From an optimization exercise on the open Yosys and OpenROAD flow, aimed at small area and a short achievable clock period; shortcuts taken in it are not production practice. Only simulation tests tie the RTL to the original design; equivalence was not proved. Some runs may be left out. An edit can pass the tests and still lose a function that they never use.

==> flow/design.v <==
module DilatedCausal1DConv (
    input clk,
    input reset,
    input wire [127:0] x,
    output wire [127:0] y,
    input h_write,
    input [7:0] h_index_channel,
    input [7:0] h_index_filter,
    input [7:0] h_value
);
    reg [39:0] xd [0:15];      
    reg [23:0] h [0:15];       
    reg [24:0] rv [0:15];   
    wire [24:0] rn [0:15];
    integer i;
    always @(posedge clk or posedge reset) begin
        if (reset) begin
            for (i = 0; i < 16; i = i + 1) xd[i] <= 40'd0;
        end else begin
            for (i = 0; i < 16; i = i + 1) xd[i] <= {xd[i][31:0], x[8*i +: 8]};
        end
    end
    localparam [23:0] HINV = {8'd3, 8'd2, 8'd1};
    wire wr_ok = h_write && (h_index_channel[7:4] == 4'd0);
    always @(posedge clk or posedge reset) begin
        if (reset) begin
            for (i = 0; i < 16; i = i + 1) h[i] <= 24'd0;
        end else begin
            for (i = 0; i < 16; i = i + 1) begin
                if (wr_ok && h_index_channel[3:0] == i && h_index_filter == 8'd0) h[i][7:0]   <= h_value ^ HINV[7:0];
                if (wr_ok && h_index_channel[3:0] == i && h_index_filter == 8'd1) h[i][15:8]  <= h_value ^ HINV[15:8];
                if (wr_ok && h_index_channel[3:0] == i && h_index_filter == 8'd2) h[i][23:16] <= h_value ^ HINV[23:16];
            end
        end
    end
    always @(posedge clk or posedge reset) begin
        if (reset) begin
            for (i = 0; i < 16; i = i + 1) rv[i] <= 25'd0;
        end else begin
            for (i = 0; i < 16; i = i + 1) rv[i] <= rn[i];
        end
    end
    genvar c;
    generate
        for (c = 0; c < 16; c = c + 1) begin : ch
            dc_mac u_mac (
                .a0(xd[c][7:0]), .a1(xd[c][23:16]), .a2(xd[c][39:32]),
                .b0(h[c][7:0]), .b1(h[c][15:8]), .b2(h[c][23:16]),
                .r(rn[c])
            );
            dc_out u_out (.r(rv[c]), .y(y[8*c +: 8]));
        end
    endgenerate
endmodule
module dc_mac (
    input  [7:0] a0, a1, a2,
    input  [7:0] b0, b1, b2,
    output [24:0] r
);
    wire p1 = ~(a0[0] & ~b0[0]);
    wire p2 = ~(a0[0] & b0[1]);
    wire p3 = ~(a0[0] & b0[2]);
    wire p4 = ~(a0[0] & b0[3]);
    wire p5 = ~(a0[0] & b0[4]);
    wire p6 = ~(a0[0] & b0[5]);
    wire p7 = ~(a0[0] & b0[6]);
    wire p8 = a0[0] & b0[7];
    wire p9 = ~(a0[1] & ~b0[0]);
    wire p10 = ~(a0[1] & b0[1]);
    wire p11 = ~(a0[1] & b0[2]);
    wire p12 = ~(a0[1] & b0[3]);
    wire p13 = ~(a0[1] & b0[4]);
    wire p14 = ~(a0[1] & b0[5]);
    wire p15 = ~(a0[1] & b0[6]);
    wire p16 = a0[1] & b0[7];
    wire p17 = ~(a0[2] & ~b0[0]);
    wire p18 = ~(a0[2] & b0[1]);
    wire p19 = ~(a0[2] & b0[2]);
    wire p20 = ~(a0[2] & b0[3]);
    wire p21 = ~(a0[2] & b0[4]);
    wire p22 = ~(a0[2] & b0[5]);
    wire p23 = ~(a0[2] & b0[6]);
    wire p24 = a0[2] & b0[7];
    wire p25 = ~(a0[3] & ~b0[0]);
    wire p26 = ~(a0[3] & b0[1]);
    wire p27 = ~(a0[3] & b0[2]);
    wire p28 = ~(a0[3] & b0[3]);
    wire p29 = ~(a0[3] & b0[4]);
    wire p30 = ~(a0[3] & b0[5]);
    wire p31 = ~(a0[3] & b0[6]);
    wire p32 = a0[3] & b0[7];
    wire p33 = ~(a0[4] & ~b0[0]);
    wire p34 = ~(a0[4] & b0[1]);
    wire p35 = ~(a0[4] & b0[2]);
    wire p36 = ~(a0[4] & b0[3]);
    wire p37 = ~(a0[4] & b0[4]);
    wire p38 = ~(a0[4] & b0[5]);
    wire p39 = ~(a0[4] & b0[6]);
    wire p40 = a0[4] & b0[7];
    wire p41 = ~(a0[5] & ~b0[0]);
    wire p42 = ~(a0[5] & b0[1]);
    wire p43 = ~(a0[5] & b0[2]);
    wire p44 = ~(a0[5] & b0[3]);
    wire p45 = ~(a0[5] & b0[4]);
    wire p46 = ~(a0[5] & b0[5]);
    wire p47 = ~(a0[5] & b0[6]);
    wire p48 = a0[5] & b0[7];
    wire p49 = ~(a0[6] & ~b0[0]);
    wire p50 = ~(a0[6] & b0[1]);
    wire p51 = ~(a0[6] & b0[2]);
    wire p52 = ~(a0[6] & b0[3]);
    wire p53 = ~(a0[6] & b0[4]);
    wire p54 = ~(a0[6] & b0[5]);
    wire p55 = ~(a0[6] & b0[6]);
    wire p56 = a0[6] & b0[7];
    wire p57 = a0[7] & ~b0[0];
    wire p58 = a0[7] & b0[1];
    wire p59 = a0[7] & b0[2];
    wire p60 = a0[7] & b0[3];
    wire p61 = a0[7] & b0[4];
    wire p62 = a0[7] & b0[5];
    wire p63 = a0[7] & b0[6];
    wire p64 = ~(a0[7] & b0[7]);
    wire p65 = ~(a1[0] & b1[0]);
    wire p66 = ~(a1[0] & ~b1[1]);
    wire p67 = ~(a1[0] & b1[2]);
    wire p68 = ~(a1[0] & b1[3]);
    wire p69 = ~(a1[0] & b1[4]);
    wire p70 = ~(a1[0] & b1[5]);
    wire p71 = ~(a1[0] & b1[6]);
    wire p72 = a1[0] & b1[7];
    wire p73 = ~(a1[1] & b1[0]);
    wire p74 = ~(a1[1] & ~b1[1]);
    wire p75 = ~(a1[1] & b1[2]);
    wire p76 = ~(a1[1] & b1[3]);
    wire p77 = ~(a1[1] & b1[4]);
    wire p78 = ~(a1[1] & b1[5]);
    wire p79 = ~(a1[1] & b1[6]);
    wire p80 = a1[1] & b1[7];
    wire p81 = ~(a1[2] & b1[0]);
    wire p82 = ~(a1[2] & ~b1[1]);
    wire p83 = ~(a1[2] & b1[2]);
    wire p84 = ~(a1[2] & b1[3]);
    wire p85 = ~(a1[2] & b1[4]);
    wire p86 = ~(a1[2] & b1[5]);
    wire p87 = ~(a1[2] & b1[6]);
    wire p88 = a1[2] & b1[7];
    wire p89 = ~(a1[3] & b1[0]);
    wire p90 = ~(a1[3] & ~b1[1]);
    wire p91 = ~(a1[3] & b1[2]);
    wire p92 = ~(a1[3] & b1[3]);
    wire p93 = ~(a1[3] & b1[4]);
    wire p94 = ~(a1[3] & b1[5]);
    wire p95 = ~(a1[3] & b1[6]);
    wire p96 = a1[3] & b1[7];
    wire p97 = ~(a1[4] & b1[0]);
    wire p98 = ~(a1[4] & ~b1[1]);
    wire p99 = ~(a1[4] & b1[2]);
    wire p100 = ~(a1[4] & b1[3]);
    wire p101 = ~(a1[4] & b1[4]);
    wire p102 = ~(a1[4] & b1[5]);
    wire p103 = ~(a1[4] & b1[6]);
    wire p104 = a1[4] & b1[7];
    wire p105 = ~(a1[5] & b1[0]);
    wire p106 = ~(a1[5] & ~b1[1]);
    wire p107 = ~(a1[5] & b1[2]);
    wire p108 = ~(a1[5] & b1[3]);
    wire p109 = ~(a1[5] & b1[4]);
    wire p110 = ~(a1[5] & b1[5]);
    wire p111 = ~(a1[5] & b1[6]);
    wire p112 = a1[5] & b1[7];
    wire p113 = ~(a1[6] & b1[0]);
    wire p114 = ~(a1[6] & ~b1[1]);
    wire p115 = ~(a1[6] & b1[2]);
    wire p116 = ~(a1[6] & b1[3]);
    wire p117 = ~(a1[6] & b1[4]);
    wire p118 = ~(a1[6] & b1[5]);
    wire p119 = ~(a1[6] & b1[6]);
    wire p120 = a1[6] & b1[7];
    wire p121 = a1[7] & b1[0];
    wire p122 = a1[7] & ~b1[1];
    wire p123 = a1[7] & b1[2];
    wire p124 = a1[7] & b1[3];
    wire p125 = a1[7] & b1[4];
    wire p126 = a1[7] & b1[5];
    wire p127 = a1[7] & b1[6];
    wire p128 = ~(a1[7] & b1[7]);
    wire p129 = ~(a2[0] & ~b2[0]);
    wire p130 = ~(a2[0] & ~b2[1]);
    wire p131 = ~(a2[0] & b2[2]);
    wire p132 = ~(a2[0] & b2[3]);
    wire p133 = ~(a2[0] & b2[4]);
    wire p134 = ~(a2[0] & b2[5]);
    wire p135 = ~(a2[0] & b2[6]);
    wire p136 = a2[0] & b2[7];
    wire p137 = ~(a2[1] & ~b2[0]);
    wire p138 = ~(a2[1] & ~b2[1]);
    wire p139 = ~(a2[1] & b2[2]);
    wire p140 = ~(a2[1] & b2[3]);
    wire p141 = ~(a2[1] & b2[4]);
    wire p142 = ~(a2[1] & b2[5]);
    wire p143 = ~(a2[1] & b2[6]);
    wire p144 = a2[1] & b2[7];
    wire p145 = ~(a2[2] & ~b2[0]);
    wire p146 = ~(a2[2] & ~b2[1]);
    wire p147 = ~(a2[2] & b2[2]);
    wire p148 = ~(a2[2] & b2[3]);
    wire p149 = ~(a2[2] & b2[4]);
    wire p150 = ~(a2[2] & b2[5]);
    wire p151 = ~(a2[2] & b2[6]);
    wire p152 = a2[2] & b2[7];
    wire p153 = ~(a2[3] & ~b2[0]);
    wire p154 = ~(a2[3] & ~b2[1]);
    wire p155 = ~(a2[3] & b2[2]);
    wire p156 = ~(a2[3] & b2[3]);
    wire p157 = ~(a2[3] & b2[4]);
    wire p158 = ~(a2[3] & b2[5]);
    wire p159 = ~(a2[3] & b2[6]);
    wire p160 = a2[3] & b2[7];
    wire p161 = ~(a2[4] & ~b2[0]);
    wire p162 = ~(a2[4] & ~b2[1]);
    wire p163 = ~(a2[4] & b2[2]);
    wire p164 = ~(a2[4] & b2[3]);
    wire p165 = ~(a2[4] & b2[4]);
    wire p166 = ~(a2[4] & b2[5]);
    wire p167 = ~(a2[4] & b2[6]);
    wire p168 = a2[4] & b2[7];
    wire p169 = ~(a2[5] & ~b2[0]);
    wire p170 = ~(a2[5] & ~b2[1]);
    wire p171 = ~(a2[5] & b2[2]);
    wire p172 = ~(a2[5] & b2[3]);
    wire p173 = ~(a2[5] & b2[4]);
    wire p174 = ~(a2[5] & b2[5]);
    wire p175 = ~(a2[5] & b2[6]);
    wire p176 = a2[5] & b2[7];
    wire p177 = ~(a2[6] & ~b2[0]);
    wire p178 = ~(a2[6] & ~b2[1]);
    wire p179 = ~(a2[6] & b2[2]);
    wire p180 = ~(a2[6] & b2[3]);
    wire p181 = ~(a2[6] & b2[4]);
    wire p182 = ~(a2[6] & b2[5]);
    wire p183 = ~(a2[6] & b2[6]);
    wire p184 = a2[6] & b2[7];
    wire p185 = a2[7] & ~b2[0];
    wire p186 = a2[7] & ~b2[1];
    wire p187 = a2[7] & b2[2];
    wire p188 = a2[7] & b2[3];
    wire p189 = a2[7] & b2[4];
    wire p190 = a2[7] & b2[5];
    wire p191 = a2[7] & b2[6];
    wire p192 = ~(a2[7] & b2[7]);
    wire s193, c194;
    dc_fa u194 (.a(p1), .b(p65), .c(p129), .s(s193), .co(c194));
    wire s195, c196;
    dc_fa u196 (.a(p2), .b(p9), .c(p66), .s(s195), .co(c196));
    wire s197, c198;
    dc_fa u198 (.a(p73), .b(p130), .c(p137), .s(s197), .co(c198));
    wire s199, c200;
    dc_fa u200 (.a(c194), .b(s195), .c(s197), .s(s199), .co(c200));
    wire s201, c202;
    dc_fa u202 (.a(p3), .b(p10), .c(p17), .s(s201), .co(c202));
    wire s203, c204;
    dc_fa u204 (.a(p67), .b(p74), .c(p81), .s(s203), .co(c204));
    wire s205, c206;
    dc_fa u206 (.a(p131), .b(p138), .c(p145), .s(s205), .co(c206));
    wire s207, c208;
    dc_fa u208 (.a(c196), .b(c198), .c(s201), .s(s207), .co(c208));
    wire s209, c210;
    dc_fa u210 (.a(s203), .b(s205), .c(c200), .s(s209), .co(c210));
    wire s211, c212;
    dc_fa u212 (.a(s207), .b(s209), .c(1'b1), .s(s211), .co(c212));
    wire s213, c214;
    dc_fa u214 (.a(p4), .b(p11), .c(p18), .s(s213), .co(c214));
    wire s215, c216;
    dc_fa u216 (.a(p25), .b(p68), .c(p75), .s(s215), .co(c216));
    wire s217, c218;
    dc_fa u218 (.a(p82), .b(p89), .c(p132), .s(s217), .co(c218));
    wire s219, c220;
    dc_fa u220 (.a(p139), .b(p146), .c(p153), .s(s219), .co(c220));
    wire s221, c222;
    dc_fa u222 (.a(c202), .b(c204), .c(c206), .s(s221), .co(c222));
    wire s223, c224;
    dc_fa u224 (.a(s213), .b(s215), .c(s217), .s(s223), .co(c224));
    wire s225, c226;
    dc_fa u226 (.a(s219), .b(c208), .c(s221), .s(s225), .co(c226));
    wire s227, c228;
    dc_fa u228 (.a(s223), .b(c210), .c(s225), .s(s227), .co(c228));
    wire s229, c230;
    dc_fa u230 (.a(c212), .b(s227), .c(1'b1), .s(s229), .co(c230));
    wire s231, c232;
    dc_fa u232 (.a(p5), .b(p12), .c(p19), .s(s231), .co(c232));
    wire s233, c234;
    dc_fa u234 (.a(p26), .b(p33), .c(p69), .s(s233), .co(c234));
    wire s235, c236;
    dc_fa u236 (.a(p76), .b(p83), .c(p90), .s(s235), .co(c236));
    wire s237, c238;
    dc_fa u238 (.a(p97), .b(p133), .c(p140), .s(s237), .co(c238));
    wire s239, c240;
    dc_fa u240 (.a(p147), .b(p154), .c(p161), .s(s239), .co(c240));
    wire s241, c242;
    dc_fa u242 (.a(c214), .b(c216), .c(c218), .s(s241), .co(c242));
    wire s243, c244;
    dc_fa u244 (.a(c220), .b(s231), .c(s233), .s(s243), .co(c244));
    wire s245, c246;
    dc_fa u246 (.a(s235), .b(s237), .c(s239), .s(s245), .co(c246));
    wire s247, c248;
    dc_fa u248 (.a(c222), .b(c224), .c(s241), .s(s247), .co(c248));
    wire s249, c250;
    dc_fa u250 (.a(s243), .b(s245), .c(c226), .s(s249), .co(c250));
    wire s251, c252;
    dc_fa u252 (.a(s247), .b(c228), .c(s249), .s(s251), .co(c252));
    wire s253, c254;
    dc_fa u254 (.a(c230), .b(s251), .c(1'b1), .s(s253), .co(c254));
    wire s255, c256;
    dc_fa u256 (.a(p6), .b(p13), .c(p20), .s(s255), .co(c256));
    wire s257, c258;
    dc_fa u258 (.a(p27), .b(p34), .c(p41), .s(s257), .co(c258));
    wire s259, c260;
    dc_fa u260 (.a(p70), .b(p77), .c(p84), .s(s259), .co(c260));
    wire s261, c262;
    dc_fa u262 (.a(p91), .b(p98), .c(p105), .s(s261), .co(c262));
    wire s263, c264;
    dc_fa u264 (.a(p134), .b(p141), .c(p148), .s(s263), .co(c264));
    wire s265, c266;
    dc_fa u266 (.a(p155), .b(p162), .c(p169), .s(s265), .co(c266));
    wire s267, c268;
    dc_fa u268 (.a(c232), .b(c234), .c(c236), .s(s267), .co(c268));
    wire s269, c270;
    dc_fa u270 (.a(c238), .b(c240), .c(s255), .s(s269), .co(c270));
    wire s271, c272;
    dc_fa u272 (.a(s257), .b(s259), .c(s261), .s(s271), .co(c272));
    wire s273, c274;
    dc_fa u274 (.a(s263), .b(s265), .c(c242), .s(s273), .co(c274));
    wire s275, c276;
    dc_fa u276 (.a(c244), .b(c246), .c(s267), .s(s275), .co(c276));
    wire s277, c278;
    dc_fa u278 (.a(s269), .b(s271), .c(c248), .s(s277), .co(c278));
    wire s279, c280;
    dc_fa u280 (.a(s273), .b(s275), .c(c250), .s(s279), .co(c280));
    wire s281, c282;
    dc_fa u282 (.a(s277), .b(c252), .c(s279), .s(s281), .co(c282));
    wire s283, c284;
    dc_fa u284 (.a(c254), .b(s281), .c(1'b1), .s(s283), .co(c284));
    wire s285, c286;
    dc_fa u286 (.a(p7), .b(p14), .c(p21), .s(s285), .co(c286));
    wire s287, c288;
    dc_fa u288 (.a(p28), .b(p35), .c(p42), .s(s287), .co(c288));
    wire s289, c290;
    dc_fa u290 (.a(p49), .b(p71), .c(p78), .s(s289), .co(c290));
    wire s291, c292;
    dc_fa u292 (.a(p85), .b(p92), .c(p99), .s(s291), .co(c292));
    wire s293, c294;
    dc_fa u294 (.a(p106), .b(p113), .c(p135), .s(s293), .co(c294));
    wire s295, c296;
    dc_fa u296 (.a(p142), .b(p149), .c(p156), .s(s295), .co(c296));
    wire s297, c298;
    dc_fa u298 (.a(p163), .b(p170), .c(p177), .s(s297), .co(c298));
    wire s299, c300;
    dc_fa u300 (.a(c256), .b(c258), .c(c260), .s(s299), .co(c300));
    wire s301, c302;
    dc_fa u302 (.a(c262), .b(c264), .c(c266), .s(s301), .co(c302));
    wire s303, c304;
    dc_fa u304 (.a(s285), .b(s287), .c(s289), .s(s303), .co(c304));
    wire s305, c306;
    dc_fa u306 (.a(s291), .b(s293), .c(s295), .s(s305), .co(c306));
    wire s307, c308;
    dc_fa u308 (.a(s297), .b(c268), .c(c270), .s(s307), .co(c308));
    wire s309, c310;
    dc_fa u310 (.a(c272), .b(s299), .c(s301), .s(s309), .co(c310));
    wire s311, c312;
    dc_fa u312 (.a(s303), .b(s305), .c(c274), .s(s311), .co(c312));
    wire s313, c314;
    dc_fa u314 (.a(c276), .b(s307), .c(s309), .s(s313), .co(c314));
    wire s315, c316;
    dc_fa u316 (.a(c278), .b(s311), .c(s313), .s(s315), .co(c316));
    wire s317, c318;
    dc_fa u318 (.a(c280), .b(s315), .c(c282), .s(s317), .co(c318));
    wire s319, c320;
    dc_fa u320 (.a(p8), .b(p15), .c(p22), .s(s319), .co(c320));
    wire s321, c322;
    dc_fa u322 (.a(p29), .b(p36), .c(p43), .s(s321), .co(c322));
    wire s323, c324;
    dc_fa u324 (.a(p50), .b(p57), .c(p72), .s(s323), .co(c324));
    wire s325, c326;
    dc_fa u326 (.a(p79), .b(p86), .c(p93), .s(s325), .co(c326));
    wire s327, c328;
    dc_fa u328 (.a(p100), .b(p107), .c(p114), .s(s327), .co(c328));
    wire s329, c330;
    dc_fa u330 (.a(p121), .b(p136), .c(p143), .s(s329), .co(c330));
    wire s331, c332;
    dc_fa u332 (.a(p150), .b(p157), .c(p164), .s(s331), .co(c332));
    wire s333, c334;
    dc_fa u334 (.a(p171), .b(p178), .c(p185), .s(s333), .co(c334));
    wire s335, c336;
    dc_fa u336 (.a(c286), .b(c288), .c(c290), .s(s335), .co(c336));
    wire s337, c338;
    dc_fa u338 (.a(c292), .b(c294), .c(c296), .s(s337), .co(c338));
    wire s339, c340;
    dc_fa u340 (.a(c298), .b(s319), .c(s321), .s(s339), .co(c340));
    wire s341, c342;
    dc_fa u342 (.a(s323), .b(s325), .c(s327), .s(s341), .co(c342));
    wire s343, c344;
    dc_fa u344 (.a(s329), .b(s331), .c(s333), .s(s343), .co(c344));
    wire s345, c346;
    dc_fa u346 (.a(c300), .b(c302), .c(c304), .s(s345), .co(c346));
    wire s347, c348;
    dc_fa u348 (.a(c306), .b(s335), .c(s337), .s(s347), .co(c348));
    wire s349, c350;
    dc_fa u350 (.a(s339), .b(s341), .c(s343), .s(s349), .co(c350));
    wire s351, c352;
    dc_fa u352 (.a(c308), .b(c310), .c(s345), .s(s351), .co(c352));
    wire s353, c354;
    dc_fa u354 (.a(s347), .b(s349), .c(c312), .s(s353), .co(c354));
    wire s355, c356;
    dc_fa u356 (.a(c314), .b(s351), .c(s353), .s(s355), .co(c356));
    wire s357, c358;
    dc_fa u358 (.a(c316), .b(s355), .c(1'b1), .s(s357), .co(c358));
    wire s359, c360;
    dc_ha u360 (.a(p16), .b(p23), .s(s359), .co(c360));
    wire s361, c362;
    dc_fa u362 (.a(p30), .b(p37), .c(p44), .s(s361), .co(c362));
    wire s363, c364;
    dc_fa u364 (.a(p51), .b(p58), .c(p80), .s(s363), .co(c364));
    wire s365, c366;
    dc_fa u366 (.a(p87), .b(p94), .c(p101), .s(s365), .co(c366));
    wire s367, c368;
    dc_fa u368 (.a(p108), .b(p115), .c(p122), .s(s367), .co(c368));
    wire s369, c370;
    dc_fa u370 (.a(p144), .b(p151), .c(p158), .s(s369), .co(c370));
    wire s371, c372;
    dc_fa u372 (.a(p165), .b(p172), .c(p179), .s(s371), .co(c372));
    wire s373, c374;
    dc_fa u374 (.a(p186), .b(c320), .c(c322), .s(s373), .co(c374));
    wire s375, c376;
    dc_fa u376 (.a(c324), .b(c326), .c(c328), .s(s375), .co(c376));
    wire s377, c378;
    dc_fa u378 (.a(c330), .b(c332), .c(c334), .s(s377), .co(c378));
    wire s379, c380;
    dc_fa u380 (.a(s359), .b(s361), .c(s363), .s(s379), .co(c380));
    wire s381, c382;
    dc_fa u382 (.a(s365), .b(s367), .c(s369), .s(s381), .co(c382));
    wire s383, c384;
    dc_fa u384 (.a(s371), .b(c336), .c(c338), .s(s383), .co(c384));
    wire s385, c386;
    dc_fa u386 (.a(c340), .b(c342), .c(c344), .s(s385), .co(c386));
    wire s387, c388;
    dc_fa u388 (.a(s373), .b(s375), .c(s377), .s(s387), .co(c388));
    wire s389, c390;
    dc_fa u390 (.a(s379), .b(s381), .c(c346), .s(s389), .co(c390));
    wire s391, c392;
    dc_fa u392 (.a(c348), .b(s383), .c(c350), .s(s391), .co(c392));
    wire s393, c394;
    dc_fa u394 (.a(s385), .b(s387), .c(c352), .s(s393), .co(c394));
    wire s395, c396;
    dc_fa u396 (.a(s389), .b(s391), .c(c354), .s(s395), .co(c396));
    wire s397, c398;
    dc_fa u398 (.a(s393), .b(c356), .c(s395), .s(s397), .co(c398));
    wire s399, c400;
    dc_ha u400 (.a(p24), .b(p31), .s(s399), .co(c400));
    wire s401, c402;
    dc_fa u402 (.a(p38), .b(p45), .c(p52), .s(s401), .co(c402));
    wire s403, c404;
    dc_fa u404 (.a(p59), .b(p88), .c(p95), .s(s403), .co(c404));
    wire s405, c406;
    dc_fa u406 (.a(p102), .b(p109), .c(p116), .s(s405), .co(c406));
    wire s407, c408;
    dc_fa u408 (.a(p123), .b(p152), .c(p159), .s(s407), .co(c408));
    wire s409, c410;
    dc_fa u410 (.a(p166), .b(p173), .c(p180), .s(s409), .co(c410));
    wire s411, c412;
    dc_fa u412 (.a(p187), .b(c360), .c(c362), .s(s411), .co(c412));
    wire s413, c414;
    dc_fa u414 (.a(c364), .b(c366), .c(c368), .s(s413), .co(c414));
    wire s415, c416;
    dc_fa u416 (.a(c370), .b(c372), .c(s399), .s(s415), .co(c416));
    wire s417, c418;
    dc_fa u418 (.a(s401), .b(s403), .c(s405), .s(s417), .co(c418));
    wire s419, c420;
    dc_fa u420 (.a(s407), .b(s409), .c(c374), .s(s419), .co(c420));
    wire s421, c422;
    dc_fa u422 (.a(c376), .b(c378), .c(c380), .s(s421), .co(c422));
    wire s423, c424;
    dc_fa u424 (.a(c382), .b(s411), .c(s413), .s(s423), .co(c424));
    wire s425, c426;
    dc_fa u426 (.a(s415), .b(s417), .c(c384), .s(s425), .co(c426));
    wire s427, c428;
    dc_fa u428 (.a(c386), .b(c388), .c(s419), .s(s427), .co(c428));
    wire s429, c430;
    dc_fa u430 (.a(s421), .b(s423), .c(c390), .s(s429), .co(c430));
    wire s431, c432;
    dc_fa u432 (.a(s425), .b(c392), .c(s427), .s(s431), .co(c432));
    wire s433, c434;
    dc_fa u434 (.a(c394), .b(s429), .c(s431), .s(s433), .co(c434));
    wire s435, c436;
    dc_fa u436 (.a(c396), .b(s433), .c(1'b1), .s(s435), .co(c436));
    wire s437, c438;
    dc_fa u438 (.a(p32), .b(p39), .c(p46), .s(s437), .co(c438));
    wire s439, c440;
    dc_fa u440 (.a(p53), .b(p60), .c(p96), .s(s439), .co(c440));
    wire s441, c442;
    dc_fa u442 (.a(p103), .b(p110), .c(p117), .s(s441), .co(c442));
    wire s443, c444;
    dc_fa u444 (.a(p124), .b(p160), .c(p167), .s(s443), .co(c444));
    wire s445, c446;
    dc_fa u446 (.a(p174), .b(p181), .c(p188), .s(s445), .co(c446));
    wire s447, c448;
    dc_fa u448 (.a(c400), .b(c402), .c(c404), .s(s447), .co(c448));
    wire s449, c450;
    dc_fa u450 (.a(c406), .b(c408), .c(c410), .s(s449), .co(c450));
    wire s451, c452;
    dc_fa u452 (.a(s437), .b(s439), .c(s441), .s(s451), .co(c452));
    wire s453, c454;
    dc_fa u454 (.a(s443), .b(s445), .c(c412), .s(s453), .co(c454));
    wire s455, c456;
    dc_fa u456 (.a(c414), .b(c416), .c(c418), .s(s455), .co(c456));
    wire s457, c458;
    dc_fa u458 (.a(s447), .b(s449), .c(s451), .s(s457), .co(c458));
    wire s459, c460;
    dc_fa u460 (.a(c420), .b(c422), .c(c424), .s(s459), .co(c460));
    wire s461, c462;
    dc_fa u462 (.a(s453), .b(s455), .c(s457), .s(s461), .co(c462));
    wire s463, c464;
    dc_fa u464 (.a(c426), .b(c428), .c(s459), .s(s463), .co(c464));
    wire s465, c466;
    dc_fa u466 (.a(s461), .b(c430), .c(c432), .s(s465), .co(c466));
    wire s467, c468;
    dc_fa u468 (.a(s463), .b(c434), .c(s465), .s(s467), .co(c468));
    wire s469, c470;
    dc_fa u470 (.a(p40), .b(p47), .c(p54), .s(s469), .co(c470));
    wire s471, c472;
    dc_fa u472 (.a(p61), .b(p104), .c(p111), .s(s471), .co(c472));
    wire s473, c474;
    dc_fa u474 (.a(p118), .b(p125), .c(p168), .s(s473), .co(c474));
    wire s475, c476;
    dc_fa u476 (.a(p175), .b(p182), .c(p189), .s(s475), .co(c476));
    wire s477, c478;
    dc_fa u478 (.a(c438), .b(c440), .c(c442), .s(s477), .co(c478));
    wire s479, c480;
    dc_fa u480 (.a(c444), .b(c446), .c(s469), .s(s479), .co(c480));
    wire s481, c482;
    dc_fa u482 (.a(s471), .b(s473), .c(s475), .s(s481), .co(c482));
    wire s483, c484;
    dc_fa u484 (.a(c448), .b(c450), .c(c452), .s(s483), .co(c484));
    wire s485, c486;
    dc_fa u486 (.a(s477), .b(s479), .c(s481), .s(s485), .co(c486));
    wire s487, c488;
    dc_fa u488 (.a(c454), .b(c456), .c(c458), .s(s487), .co(c488));
    wire s489, c490;
    dc_fa u490 (.a(s483), .b(s485), .c(c460), .s(s489), .co(c490));
    wire s491, c492;
    dc_fa u492 (.a(c462), .b(s487), .c(c464), .s(s491), .co(c492));
    wire s493, c494;
    dc_fa u494 (.a(s489), .b(c466), .c(s491), .s(s493), .co(c494));
    wire s495, c496;
    dc_fa u496 (.a(p48), .b(p55), .c(p62), .s(s495), .co(c496));
    wire s497, c498;
    dc_fa u498 (.a(p112), .b(p119), .c(p126), .s(s497), .co(c498));
    wire s499, c500;
    dc_fa u500 (.a(p176), .b(p183), .c(p190), .s(s499), .co(c500));
    wire s501, c502;
    dc_fa u502 (.a(c470), .b(c472), .c(c474), .s(s501), .co(c502));
    wire s503, c504;
    dc_fa u504 (.a(c476), .b(s495), .c(s497), .s(s503), .co(c504));
    wire s505, c506;
    dc_fa u506 (.a(s499), .b(c478), .c(c480), .s(s505), .co(c506));
    wire s507, c508;
    dc_fa u508 (.a(c482), .b(s501), .c(s503), .s(s507), .co(c508));
    wire s509, c510;
    dc_fa u510 (.a(c484), .b(c486), .c(s505), .s(s509), .co(c510));
    wire s511, c512;
    dc_fa u512 (.a(s507), .b(c488), .c(s509), .s(s511), .co(c512));
    wire s513, c514;
    dc_fa u514 (.a(c490), .b(s511), .c(c492), .s(s513), .co(c514));
    wire s515, c516;
    dc_fa u516 (.a(p56), .b(p63), .c(p120), .s(s515), .co(c516));
    wire s517, c518;
    dc_fa u518 (.a(p127), .b(p184), .c(p191), .s(s517), .co(c518));
    wire s519, c520;
    dc_fa u520 (.a(c496), .b(c498), .c(c500), .s(s519), .co(c520));
    wire s521, c522;
    dc_fa u522 (.a(s515), .b(s517), .c(c502), .s(s521), .co(c522));
    wire s523, c524;
    dc_fa u524 (.a(c504), .b(s519), .c(c506), .s(s523), .co(c524));
    wire s525, c526;
    dc_fa u526 (.a(s521), .b(c508), .c(c510), .s(s525), .co(c526));
    wire s527, c528;
    dc_fa u528 (.a(s523), .b(c512), .c(s525), .s(s527), .co(c528));
    wire s529, c530;
    dc_fa u530 (.a(p64), .b(p128), .c(p192), .s(s529), .co(c530));
    wire s531, c532;
    dc_fa u532 (.a(c516), .b(c518), .c(s529), .s(s531), .co(c532));
    wire s533, c534;
    dc_fa u534 (.a(c520), .b(s531), .c(c522), .s(s533), .co(c534));
    wire s535, c536;
    dc_fa u536 (.a(c524), .b(s533), .c(c526), .s(s535), .co(c536));
    wire s537 = ~c530;
    wire s538 = ~(s537 ^ c532);
    wire s539 = ~(s538 ^ c534);
    wire s540 = ~(s539 ^ c536);
    wire pp541, nt542;
    dc_ha u542 (.a(c284), .b(s317), .s(pp541), .co(nt542));
    wire pp543, nt544;
    dc_ha u544 (.a(c318), .b(s357), .s(pp543), .co(nt544));
    wire pp545, nt546;
    dc_ha u546 (.a(c358), .b(s397), .s(pp545), .co(nt546));
    wire pp547, nt548;
    dc_ha u548 (.a(c398), .b(s435), .s(pp547), .co(nt548));
    wire pp549, nt550;
    dc_ha u550 (.a(c436), .b(s467), .s(pp549), .co(nt550));
    wire pp551, nt552;
    dc_ha u552 (.a(c468), .b(s493), .s(pp551), .co(nt552));
    wire pp553, nt554;
    dc_ha u554 (.a(c494), .b(s513), .s(pp553), .co(nt554));
    wire pp555, nt556;
    dc_ha u556 (.a(c514), .b(s527), .s(pp555), .co(nt556));
    wire pp557, nt558;
    dc_ha u558 (.a(c528), .b(s535), .s(pp557), .co(nt558));
    assign r = {s540, nt558, ~pp557, nt556, ~pp555, nt554, ~pp553, nt552, ~pp551, nt550, ~pp549, nt548, ~pp547, nt546, ~pp545, nt544, ~pp543, nt542, pp541, ~s283, ~s253, ~s229, ~s211, ~s199, ~s193};
endmodule
module dc_out (
    input  [24:0] r,
    output [7:0] y
);
    wire [15:0] g = {1'b0, (~r[23] & ~~r[22]), (~r[21] & ~~r[20]), (~r[19] & ~~r[18]), (~r[17] & ~~r[16]), (~r[15] & ~~r[14]), (~r[13] & ~~r[12]), (~r[11] & ~~r[10]), (~r[9] & ~~r[8]), (~r[7] & ~r[6]), 1'b0, 1'b0, 1'b0, 1'b0, 1'b0, 1'b0};
    wire [15:0] p = {~r[24], ~r[22], ~r[20], ~r[18], ~r[16], ~r[14], ~r[12], ~r[10], ~r[8], r[6], r[5], r[4], r[3], r[2], r[1], r[0]};
    wire [15:0] t = {~r[24], ~r[23], ~r[21], ~r[19], ~r[17], ~r[15], ~r[13], ~r[11], ~r[9], ~r[7], r[5], r[4], r[3], r[2], r[1], r[0]};
    wire [7:0] cy;
    wire c15, ir;
    assign cy[0] = 1'b0;
    assign cy[1] = (g[0]);
    assign cy[2] = (g[1]) | (g[0] & p[1]);
    assign cy[3] = (g[2]) | (g[1] & p[2]) | (g[0] & p[1] & p[2]);
    assign cy[4] = (g[3]) | (g[2] & p[3]) | (g[1] & p[2] & p[3]) | (g[0] & p[1] & p[2] & p[3]);
    assign cy[5] = (g[4]) | (g[3] & p[4]) | (g[2] & p[3] & p[4]) | (g[1] & p[2] & p[3] & p[4]) | (g[0] & p[1] & p[2] & p[3] & p[4]);
    assign cy[6] = (g[5]) | (g[4] & p[5]) | (g[3] & p[4] & p[5]) | (g[2] & p[3] & p[4] & p[5]) | (g[1] & p[2] & p[3] & p[4] & p[5]) | (g[0] & p[1] & p[2] & p[3] & p[4] & p[5]);
    assign cy[7] = (g[6]) | (g[5] & p[6]) | (g[4] & p[5] & p[6]) | (g[3] & p[4] & p[5] & p[6]) | (g[2] & p[3] & p[4] & p[5] & p[6]) | (g[1] & p[2] & p[3] & p[4] & p[5] & p[6]) | (g[0] & p[1] & p[2] & p[3] & p[4] & p[5] & p[6]);
    wire gh = (g[14]) | (g[13] & p[14]) | (g[12] & p[13] & p[14]) | (g[11] & p[12] & p[13] & p[14]) | (g[10] & p[11] & p[12] & p[13] & p[14]) | (g[9] & p[10] & p[11] & p[12] & p[13] & p[14]) | (g[8] & p[9] & p[10] & p[11] & p[12] & p[13] & p[14]) | (g[7] & p[8] & p[9] & p[10] & p[11] & p[12] & p[13] & p[14]);
    wire ph = &p[14:7];
    assign c15 = gh | (ph & cy[7]);
    wire c7 = cy[7];
    wire e0 = (p[7] ~^ 1'b0) & (p[8] ~^ t[7]) & (p[9] ~^ t[8]) & (p[10] ~^ t[9]) & (p[11] ~^ t[10]) & (p[12] ~^ t[11]) & (p[13] ~^ t[12]) & (p[14] ~^ t[13]) & (p[15] ~^ t[14]);
    wire e1 = &p[15:7];
    wire e2 = (p[7] ~^ 1'b0) & (p[8] ^ t[7]) & (p[9] ^ g[8]) & (p[10] ^ g[9]) & (p[11] ^ g[10]) & (p[12] ^ g[11]) & (p[13] ^ g[12]) & (p[14] ^ g[13]) & (p[15] ^ g[14]);
    assign ir = c7 ? (e1 | e2) : (e0 | e1);
    wire [7:0] s8 = p[7:0] ^ cy[7:0];
    wire sg = p[15] ^ c15;
    assign y = ir ? s8 : {sg, {7{~sg}}};
endmodule
module dc_fa (input a, input b, input c, output s, output co);
    assign s = a ^ b ^ c;
    assign co = (a & b) | (a & c) | (b & c);
endmodule
module dc_ha (input a, input b, output s, output co);
    assign s = a ^ b;
    assign co = a & b;
endmodule
==> flow/flow/run.sh <==
#!/bin/bash
set -euo pipefail
export BUFFER_PORTS_ARGS="-buffer_cell sky130_fd_sc_hd__buf_4"
bash standard.sh finish > standard.log 2>&1
==> flow/standard.sh <==
#!/bin/bash
# synth_recipe.tcl (not shown) runs the flow's synth.tcl, then flattens the netlist and writes it again
# the make line also repeats each setting of config.mk as NAME=value (left out here)
make -C /OpenROAD-flow-scripts/flow DESIGN_CONFIG=/design/flow/config.mk WORK_HOME=/design/flow/orfs CLKGATE_MAP_FILE= SYNTH_SCRIPT=/design/flow/synth_recipe.tcl "${@:-finish}"
==> flow/config.mk <==
export PLATFORM = sky130hd
export DESIGN_NAME = DilatedCausal1DConv
export DESIGN_NICKNAME = DilatedCausal1DConv
export VERILOG_FILES = /design/flow/design.v
export SDC_FILE = /design/flow/constraint.sdc
export NUM_CORES = 4
export LEC_CHECK = 0
export CAP_MARGIN = 20
export CORE_MARGIN = 2
export CORE_UTILIZATION = 40
export SLEW_MARGIN = 20
export SYNTH_HIERARCHICAL = 1
==> flow/constraint.sdc <==
create_clock -name core_clock -period 7.0 [get_ports {clk}]
set_input_delay 1.4000 -clock core_clock [delete_from_list [all_inputs] [get_ports {clk}]]
set_output_delay 1.4000 -clock core_clock [all_outputs]
set_load 0.01 [all_outputs]
==> reports/qor.tcl, run 1 <==
set qor(wl_per_cell_um) 23.2
set qor(grt_use_met3_pct) 3.42
set qor(timing.clock.skew_ns) 0.0610
set qor(globalRoute.totalOverflow) 0
set qor(worst-path-max-fanout) 8
set qor(num-nonclk-inverters) 343
set qor(critPathCaptureType) {output port}
set qor(critical-path-max-stage-delay_ns) 0.54
set qor(outcome) {timing/DRC/antenna clean}
set qor(most_frequent_cells_in_the_layout) {sky130_fd_sc_hd__fa_1 (2720), sky130_fd_sc_hd__nand2_1 (2000), sky130_fd_sc_hd__dfrtp_1 (1424)}
set qor(synth_compound_area_share_pct) 2.52
set qor(cts_hold_buf) 0
set qor(drv_slew) 0
set qor(timing.hold.worst.class) {reg -> reg}
set qor(clk_share_pct) 4.46
set qor(floorplan.rows) 203
set qor(largestClassByArea) {multi-input combinational cells}
set qor(clock_latency_on_the_worst_skew_pair_ns) 0.87
set qor(number_of_antenna_violations_at_the_first_check_in_global_routing) 34
set qor(vias_per_cell) 5.23
set qor(worst-endpoint-required_ns) 5.60
set qor(arrival_ns) 3.33
set qor(yosys_register_bits) 1424
set qor(fp.dieArea_um2) 312000
set qor(met2_wirelength_um) 155000
set qor(main_combinational_cell_family_by_area_after_synthesis) {adder cells}
set qor(yosys.area.top_type) {sky130_fd_sc_hd__fa_1}
set qor(core_area_um2) 306000
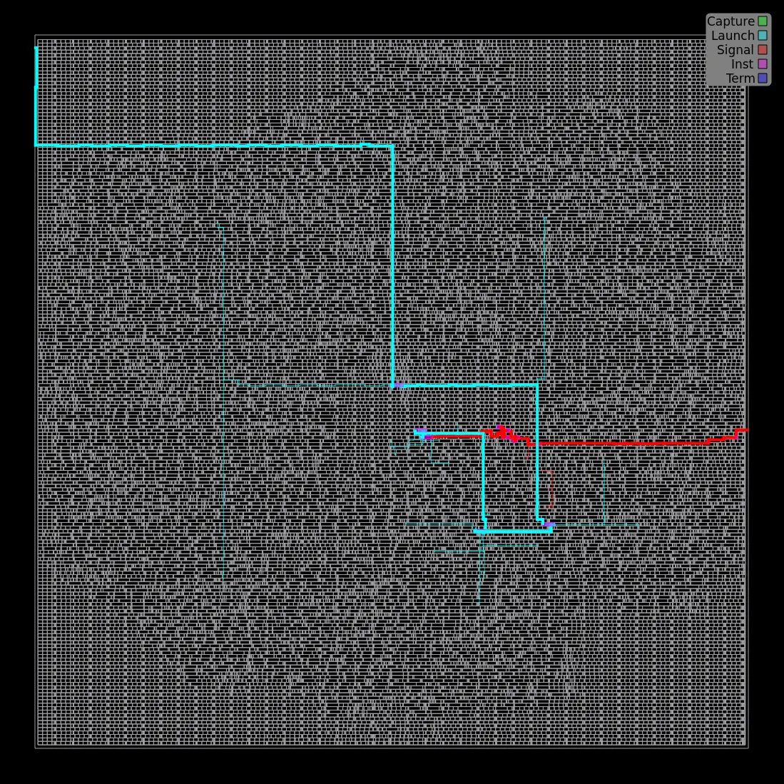
Run 1: worst path highlighted
setup tns final: 0 ns
Final WS setup: 2.27 ns
Finished Layout Cells: 14000
final core occ: 43.9%
crit path time final: 4.73 ns

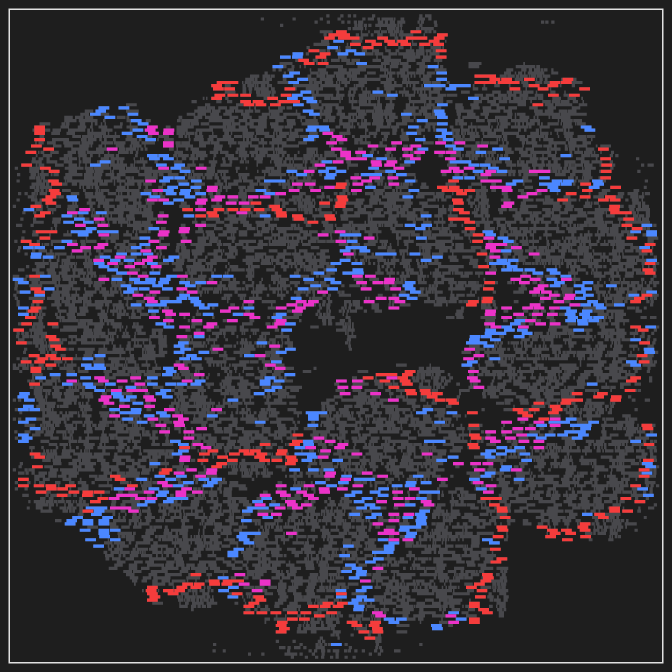
Run 1: register map, names as in the netlist
Other cells in grey.
legend:
  blue:
    netlist_name: `xd`
    sequential_cells: 640
  magenta:
    netlist_name: `h`
    sequential_cells: 384
  red:
    netlist_name: `rv`
    sequential_cells: 400
    where: all over the die
Seq. cell area: 35600 um2

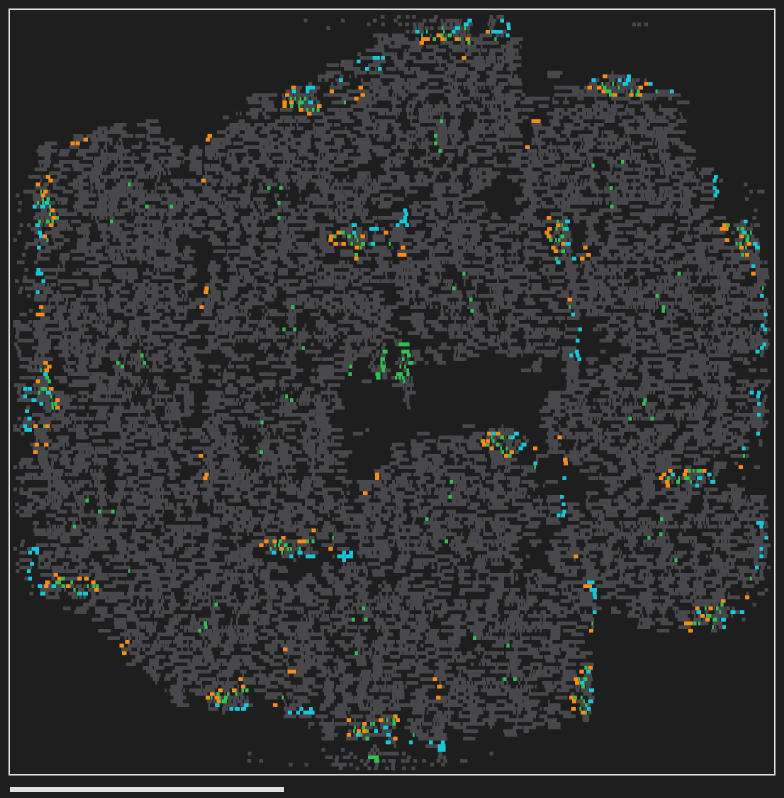
Run 1: selected gate families
The bar under the picture is 200 um long.
legend:
  orange:
    family: XOR/XNOR gates
    cells: 192
    where: all over the die
  green:
    family: NOR gates
    cells: 282
    where: all over the die
  cyan:
    family: AND-OR and OR-AND gates
    cells: 192
    where: all over the die
share of the final layout cell area in multi-input gates: 62.4%
most common cell after layout, fill and taps aside: sky130_fd_sc_hd__fa_1

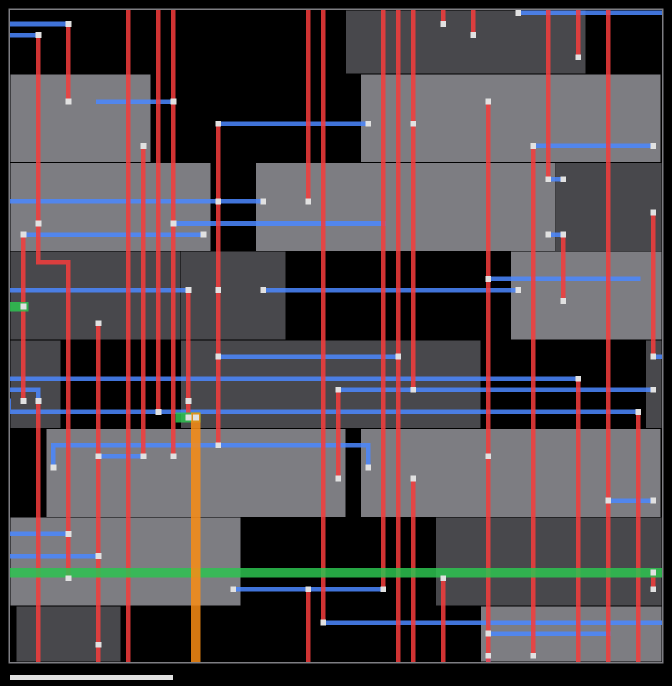
Run 1: close-up of the layout
The bar under the picture is 5 um long. Region (130, 409) to (150, 429) um. Cells in grey, sequential cells in the stronger grey; small squares are vias.
legend:
  blue:
    layer: metal 1
  orange:
    layer: metal 4
  green:
    layer: metal 3
  red:
    layer: metal 2
most frequent: dfrtp_1 (8), clkbuf_16 (3)
sequential cells in the window: 8
cells with their middle in the window: 14
netlist names of flops here include: `xd` (7), `h` (1)

--- run 2 (diff from run 1) ---
--- a/flow/design.v
+++ b/flow/design.v
@@ -36,5 +36,5 @@
     always @(posedge clk or posedge reset) begin
         if (reset) begin
-            for (i = 0; i < 16; i = i + 1) rv[i] <= 25'd0;
+            for (i = 0; i < 16; i = i + 1) rv[i] <= 25'b0000000000000000000111111;
         end else begin
             for (i = 0; i < 16; i = i + 1) rv[i] <= rn[i];
@@ -616,5 +616,5 @@
     wire pp557, nt558;
     dc_ha u558 (.a(c528), .b(s535), .s(pp557), .co(nt558));
-    assign r = {s540, nt558, ~pp557, nt556, ~pp555, nt554, ~pp553, nt552, ~pp551, nt550, ~pp549, nt548, ~pp547, nt546, ~pp545, nt544, ~pp543, nt542, pp541, ~s283, ~s253, ~s229, ~s211, ~s199, ~s193};
+    assign r = {s540, nt558, ~pp557, nt556, ~pp555, nt554, ~pp553, nt552, ~pp551, nt550, ~pp549, nt548, ~pp547, nt546, ~pp545, nt544, ~pp543, nt542, pp541, s283, s253, s229, s211, s199, s193};
 endmodule
 module dc_out (
@@ -623,6 +623,6 @@
 );
     wire [15:0] g = {1'b0, (~r[23] & ~~r[22]), (~r[21] & ~~r[20]), (~r[19] & ~~r[18]), (~r[17] & ~~r[16]), (~r[15] & ~~r[14]), (~r[13] & ~~r[12]), (~r[11] & ~~r[10]), (~r[9] & ~~r[8]), (~r[7] & ~r[6]), 1'b0, 1'b0, 1'b0, 1'b0, 1'b0, 1'b0};
-    wire [15:0] p = {~r[24], ~r[22], ~r[20], ~r[18], ~r[16], ~r[14], ~r[12], ~r[10], ~r[8], r[6], r[5], r[4], r[3], r[2], r[1], r[0]};
-    wire [15:0] t = {~r[24], ~r[23], ~r[21], ~r[19], ~r[17], ~r[15], ~r[13], ~r[11], ~r[9], ~r[7], r[5], r[4], r[3], r[2], r[1], r[0]};
+    wire [15:0] p = {~r[24], ~r[22], ~r[20], ~r[18], ~r[16], ~r[14], ~r[12], ~r[10], ~r[8], r[6], ~r[5], ~r[4], ~r[3], ~r[2], ~r[1], ~r[0]};
+    wire [15:0] t = {~r[24], ~r[23], ~r[21], ~r[19], ~r[17], ~r[15], ~r[13], ~r[11], ~r[9], ~r[7], ~r[5], ~r[4], ~r[3], ~r[2], ~r[1], ~r[0]};
     wire [7:0] cy;
     wire c15, ir;
--- a/flow/config.mk
+++ b/flow/config.mk
@@ -9,4 +9,5 @@
 export CORE_MARGIN = 2
 export CORE_UTILIZATION = 40
+export SETUP_SLACK_MARGIN = 2.5
 export SLEW_MARGIN = 20
 export SYNTH_HIERARCHICAL = 1
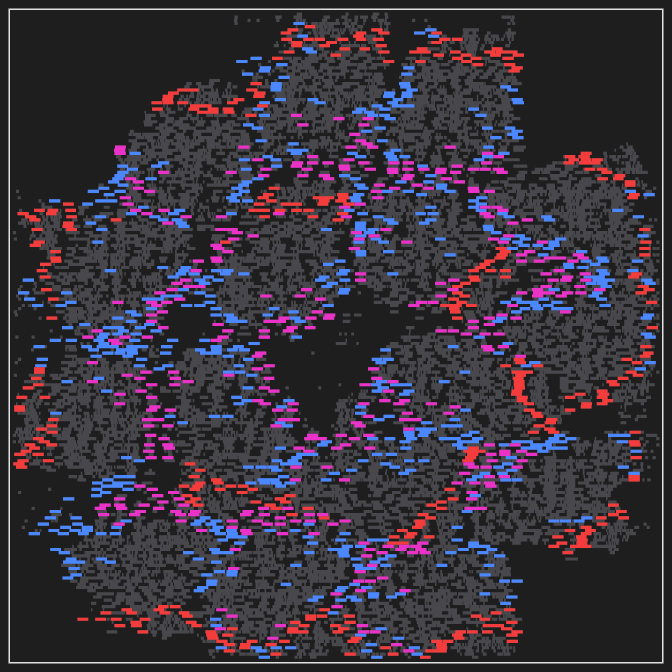
Run 2: register map, names as in the netlist
Other cells in grey.
sequential cell area share: 26.1%
final core occ: 45.6%
Seq. cell area: 36700 um2

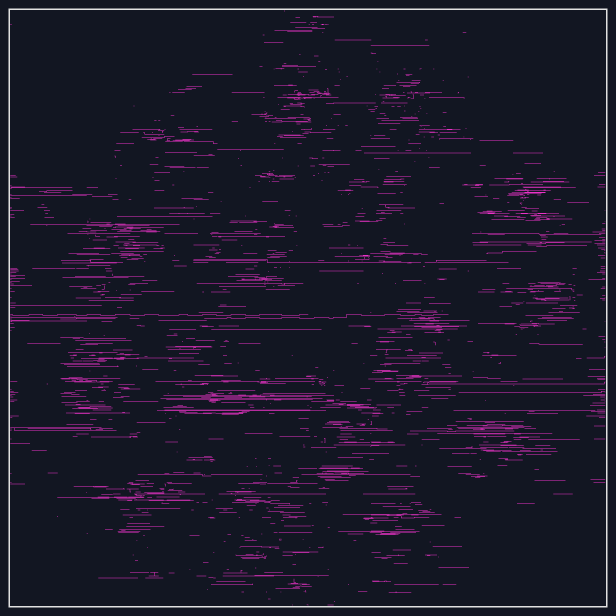
Run 2: M3 wires
main direction: horizontal
wire length on this layer: 22.3 mm
count of vias placed by the detailed router: 75700
total routed wirelength: 341000 um

==> reports/qor.tcl, run 2 <==
set qor(outcome) {timing/DRC/antenna clean}
set qor(met2_wirelength_um) 165000 ;# +6.8%
set qor(cts_hold_buf) 0 ;# unchanged
set qor(n_tap_cell) 4120
set qor(share_of_the_final_layout_cell_area_in_multi_input_gates_pct) 60.5 ;# -1.8 points
set qor(placed_cells) 13700
set qor(most_frequent_cells_in_the_layout) {sky130_fd_sc_hd__fa_1 (2515), sky130_fd_sc_hd__nand2_1 (2025), sky130_fd_sc_hd__dfrtp_2 (721)}
set qor(timing.hold.worst.class) {reg -> reg}
set qor(clk_share_pct) 4.40 ;# -0.057 points
set qor(vias_per_cell) 5.21 ;# -0.34%
set qor(arrival_ns) 5.19 ;# +1.86 ns
set qor(hold_viol_final) 0
set qor(critPathCaptureType) {flop}
set qor(finalWorstPathRequiredPeriod_ns) 4.48 ;# -0.248 ns
set qor(path_class) {reg -> reg}
set qor(wl_per_cell_um) 23.4 ;# +0.94%
set qor(postSynthCellCount) 9719
set qor(worst-endpoint-required_ns) 7.71 ;# +2.11 ns
set qor(number_of_antenna_violations_at_the_first_check_in_global_routing) 39 ;# +15%
set qor(globalRoute.totalOverflow) 0 ;# unchanged
set qor(synth_compound_area_share_pct) 2.24 ;# -0.29 points
set qor(worst-path-max-fanout) 7 ;# -1
set qor(timing.clock.skew_ns) 0.0637 ;# +0.00279 ns
set qor(timing.critical_path.mode_cell) {sky130_fd_sc_hd__fa_1}
set qor(fp.dieArea_um2) 313000 ;# +0.41%
set qor(final.setup.worst_slack_ns) 2.52 ;# +0.248 ns
set qor(cts_post_setup_buffers_inserted) 68
set qor(num-nonclk-inverters) 247 ;# -28%
set qor(largestClassByArea) {multi-input combinational cells}
set qor(floorplan.rows) 204 ;# +0.49%
set qor(yosys_register_bits) 1424 ;# unchanged
set qor(drtIter0Drc) 5382
set qor(hold_path.startpoint) {xd[14][27]$_DFF_PP0_}
set qor(timing.setup.tns_ns) 0 ;# unchanged
set qor(finish.cell_count_without_fillers) 14500 ;# +3.6%
set qor(reg2reg_slack_ns) 2.52
set qor(final_common_cell) {sky130_fd_sc_hd__fa_1}
set qor(non_clock_buffer_area_share_pct) 4.60
set qor(critical-path-max-stage-delay_ns) 0.63 ;# +0.09 ns
set qor(yosys.area.top_type) {sky130_fd_sc_hd__fa_1}
set qor(main_combinational_cell_family_by_area_after_synthesis) {adder cells}
set qor(clock_latency_on_the_worst_skew_pair_ns) 0.88 ;# about the same
--- run 3 (diff from run 2) ---
--- a/flow/config.mk
+++ b/flow/config.mk
@@ -12,2 +12,3 @@
 export SLEW_MARGIN = 20
 export SYNTH_HIERARCHICAL = 1
+export TNS_END_PERCENT = 0
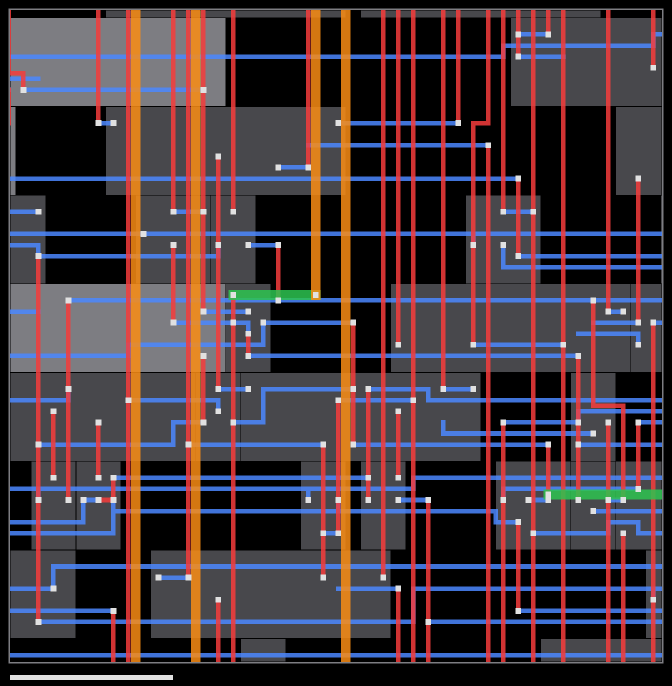
Run 3: close-up of the layout
The bar under the picture is 5 um long. Region (130, 410) to (150, 430) um. Cells in grey, sequential cells in the stronger grey; small squares are vias.

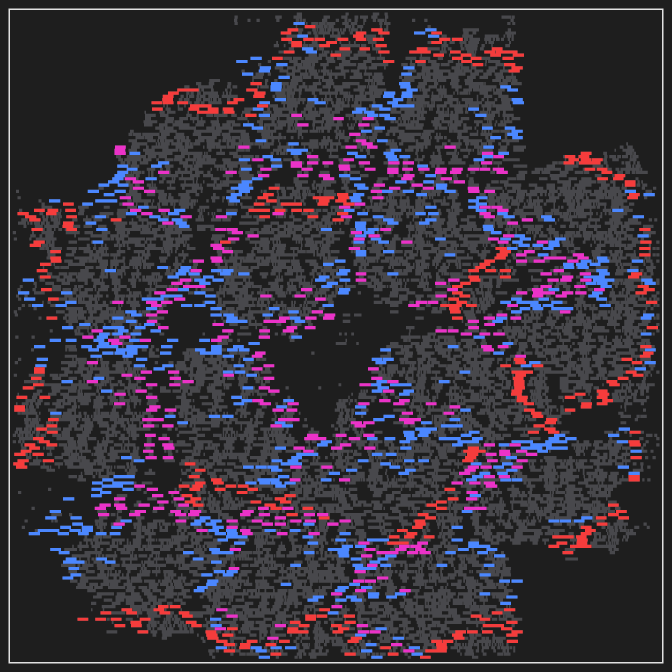
Run 3: register map, names as in the netlist
Other cells in grey.
legend:
  blue:
    netlist_name: `xd`
    sequential_cells: 640
    where: all over the die
  magenta:
    netlist_name: `h`
    sequential_cells: 384
  red:
    netlist_name: `rv`
    sequential_cells: 400
    where: all over the die
Seq. cell area: 36400 um2
final core occ: 44.2%

==> reports/qor.tcl, run 3 <==
set qor(final.setup.worst_slack_ns) 2.49 ;# -0.0301 ns
set qor(final_common_cell) {sky130_fd_sc_hd__fa_1}
set qor(clock_latency_on_the_worst_skew_pair_ns) 0.88 ;# about the same
set qor(fp.dieArea_um2) 313000 ;# unchanged
set qor(critPathCaptureType) {flop}
set qor(number_of_antenna_violations_at_the_first_check_in_global_routing) 37 ;# -5.1%
set qor(path_class) {reg -> reg}
set qor(floorplan.rows) 204 ;# unchanged
set qor(reg2reg_slack_ns) 2.49 ;# -0.03 ns
set qor(cts_post_setup_buffers_inserted) 4 ;# -94%
set qor(share_of_the_final_layout_cell_area_in_multi_input_gates_pct) 61.7 ;# +1.2 points
set qor(cts_hold_buf) 0 ;# unchanged
set qor(postSynthCellCount) 9719 ;# unchanged
set qor(outcome) {timing/DRC/antenna clean}
set qor(placed_cells) 13700 ;# unchanged
set qor(arrival_ns) 5.26 ;# +0.07 ns
set qor(hold_viol_final) 0 ;# unchanged
set qor(clk_share_pct) 4.53 ;# +0.13 points
set qor(timing.hold.worst.class) {reg -> reg}
set qor(hold_path.startpoint) {xd[3][28]$_DFF_PP0_}
set qor(timing.setup.tns_ns) 0 ;# unchanged
set qor(main_combinational_cell_family_by_area_after_synthesis) {adder cells}
set qor(postRouteWirelength_um) 332000 ;# -2.6%
set qor(met2_wirelength_um) 162000 ;# -2.2%
set qor(n_tap_cell) 4120 ;# unchanged
set qor(timing.critical_path.mode_cell) {sky130_fd_sc_hd__fa_1}
--- run 4 (diff from run 3) ---
--- a/flow/config.mk
+++ b/flow/config.mk
@@ -8,5 +8,6 @@
 export CAP_MARGIN = 20
 export CORE_MARGIN = 2
-export CORE_UTILIZATION = 40
+export CORE_UTILIZATION = 55
+export PLACE_DENSITY = 0.65
 export SETUP_SLACK_MARGIN = 2.5
 export SLEW_MARGIN = 20
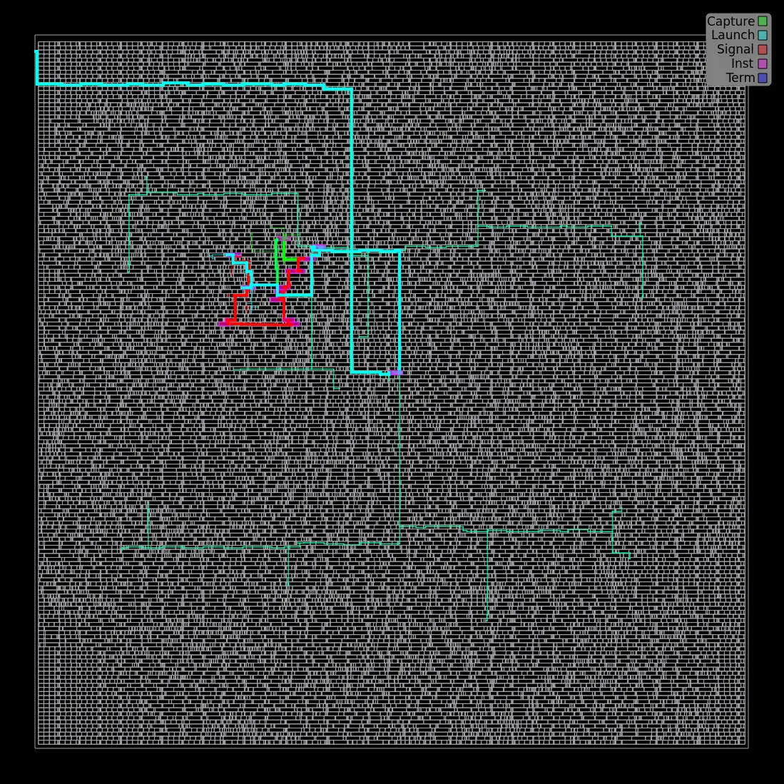
Run 4: worst path highlighted
Final WS setup: 2.50 ns
crit path time final: 4.50 ns

==> reports/qor.tcl, run 4 <==
set qor(grt_setup_unrepaired) {yes}
set qor(numPortBuffers) 282
set qor(largestClassByArea) {multi-input combinational cells}
set qor(timing.critical_path.mode_cell) {sky130_fd_sc_hd__fa_1}
set qor(grt_use_met3_pct) 4.83
set qor(fp.dieArea_um2) 228000 ;# -27%
set qor(arrival_ns) 5.24 ;# -0.02 ns
set qor(placedInstanceArea_um2) 127000
set qor(clk_share_pct) 4.38 ;# -0.15 points
set qor(top_usage_layer) {met2}
set qor(hold-worst-slack_ns) 0.329
set qor(number_of_antenna_violations_at_the_first_check_in_global_routing) 35 ;# -5.4%
set qor(postRouteWirelength_um) 315000 ;# -5.2%
set qor(largest_register) {xd}
set qor(met2_wirelength_um) 151000 ;# -6.4%
set qor(reg2reg_slack_ns) 2.50 ;# about the same
set qor(ys.flop_type) {sky130_fd_sc_hd__dfrtp_1}
set qor(critPathCaptureType) {flop}
set qor(post_synth_and_or_nand_nor_area_fraction_pct) 14.1
set qor(yosys_register_bits) 1424
set qor(worst-path-buf-inv) 1
set qor(cts_hold_buf) 0 ;# unchanged
set qor(detailed_route_wirelength_on_metal3_um) 21100
set qor(postSynthCellCount) 9719 ;# unchanged
set qor(placed_cells) 12600 ;# -8.4%
set qor(cts_root_buffer) {sky130_fd_sc_hd__clkbuf_16}
set qor(final_common_cell) {sky130_fd_sc_hd__fa_1}
set qor(synthesis.area_per_instance_um2) 12.7
set qor(clock_latency_on_the_worst_skew_pair_ns) 0.86 ;# -0.02 ns
set qor(slowest_stage) {sky130_fd_sc_hd__fa_1}
set qor(timing.slew.headroom_pct) 20.4
set qor(crit_path_end) {rv[11][12]$_DFF_PP0_}
set qor(top_signal_layer_used) {met5}
set qor(multiplexer_fraction_of_the_synthesized_cell_area_pct) 3.12
set qor(crit_family) {adder cells}
set qor(layout.filler_cells) 17700
set qor(largestRegisters) {xd: 640 flops, rv: 400 flops, h: 384 flops}
set qor(grt_start_max_net_pins) 160
set qor(cts_post_setup_buffers_inserted) 0 ;# -4
set qor(finish.utilization_pct) 60.3 ;# +16 points
set qor(n_tap_cell) 2975 ;# -28%
set qor(wl_per_cell_um) 24.3
set qor(hold_viol_final) 0 ;# unchanged
set qor(route.detailed.drc) 0
set qor(seq_cell_area_um2) 36500 ;# about the same
set qor(path_class) {reg -> reg}
set qor(routedLengthMet1_um) 127000
set qor(main_combinational_cell_family_by_area_after_synthesis) {adder cells}
set qor(timing.setup.tns_ns) 0 ;# unchanged
set qor(floorplan.rows) 173 ;# -15%
set qor(number_of_multi_input_combinational_cells) 7601
set qor(maxClockFrequency_mhz) 222
set qor(hold_path.startpoint) {xd[3][15]$_DFF_PP0_}
set qor(outcome) {timing/DRC/antenna clean}
set qor(dieWidth_um) 478
set qor(timing.hold.worst.class) {reg -> reg}
set qor(critical-path-max-stage-delay_ns) 0.56
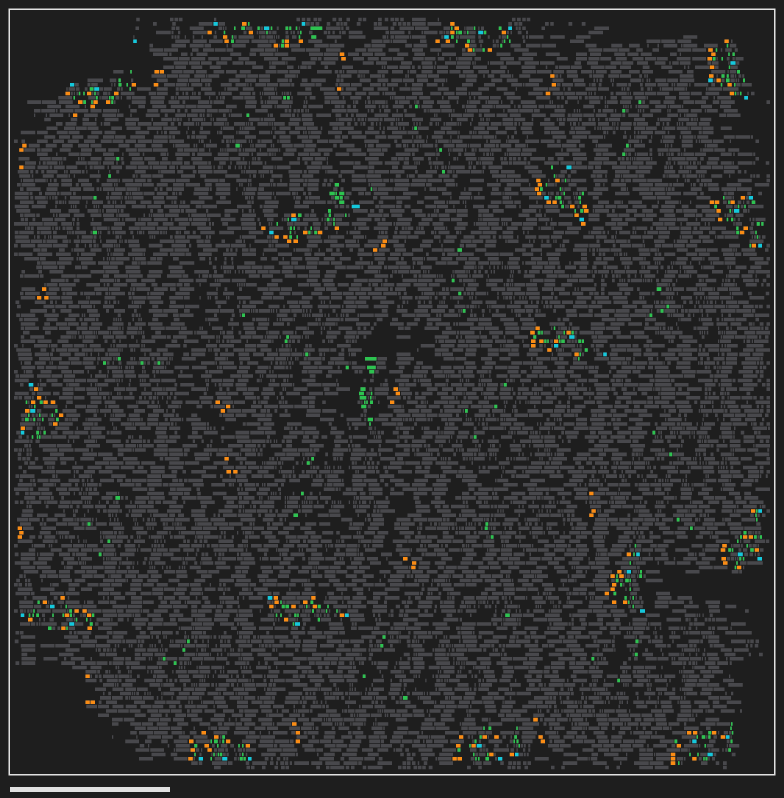
Run 4: selected gate families
The bar under the picture is 100 um long.
legend:
  cyan:
    family: AND-OR and OR-AND gates
    cells: 48
    where: all over the die
  orange:
    family: XOR/XNOR gates
    cells: 192
    where: all over the die
  green:
    family: NOR gates
    cells: 346
    where: all over the die
Finished Layout Cells: 13000
share of the final layout cell area in multi-input gates: 62.6%

--- run 5 (diff from run 4) ---
--- a/flow/config.mk
+++ b/flow/config.mk
@@ -10,5 +10,5 @@
 export CORE_UTILIZATION = 55
 export PLACE_DENSITY = 0.65
-export SETUP_SLACK_MARGIN = 2.5
+export SETUP_SLACK_MARGIN = 3.0
 export SLEW_MARGIN = 20
 export SYNTH_HIERARCHICAL = 1
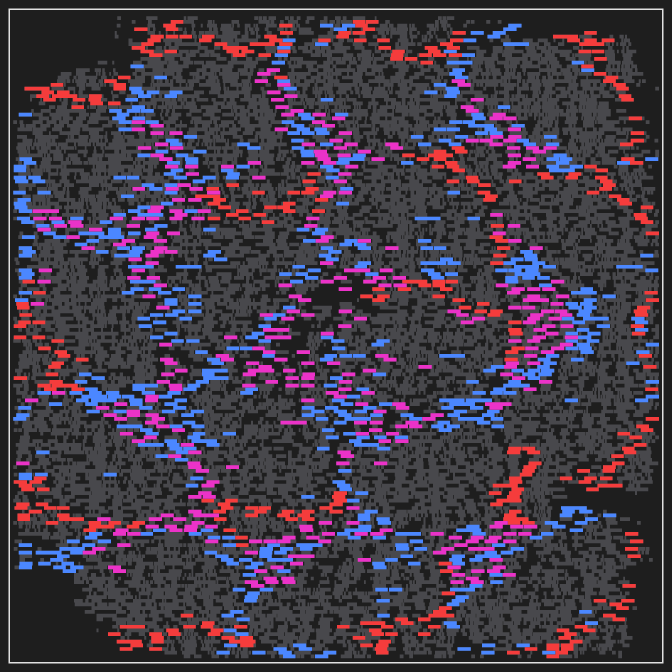
Run 5: register map, names as in the netlist
Other cells in grey.
Seq. cell area: 36700 um2
final core occ: 62.6%

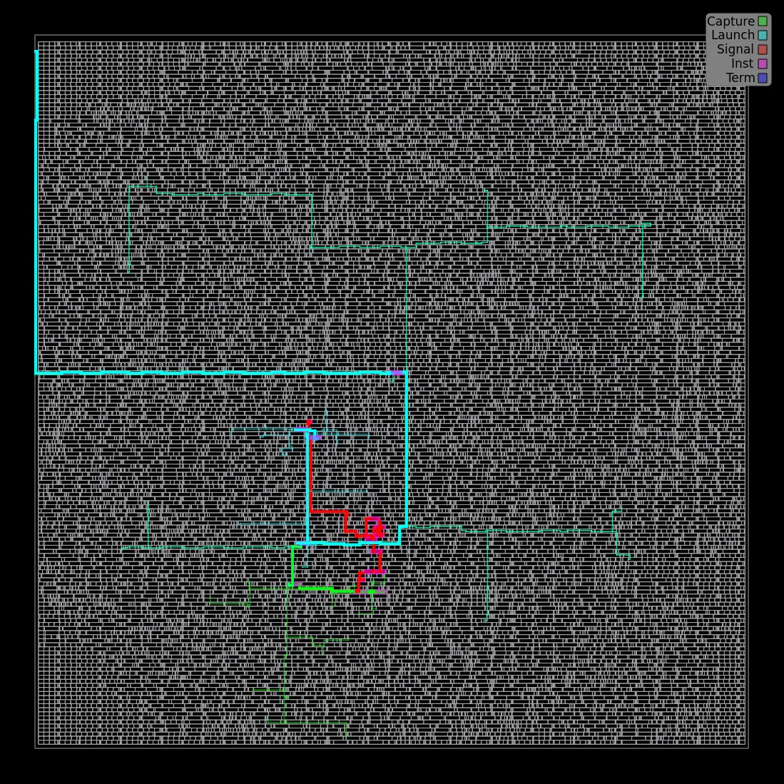
Run 5: worst path highlighted
crit path time final: 4.42 ns
Final WS setup: 2.58 ns

==> reports/qor.tcl, run 5 <==
set qor(top_usage_layer) {met2}
set qor(multiplexer_fraction_of_the_synthesized_cell_area_pct) 3.12 ;# unchanged
set qor(finish.cell_count_without_fillers) 13400 ;# +3.7%
set qor(met2_wirelength_um) 158000 ;# +4.1%
set qor(slowest_stage) {sky130_fd_sc_hd__fa_1}
set qor(detailed_route_wirelength_on_metal3_um) 23300 ;# +10%
set qor(grt_setup_unrepaired) {yes}
set qor(cts_htree_levels) 4
set qor(postSynthCellCount) 9719 ;# unchanged
set qor(grt_use_met3_pct) 5.53 ;# +0.70 points
set qor(timing.slew.headroom_pct) 22.1 ;# +1.7 points
set qor(post_synth_and_or_nand_nor_area_fraction_pct) 14.1 ;# unchanged
set qor(grt_start_max_net_pins) 160 ;# unchanged
set qor(routedLengthMet1_um) 131000 ;# +3.1%
set qor(place_congestion) 0.962
set qor(layout.filler_cells) 17200 ;# -2.5%
set qor(yosys_register_bits) 1424 ;# unchanged
set qor(maxClockFrequency_mhz) 226 ;# +1.8%
set qor(number_of_multi_input_combinational_cells) 7601 ;# unchanged
set qor(n_tap_cell) 2975 ;# unchanged
set qor(worst-path-buf-inv) 1 ;# unchanged
set qor(arrival_ns) 5.15 ;# -0.09 ns
set qor(ys.flop_type) {sky130_fd_sc_hd__dfrtp_1}
set qor(hold_path.startpoint) {xd[3][15]$_DFF_PP0_}
set qor(synthesis.area_per_instance_um2) 12.7 ;# unchanged
set qor(timing.setup.tns_ns) 0 ;# unchanged
set qor(timing.hold.worst.class) {reg -> reg}
set qor(cts_hold_buf) 0 ;# unchanged
set qor(share_of_the_final_layout_cell_area_in_multi_input_gates_pct) 61.0 ;# -1.6 points
set qor(dieWidth_um) 478 ;# unchanged
set qor(floorplan.rows) 173 ;# unchanged
set qor(cts_root_buffer) {sky130_fd_sc_hd__clkbuf_16}
set qor(top_signal_layer_used) {met5}
set qor(path_class) {reg -> reg}
set qor(min_delay_path_depth) 0
set qor(placedInstanceArea_um2) 127000 ;# unchanged
set qor(numPortBuffers) 282 ;# unchanged
set qor(number_of_antenna_violations_at_the_first_check_in_global_routing) 33 ;# -5.7%
set qor(wl_per_cell_um) 24.4 ;# +0.43%
set qor(final_common_cell) {sky130_fd_sc_hd__fa_1}
set qor(largestRegisters) {xd: 640 flops, rv: 400 flops, h: 384 flops}
set qor(largestClassByArea) {multi-input combinational cells}
set qor(crit_path_end) {rv[10][6]$_DFF_PP0_}
set qor(netlist-cell-type-count) 60
set qor(regToRegEndpoint) {rv[10][6]$_DFF_PP0_}
set qor(critical-path-max-stage-delay_ns) 0.57 ;# about the same
set qor(clk_share_pct) 4.22 ;# -0.16 points
set qor(timing.critical_path.mode_cell) {sky130_fd_sc_hd__fa_1}
set qor(hold-worst-slack_ns) 0.330 ;# +0.000800 ns
set qor(outcome) {timing/DRC/antenna clean}
set qor(largest_register) {xd}
set qor(clock_latency_on_the_worst_skew_pair_ns) 0.86 ;# about the same
--- run 6 (diff from run 5) ---
--- a/flow/config.mk
+++ b/flow/config.mk
@@ -10,5 +10,5 @@
 export CORE_UTILIZATION = 55
 export PLACE_DENSITY = 0.65
-export SETUP_SLACK_MARGIN = 3.0
+export SETUP_SLACK_MARGIN = 2.2
 export SLEW_MARGIN = 20
 export SYNTH_HIERARCHICAL = 1
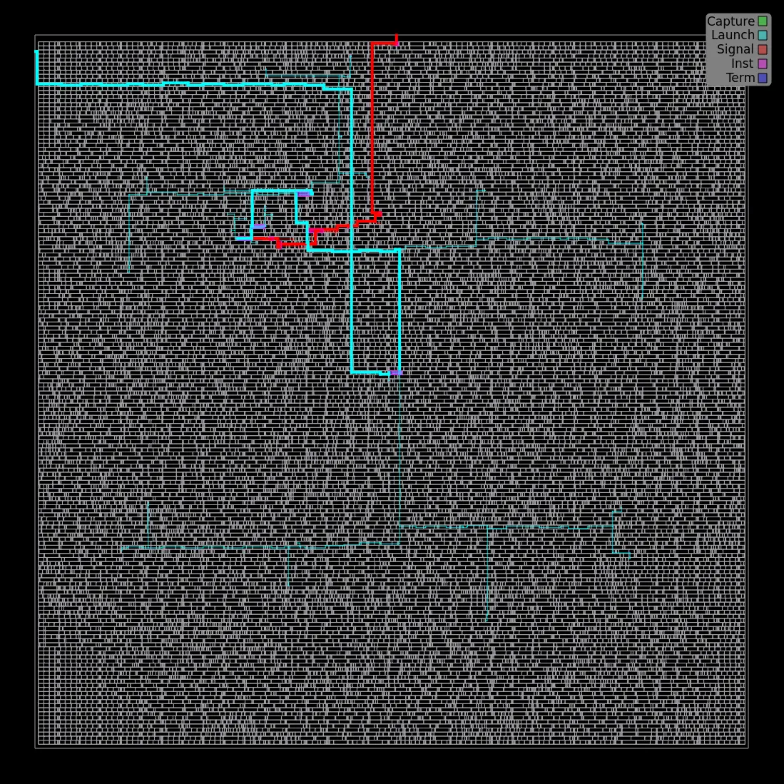
Run 6: worst path highlighted
Finished Layout Cells: 12900
crit path time final: 4.76 ns
final core occ: 59.5%

==> reports/qor.tcl, run 6 <==
set qor(grt_setup_unrepaired) {yes}
set qor(arrival_ns) 3.36 ;# -1.79 ns
set qor(worst-path-buf-inv) 1 ;# unchanged
set qor(cts_hold_buf) 0 ;# unchanged
set qor(routedLengthMet1_um) 127000 ;# -2.6%
set qor(cts_htree_levels) 4 ;# unchanged
set qor(largest_register) {xd}
set qor(outcome) {timing/DRC/antenna clean}
set qor(seq_cell_area_um2) 35800 ;# -2.5%
set qor(n_tap_cell) 2975 ;# unchanged
set qor(layout.filler_cells) 17800 ;# +3.7%
set qor(placedInstanceArea_um2) 127000 ;# unchanged
set qor(hold_path.startpoint) {xd[3][15]$_DFF_PP0_}
set qor(cts_root_buffer) {sky130_fd_sc_hd__clkbuf_16}
set qor(numPortBuffers) 282 ;# unchanged
set qor(clock_latency_on_the_worst_skew_pair_ns) 0.86 ;# about the same
set qor(slowest_stage) {sky130_fd_sc_hd__o21ai_0}
set qor(place_congestion) 0.962 ;# unchanged
set qor(final_common_cell) {sky130_fd_sc_hd__fa_1}
set qor(floorplan.rows) 173 ;# unchanged
set qor(yosys_register_bits) 1424 ;# unchanged
set qor(ys.flop_type) {sky130_fd_sc_hd__dfrtp_1}
set qor(synthesis.area_per_instance_um2) 12.7 ;# unchanged
set qor(min_delay_path_depth) 0 ;# unchanged
set qor(netlist-cell-type-count) 60 ;# unchanged
set qor(met2_wirelength_um) 151000 ;# -4.3%
set qor(final.setup.worst_slack_ns) 2.24 ;# -0.341 ns
set qor(largestRegisters) {xd: 640 flops, rv: 400 flops, h: 384 flops}
set qor(timing.slew.headroom_pct) 19.2 ;# -2.9 points
set qor(grt_start_max_net_pins) 160 ;# unchanged
set qor(wl_per_cell_um) 24.3 ;# -0.32%
set qor(detailed_route_wirelength_on_metal3_um) 19800 ;# -15%
set qor(dieWidth_um) 478 ;# unchanged
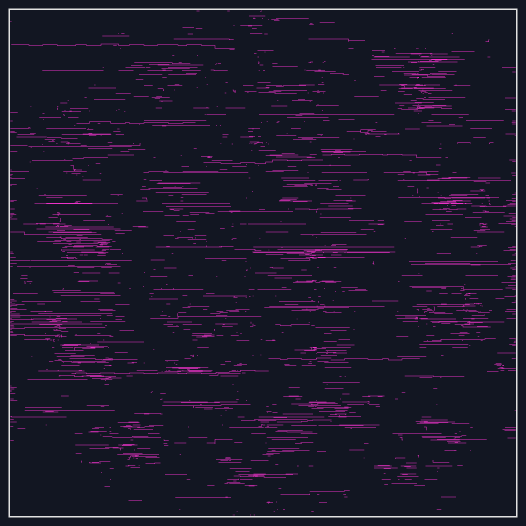
Run 6: M3 wires
met3 demand-to-capacity share in global routing: 4.84%
total routed wirelength: 313000 um

Run 6, close-up of the layout:
The bar under the picture is 5 um long. Region (109, 348) to (129, 368) um. Cells in grey, sequential cells in the stronger grey; small squares are vias.
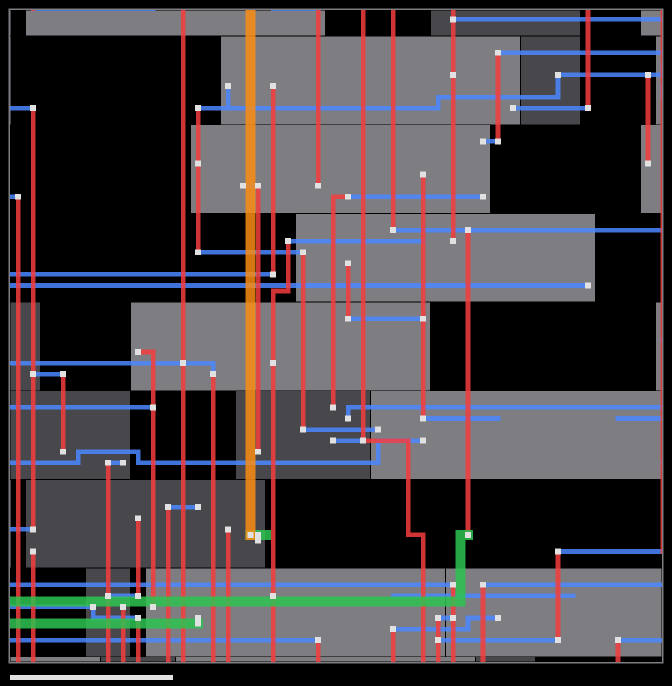

--- run 7 (diff from run 6) ---
==> flow/flow/run.sh (replaced) <==
#!/bin/bash
set -euo pipefail
export BUFFER_PORTS_ARGS="-buffer_cell sky130_fd_sc_hd__buf_2"
bash standard.sh finish > standard.log 2>&1
--- a/flow/config.mk
+++ b/flow/config.mk
@@ -8,7 +8,7 @@
 export CAP_MARGIN = 20
 export CORE_MARGIN = 2
-export CORE_UTILIZATION = 55
-export PLACE_DENSITY = 0.65
-export SETUP_SLACK_MARGIN = 2.2
+export CORE_UTILIZATION = 62
+export PLACE_DENSITY = 0.72
+export SETUP_SLACK_MARGIN = 2.5
 export SLEW_MARGIN = 20
 export SYNTH_HIERARCHICAL = 1
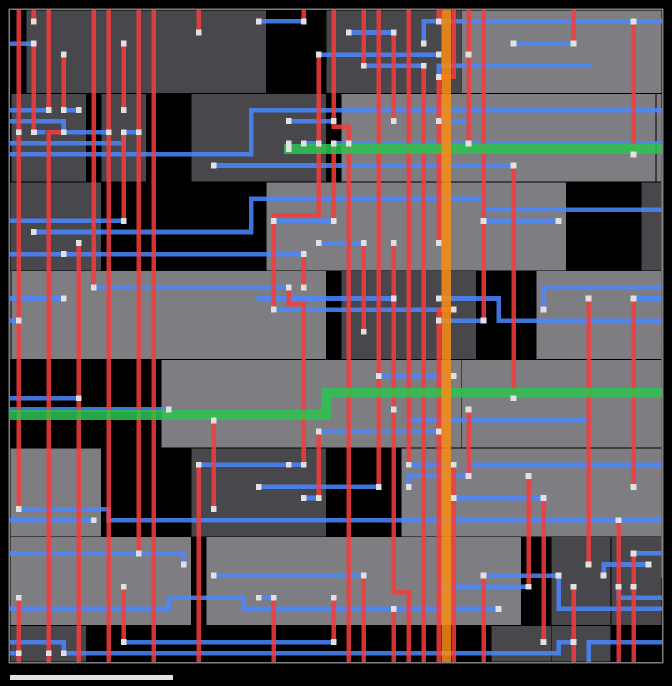
Run 7: close-up of the layout
The bar under the picture is 5 um long. Region (103, 328) to (123, 348) um. Cells in grey, sequential cells in the stronger grey; small squares are vias.

==> reports/qor.tcl, run 7 <==
set qor(grt_start_max_net_pins) 139 ;# -13%
set qor(met2_wirelength_um) 155000 ;# +2.5%
set qor(outcome) {timing/DRC/antenna clean}
set qor(largestRegisters) {xd: 640 flops, rv: 400 flops, h: 384 flops}
set qor(wl_per_cell_um) 25.0 ;# +2.8%
set qor(hold_path.startpoint) {xd[4][24]$_DFF_PP0_}
set qor(timing.slew.headroom_pct) 24.5 ;# +5.3 points
set qor(cts_htree_levels) 4 ;# unchanged
set qor(postRouteWirelength_um) 315000 ;# +0.58%
set qor(seq_cell_area_um2) 36300 ;# +1.5%
set qor(grt_setup_unrepaired) {yes}
set qor(min_delay_path_depth) 0 ;# unchanged
set qor(clock_latency_on_the_worst_skew_pair_ns) 0.84 ;# -0.02 ns
set qor(arrival_ns) 5.25 ;# +1.89 ns
set qor(worst-path-buf-inv) 1 ;# unchanged
set qor(n_tap_cell) 2640 ;# -11%
set qor(largest_register) {xd}
set qor(cts_root_buffer) {sky130_fd_sc_hd__clkbuf_16}
set qor(floorplan.rows) 163 ;# -5.8%
set qor(dieWidth_um) 450 ;# -5.8%
set qor(place_congestion) 0.966 ;# +0.32%
set qor(final_common_cell) {sky130_fd_sc_hd__fa_1}
set qor(placedInstanceArea_um2) 126000 ;# -0.86%
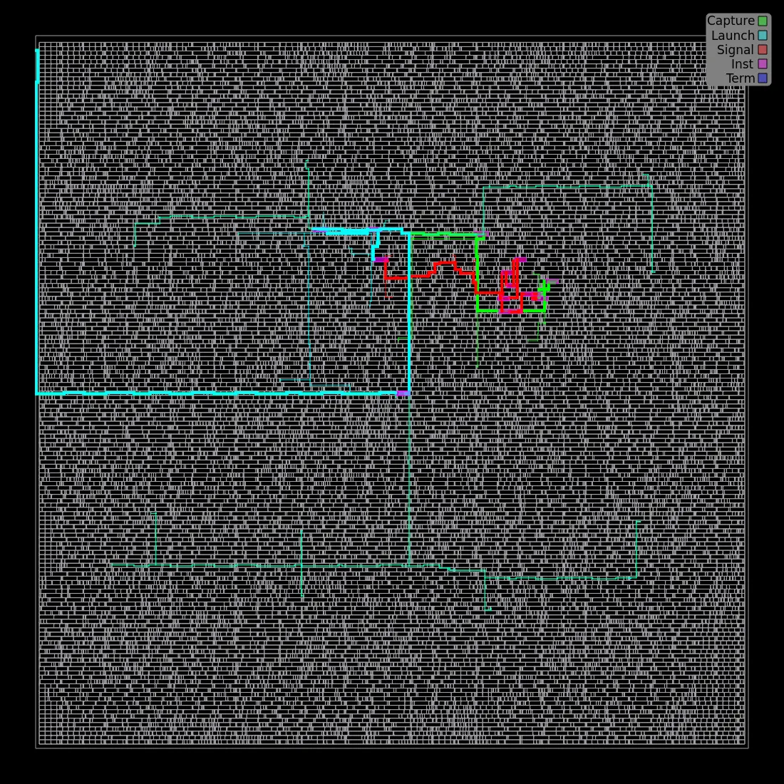
Run 7: worst path highlighted
final core occ: 67.0%
Finished Layout Cells: 12600
Final WS setup: 2.46 ns
crit path time final: 4.54 ns

--- run 8 (diff from run 7) ---
--- a/flow/design.v
+++ b/flow/design.v
@@ -598,23 +598,32 @@
     wire s539 = ~(s538 ^ c534);
     wire s540 = ~(s539 ^ c536);
-    wire pp541, nt542;
-    dc_ha u542 (.a(c284), .b(s317), .s(pp541), .co(nt542));
-    wire pp543, nt544;
-    dc_ha u544 (.a(c318), .b(s357), .s(pp543), .co(nt544));
-    wire pp545, nt546;
-    dc_ha u546 (.a(c358), .b(s397), .s(pp545), .co(nt546));
-    wire pp547, nt548;
-    dc_ha u548 (.a(c398), .b(s435), .s(pp547), .co(nt548));
-    wire pp549, nt550;
-    dc_ha u550 (.a(c436), .b(s467), .s(pp549), .co(nt550));
-    wire pp551, nt552;
-    dc_ha u552 (.a(c468), .b(s493), .s(pp551), .co(nt552));
-    wire pp553, nt554;
-    dc_ha u554 (.a(c494), .b(s513), .s(pp553), .co(nt554));
-    wire pp555, nt556;
-    dc_ha u556 (.a(c514), .b(s527), .s(pp555), .co(nt556));
-    wire pp557, nt558;
-    dc_ha u558 (.a(c528), .b(s535), .s(pp557), .co(nt558));
-    assign r = {s540, nt558, ~pp557, nt556, ~pp555, nt554, ~pp553, nt552, ~pp551, nt550, ~pp549, nt548, ~pp547, nt546, ~pp545, nt544, ~pp543, nt542, pp541, s283, s253, s229, s211, s199, s193};
+    wire pp541, gg542;
+    dc_xor u542 (.a(c284), .b(s317), .y(pp541));
+    dc_nor u543 (.a(c284), .b(s317), .y(gg542));
+    wire pp544, gg545;
+    dc_xor u545 (.a(c318), .b(s357), .y(pp544));
+    dc_nor u546 (.a(c318), .b(s357), .y(gg545));
+    wire pp547, gg548;
+    dc_xor u548 (.a(c358), .b(s397), .y(pp547));
+    dc_nor u549 (.a(c358), .b(s397), .y(gg548));
+    wire pp550, gg551;
+    dc_xor u551 (.a(c398), .b(s435), .y(pp550));
+    dc_nor u552 (.a(c398), .b(s435), .y(gg551));
+    wire pp553, gg554;
+    dc_xor u554 (.a(c436), .b(s467), .y(pp553));
+    dc_nor u555 (.a(c436), .b(s467), .y(gg554));
+    wire pp556, gg557;
+    dc_xor u557 (.a(c468), .b(s493), .y(pp556));
+    dc_nor u558 (.a(c468), .b(s493), .y(gg557));
+    wire pp559, gg560;
+    dc_xor u560 (.a(c494), .b(s513), .y(pp559));
+    dc_nor u561 (.a(c494), .b(s513), .y(gg560));
+    wire pp562, gg563;
+    dc_xor u563 (.a(c514), .b(s527), .y(pp562));
+    dc_nor u564 (.a(c514), .b(s527), .y(gg563));
+    wire pp565, gg566;
+    dc_xor u566 (.a(c528), .b(s535), .y(pp565));
+    dc_nor u567 (.a(c528), .b(s535), .y(gg566));
+    assign r = {~s540, gg566, pp565, gg563, pp562, gg560, pp559, gg557, pp556, gg554, pp553, gg551, pp550, gg548, pp547, gg545, pp544, gg542, pp541, s283, s253, s229, s211, s199, s193};
 endmodule
 module dc_out (
@@ -622,7 +631,7 @@
     output [7:0] y
 );
-    wire [15:0] g = {1'b0, (~r[23] & ~~r[22]), (~r[21] & ~~r[20]), (~r[19] & ~~r[18]), (~r[17] & ~~r[16]), (~r[15] & ~~r[14]), (~r[13] & ~~r[12]), (~r[11] & ~~r[10]), (~r[9] & ~~r[8]), (~r[7] & ~r[6]), 1'b0, 1'b0, 1'b0, 1'b0, 1'b0, 1'b0};
-    wire [15:0] p = {~r[24], ~r[22], ~r[20], ~r[18], ~r[16], ~r[14], ~r[12], ~r[10], ~r[8], r[6], ~r[5], ~r[4], ~r[3], ~r[2], ~r[1], ~r[0]};
-    wire [15:0] t = {~r[24], ~r[23], ~r[21], ~r[19], ~r[17], ~r[15], ~r[13], ~r[11], ~r[9], ~r[7], ~r[5], ~r[4], ~r[3], ~r[2], ~r[1], ~r[0]};
+    wire [15:0] g = {1'b0, r[23], r[21], r[19], r[17], r[15], r[13], r[11], r[9], r[7], 1'b0, 1'b0, 1'b0, 1'b0, 1'b0, 1'b0};
+    wire [15:0] p = {r[24], r[22], r[20], r[18], r[16], r[14], r[12], r[10], r[8], r[6], ~r[5], ~r[4], ~r[3], ~r[2], ~r[1], ~r[0]};
+    wire [15:0] t = {r[24], (r[22] | r[23]), (r[20] | r[21]), (r[18] | r[19]), (r[16] | r[17]), (r[14] | r[15]), (r[12] | r[13]), (r[10] | r[11]), (r[8] | r[9]), (r[6] | r[7]), ~r[5], ~r[4], ~r[3], ~r[2], ~r[1], ~r[0]};
     wire [7:0] cy;
     wire c15, ir;
@@ -655,2 +664,8 @@
     assign co = a & b;
 endmodule
+module dc_xor (input a, input b, output y);
+    assign y = a ^ b;
+endmodule
+module dc_nor (input a, input b, output y);
+    assign y = ~(a | b);
+endmodule
==> flow/flow/run.sh (replaced) <==
#!/bin/bash
set -euo pipefail
export BUFFER_PORTS_ARGS="-buffer_cell sky130_fd_sc_hd__buf_4"
bash standard.sh finish > standard.log 2>&1
--- a/flow/config.mk
+++ b/flow/config.mk
@@ -8,6 +8,6 @@
 export CAP_MARGIN = 20
 export CORE_MARGIN = 2
-export CORE_UTILIZATION = 62
-export PLACE_DENSITY = 0.72
+export CORE_UTILIZATION = 55
+export PLACE_DENSITY = 0.65
 export SETUP_SLACK_MARGIN = 2.5
 export SLEW_MARGIN = 20
==> reports/qor.tcl, run 8 <==
set qor(place_congestion) 0.959 ;# -0.70%
set qor(start_util_pct) 55.2
set qor(synthesis.area_per_instance_um2) 12.8
set qor(n_tap_cell) 2992 ;# +13%
set qor(outcome) {timing/DRC/antenna clean}
set qor(wl_per_cell_um) 24.5 ;# -1.9%
set qor(synthDominantCellAreaShare_pct) 44.0
set qor(min_delay_path_depth) 0 ;# unchanged
set qor(largest_register) {xd}
set qor(floorplan.rows) 174 ;# +6.7%
set qor(worst-path-buf-inv) 0 ;# -1
set qor(vias_per_cell) 5.76
set qor(placedInstanceArea_um2) 126000 ;# +0.48%
set qor(cts_root_buffer) {sky130_fd_sc_hd__clkbuf_16}
set qor(arrival_ns) 5.26 ;# about the same
set qor(postRouteWirelength_um) 313000 ;# -0.60%
set qor(number_of_sequential_cells) 1424
set qor(final_common_cell) {sky130_fd_sc_hd__fa_1}
set qor(finalWorstPathRequiredPeriod_ns) 4.57 ;# +0.0259 ns
set qor(final.setup.worst_slack_ns) 2.43 ;# -0.0259 ns
set qor(met2_wirelength_um) 152000 ;# -1.8%
set qor(grt_setup_unrepaired) {yes}
set qor(ys_async_sr_fraction_pct) 100
set qor(timing.slew.headroom_pct) 23.0 ;# -1.5 points
set qor(clock_latency_on_the_worst_skew_pair_ns) 0.82 ;# -0.02 ns
set qor(hold_path.startpoint) {xd[4][10]$_DFF_PP0_}
set qor(dieWidth_um) 478 ;# +6.2%
set qor(cts_htree_levels) 4 ;# unchanged
set qor(grt_start_max_net_pins) 152 ;# +9.4%
set qor(ant_nets) 0
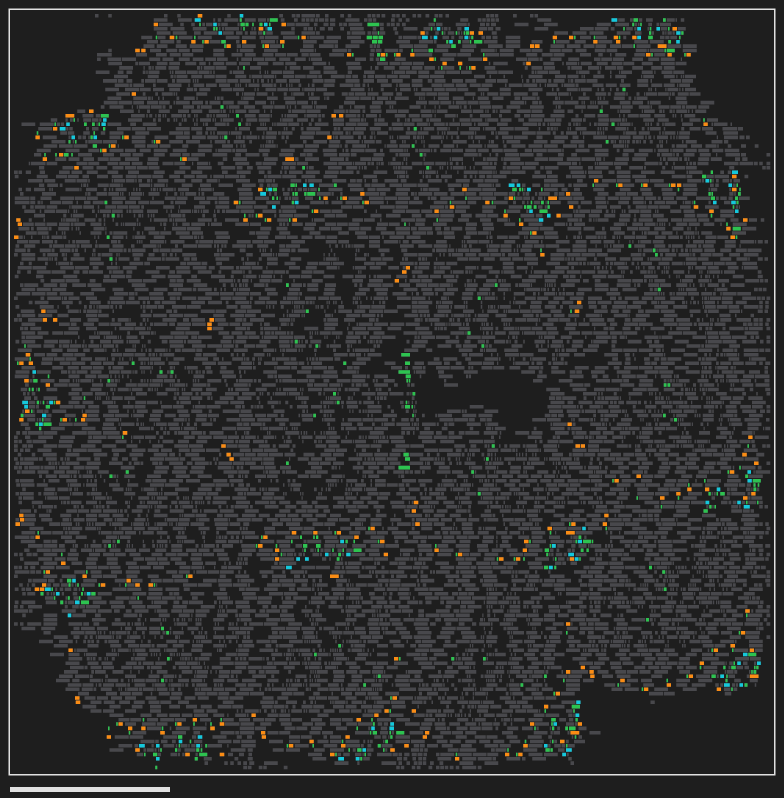
Run 8: selected gate families
The bar under the picture is 100 um long.
legend:
  cyan:
    family: AND-OR and OR-AND gates
    cells: 96
    where: all over the die
  orange:
    family: XOR/XNOR gates
    cells: 240
    where: all over the die
  green:
    family: NOR gates
    cells: 442
    where: all over the die
Finished Layout Cells: 12800
share of the final layout cell area in multi-input gates: 63.6%

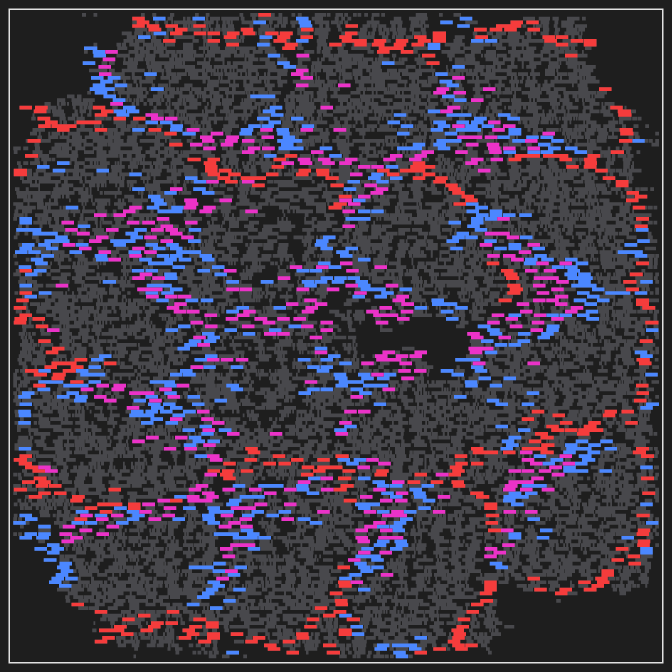
Run 8: register map, names as in the netlist
Other cells in grey.
legend:
  blue:
    netlist_name: `xd`
    sequential_cells: 640
    where: all over the die
  magenta:
    netlist_name: `h`
    sequential_cells: 384
  red:
    netlist_name: `rv`
    sequential_cells: 400
    where: all over the die
sequential cell area share: 27.0%
final core occ: 59.1%
Seq. cell area: 35800 um2

--- run 9 (diff from run 8) ---
--- a/flow/config.mk
+++ b/flow/config.mk
@@ -9,4 +9,5 @@
 export CORE_MARGIN = 2
 export CORE_UTILIZATION = 55
+export CTS_BUF_LIST = sky130_fd_sc_hd__clkbuf_8
 export PLACE_DENSITY = 0.65
 export SETUP_SLACK_MARGIN = 2.5
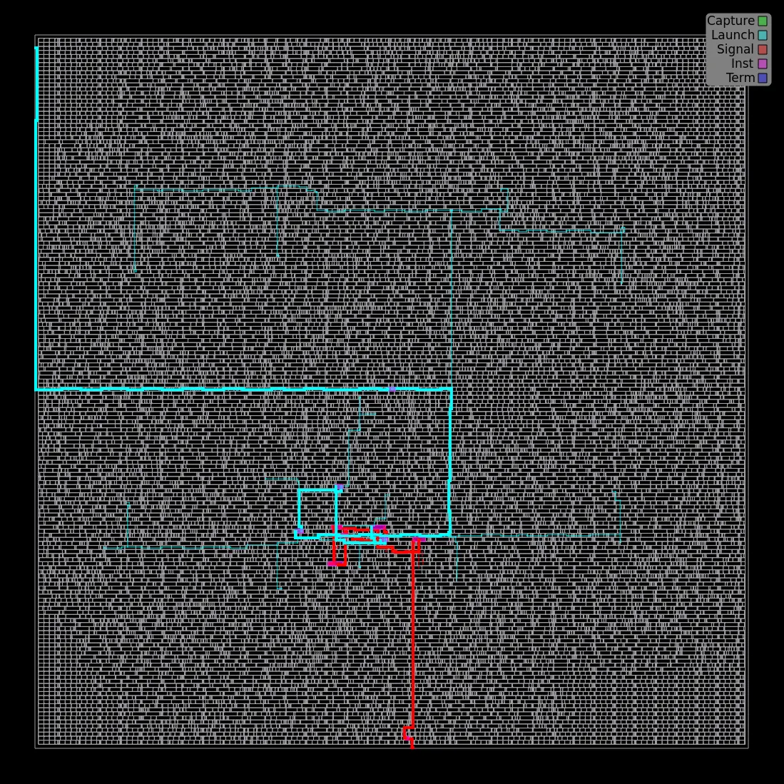
Run 9: worst path highlighted
Finished Layout Cells: 12900
crit path time final: 4.61 ns
final core occ: 59.2%

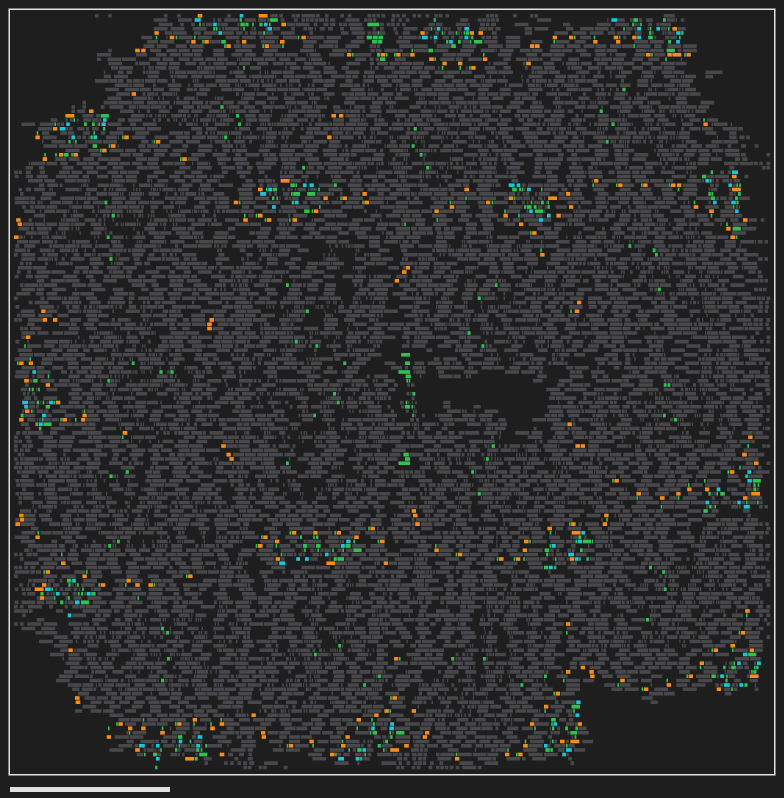
Run 9: selected gate families
The bar under the picture is 100 um long.
legend:
  cyan:
    family: AND-OR and OR-AND gates
    cells: 96
    where: all over the die
  green:
    family: NOR gates
    cells: 442
    where: all over the die
  orange:
    family: XOR/XNOR gates
    cells: 240
    where: all over the die
share of the final layout cell area in multi-input gates: 63.8%

==> reports/qor.tcl, run 9 <==
set qor(outcome) {timing/DRC/antenna clean}
set qor(start_util_pct) 55.2 ;# unchanged
set qor(seq_cell_area_um2) 35800 ;# unchanged
set qor(synthDominantCellAreaShare_pct) 44.0 ;# unchanged
set qor(floorplan.rows) 174 ;# unchanged
set qor(pin_count) 283
set qor(min_delay_path_depth) 0 ;# unchanged
set qor(worst-path-buf-inv) 2 ;# +2
set qor(area.share.sequential_pct) 26.9 ;# -0.051 points
set qor(vias_per_cell) 5.74 ;# -0.26%
set qor(placedInstanceArea_um2) 126000 ;# unchanged
set qor(final_common_cell) {sky130_fd_sc_hd__fa_1}
set qor(grt_start_max_net_pins) 152 ;# unchanged
set qor(ant_nets) 0 ;# unchanged
set qor(antenna_cells_inserted) 18
set qor(cts-resized-gates) 75
set qor(timing.slew.headroom_pct) 25.0 ;# +2.0 points
set qor(ys_async_sr_fraction_pct) 100 ;# unchanged
set qor(largest_register) {xd}
set qor(arrival_ns) 3.21 ;# -2.05 ns
set qor(place_congestion) 0.959 ;# unchanged
set qor(number_of_multi_input_combinational_cells) 7665
set qor(postRouteWirelength_um) 315000 ;# +0.73%
set qor(synthesis.area_per_instance_um2) 12.8 ;# unchanged
set qor(number_of_sequential_cells) 1424 ;# unchanged
set qor(cts_root_buffer) {sky130_fd_sc_hd__clkbuf_8}
set qor(post_synth_xor_area_fraction_pct) 1.70
set qor(most_frequent_cells_in_the_layout) {sky130_fd_sc_hd__fa_1 (2720), sky130_fd_sc_hd__nand2_1 (2032), sky130_fd_sc_hd__dfrtp_1 (1320)}
set qor(dieWidth_um) 478 ;# unchanged
set qor(path_class) {reg -> out}
set qor(met2_wirelength_um) 152000 ;# +0.11%
set qor(gr-usage-met1_pct) 39.9
set qor(clock_latency_on_the_worst_skew_pair_ns) 1.08 ;# +0.26 ns
set qor(grt_setup_unrepaired) {yes}
set qor(cts_htree_levels) 5 ;# +1
set qor(wl_per_cell_um) 24.3 ;# -0.67%
set qor(mappedNetlistArea_um2) 124000
set qor(hold_path.startpoint) {xd[10][14]$_DFF_PP0_}
--- run 10 (diff from run 9) ---
==> flow/flow/run.sh (replaced) <==
#!/bin/bash
set -euo pipefail
export BUFFER_PORTS_ARGS="-buffer_cell sky130_fd_sc_hd__buf_2"
bash standard.sh finish > standard.log 2>&1
--- a/flow/config.mk
+++ b/flow/config.mk
@@ -8,8 +8,7 @@
 export CAP_MARGIN = 20
 export CORE_MARGIN = 2
-export CORE_UTILIZATION = 55
-export CTS_BUF_LIST = sky130_fd_sc_hd__clkbuf_8
-export PLACE_DENSITY = 0.65
-export SETUP_SLACK_MARGIN = 2.5
+export CORE_UTILIZATION = 60
+export PLACE_DENSITY = 0.7
+export SETUP_SLACK_MARGIN = 2.7
 export SLEW_MARGIN = 20
 export SYNTH_HIERARCHICAL = 1
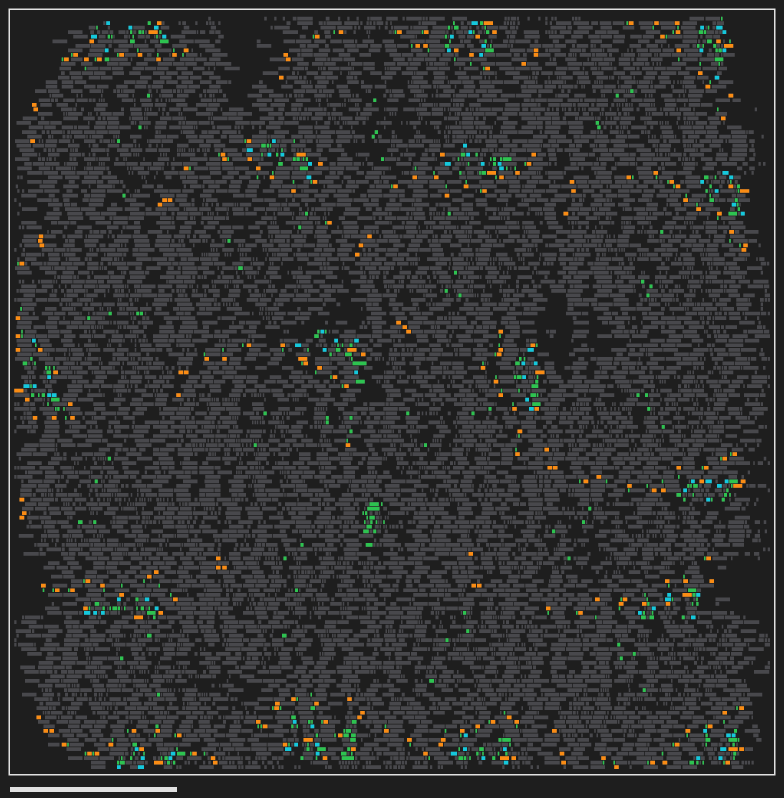
Run 10: selected gate families
The bar under the picture is 100 um long.
legend:
  cyan:
    family: AND-OR and OR-AND gates
    cells: 96
    where: all over the die
  green:
    family: NOR gates
    cells: 442
    where: all over the die
  orange:
    family: XOR/XNOR gates
    cells: 240
    where: all over the die
Finished Layout Cells: 12500
share of the final layout cell area in multi-input gates: 63.7%

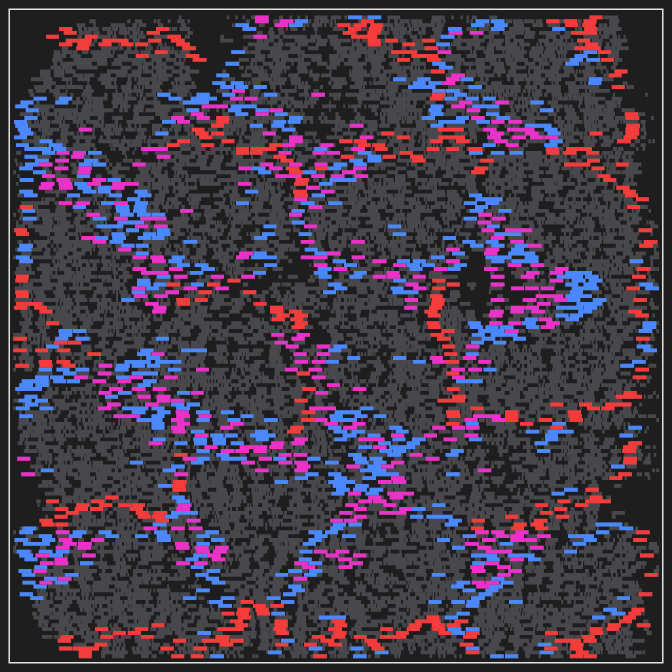
Run 10: register map, names as in the netlist
Other cells in grey.
legend:
  blue:
    netlist_name: `xd`
    sequential_cells: 640
    where: all over the die
  red:
    netlist_name: `rv`
    sequential_cells: 400
    where: all over the die
  magenta:
    netlist_name: `h`
    sequential_cells: 384
    where: all over the die
final core occ: 64.8%
Seq. cell area: 36400 um2
sequential cell area share: 27.4%

==> reports/qor.tcl, run 10 <==
set qor(dieWidth_um) 458 ;# -4.2%
set qor(wl_per_cell_um) 24.7 ;# +1.6%
set qor(number_of_multi_input_combinational_cells) 7665 ;# unchanged
set qor(start_util_pct) 60.4 ;# +5.2 points
set qor(cts-resized-gates) 103 ;# +37%
set qor(arrival_ns) 5.11 ;# +1.90 ns
set qor(min_delay_path_depth) 0 ;# unchanged
set qor(largest_register) {xd}
set qor(mappedNetlistArea_um2) 124000 ;# unchanged
set qor(place_congestion) 0.953 ;# -0.65%
set qor(path_class) {reg -> reg}
set qor(hold_path.startpoint) {xd[2][12]$_DFF_PP0_}
set qor(cts_htree_levels) 4 ;# -1
set qor(synthesis.area_per_instance_um2) 12.8 ;# unchanged
set qor(worst-path-buf-inv) 0 ;# -2
set qor(synthDominantCellAreaShare_pct) 44.0 ;# unchanged
set qor(antenna_cells_inserted) 19 ;# +1
set qor(ys_async_sr_fraction_pct) 100 ;# unchanged
set qor(cts_root_buffer) {sky130_fd_sc_hd__clkbuf_16}
set qor(met2_wirelength_um) 153000 ;# +0.36%
set qor(vias_per_cell) 5.88 ;# +2.4%
set qor(floorplan.rows) 166 ;# -4.6%
set qor(outcome) {timing/DRC/antenna clean}
set qor(placedInstanceArea_um2) 125000 ;# -0.84%
set qor(clock_latency_on_the_worst_skew_pair_ns) 0.84 ;# -0.24 ns
set qor(postRouteWirelength_um) 310000 ;# -1.7%
--- run 11 (diff from run 10) ---
--- a/flow/config.mk
+++ b/flow/config.mk
@@ -8,7 +8,7 @@
 export CAP_MARGIN = 20
 export CORE_MARGIN = 2
-export CORE_UTILIZATION = 60
-export PLACE_DENSITY = 0.7
-export SETUP_SLACK_MARGIN = 2.7
+export CORE_UTILIZATION = 65
+export PLACE_DENSITY = 0.75
+export SETUP_SLACK_MARGIN = 2.8
 export SLEW_MARGIN = 20
 export SYNTH_HIERARCHICAL = 1
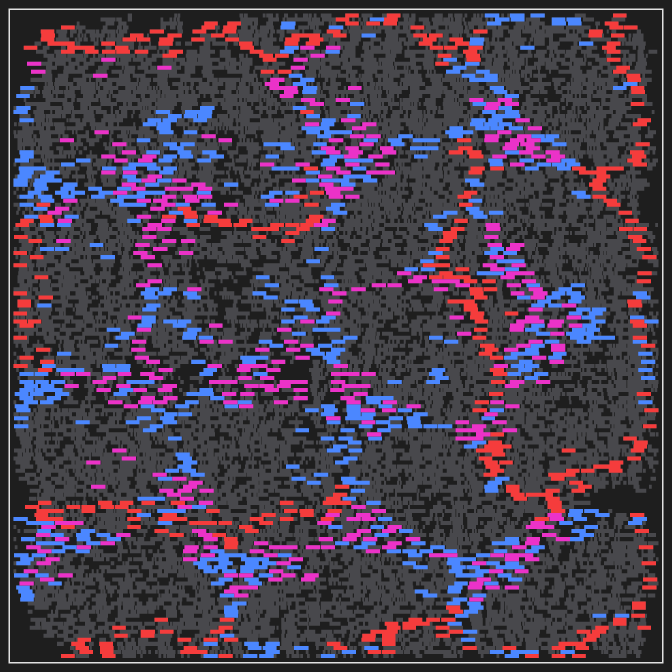
Run 11: register map, names as in the netlist
Other cells in grey.
legend:
  magenta:
    netlist_name: `h`
    sequential_cells: 384
    where: all over the die
  blue:
    netlist_name: `xd`
    sequential_cells: 640
    where: all over the die
  red:
    netlist_name: `rv`
    sequential_cells: 400
    where: all over the die
Seq. cell area: 36600 um2
final core occ: 71.2%
sequential cell area share: 27.1%

==> reports/qor.tcl, run 11 <==
set qor(final.signal_buffer_count) 573
set qor(worst-path-buf-inv) 3 ;# +3
set qor(placedInstanceArea_um2) 125000 ;# -0.19%
set qor(floorplan.rows) 160 ;# -3.6%
set qor(wl_per_cell_um) 25.2 ;# +2.0%
set qor(start_util_pct) 65.2 ;# +4.8 points
set qor(ys_async_sr_fraction_pct) 100 ;# unchanged
set qor(mappedNetlistArea_um2) 124000 ;# unchanged
set qor(crit_path_start_kind) {flop}
set qor(hold_viol_final) 0
set qor(outcome) {timing/DRC/antenna clean}
set qor(arrival_ns) 5.09 ;# -0.02 ns
set qor(number_of_antenna_violations_at_the_first_check_in_global_routing) 25
set qor(cts_tree) {yes}
set qor(yosys.area.top_type) {sky130_fd_sc_hd__fa_1}
set qor(dieWidth_um) 440 ;# -3.9%
set qor(synthesis.area_per_instance_um2) 12.8 ;# unchanged
set qor(number_of_multi_input_combinational_cells) 7665 ;# unchanged
set qor(path_class) {reg -> reg}
set qor(vias_per_cell) 6.03 ;# +2.5%
set qor(cts_htree_levels) 4 ;# unchanged
set qor(largest_register) {xd}
set qor(multi_input_area_um2) 85100
set qor(met2_wirelength_um) 155000 ;# +1.7%
set qor(fp.dieArea_um2) 194000
set qor(clock_latency_on_the_worst_skew_pair_ns) 0.85 ;# about the same
set qor(place_congestion) 0.977 ;# +2.5%
set qor(hold_path.startpoint) {xd[12][25]$_DFF_PP0_}
set qor(min_delay_path_depth) 0 ;# unchanged
set qor(antenna_cells_inserted) 26 ;# +7
set qor(cts-resized-gates) 496 ;# +380%
set qor(synthDominantCellAreaShare_pct) 44.0 ;# unchanged
set qor(postRouteWirelength_um) 316000 ;# +2.1%
set qor(grt_setup_unrepaired) {yes}
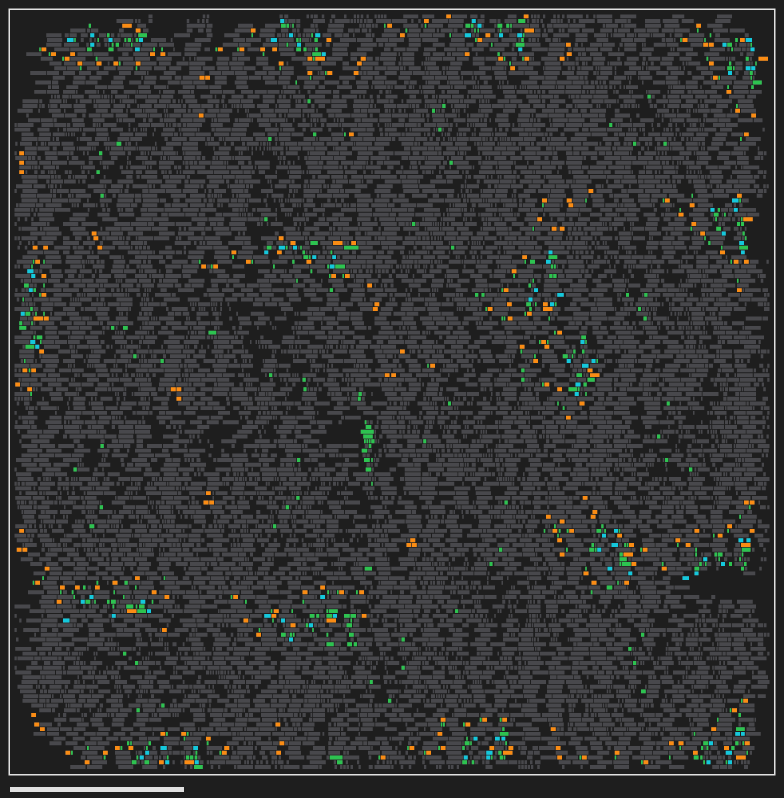
Run 11: selected gate families
The bar under the picture is 100 um long.
legend:
  orange:
    family: XOR/XNOR gates
    cells: 240
    where: all over the die
  green:
    family: NOR gates
    cells: 442
    where: all over the die
  cyan:
    family: AND-OR and OR-AND gates
    cells: 96
    where: all over the die
share of the final layout cell area in multi-input gates: 63.1%
Finished Layout Cells: 12500

## what the ideal ports hide
Ports are ideal in the flow. The routed layouts listed here were re-timed in OpenROAD. Step 1 assumes that a clkbuf_16 drives the clock port and a buf_2 every other input. Step 2 moves the port delays by t, midway between the first and last clock arrival at a register: inputs arrive t later, outputs are due t later. That takes back most of the time a late clock gives input paths. Slacks: ideal ports / drivers / drivers and shift; pairs: ideal ports / drivers.
| run | t (ns) | setup slack, ns | clock arrival spread, ns |
|---|---|---|---|
| run 1 | 0.943 | 2.273 / 2.170 / 2.127 | 0.070 / 0.070 |
| run 2 | 0.944 | 2.521 / 2.477 / 2.521 | 0.072 / 0.072 |
| run 3 | 0.940 | 2.491 / 2.420 / 2.491 | 0.067 / 0.067 |
| run 4 | 0.940 | 2.503 / 2.421 / 2.503 | 0.040 / 0.041 |
| run 5 | 0.935 | 2.582 / 2.572 / 2.582 | 0.039 / 0.040 |
| run 6 | 0.938 | 2.241 / 2.140 / 2.345 | 0.040 / 0.040 |
| run 7 | 0.911 | 2.460 / 2.400 / 2.460 | 0.043 / 0.043 |
| run 8 | 0.901 | 2.435 / 2.345 / 2.435 | 0.033 / 0.034 |
| run 9 | 1.130 | 2.386 / 2.299 / 2.425 | 0.085 / 0.084 |
| run 10 | 0.905 | 2.589 / 2.527 / 2.589 | 0.040 / 0.039 |
| run 11 | 0.932 | 2.635 / 2.556 / 2.635 | 0.040 / 0.041 |
After both steps every run listed still meets setup and hold. For run 1, which loses most, drivers alone change the setup slack by -0.103 ns; drivers and shift together by -0.146 ns.
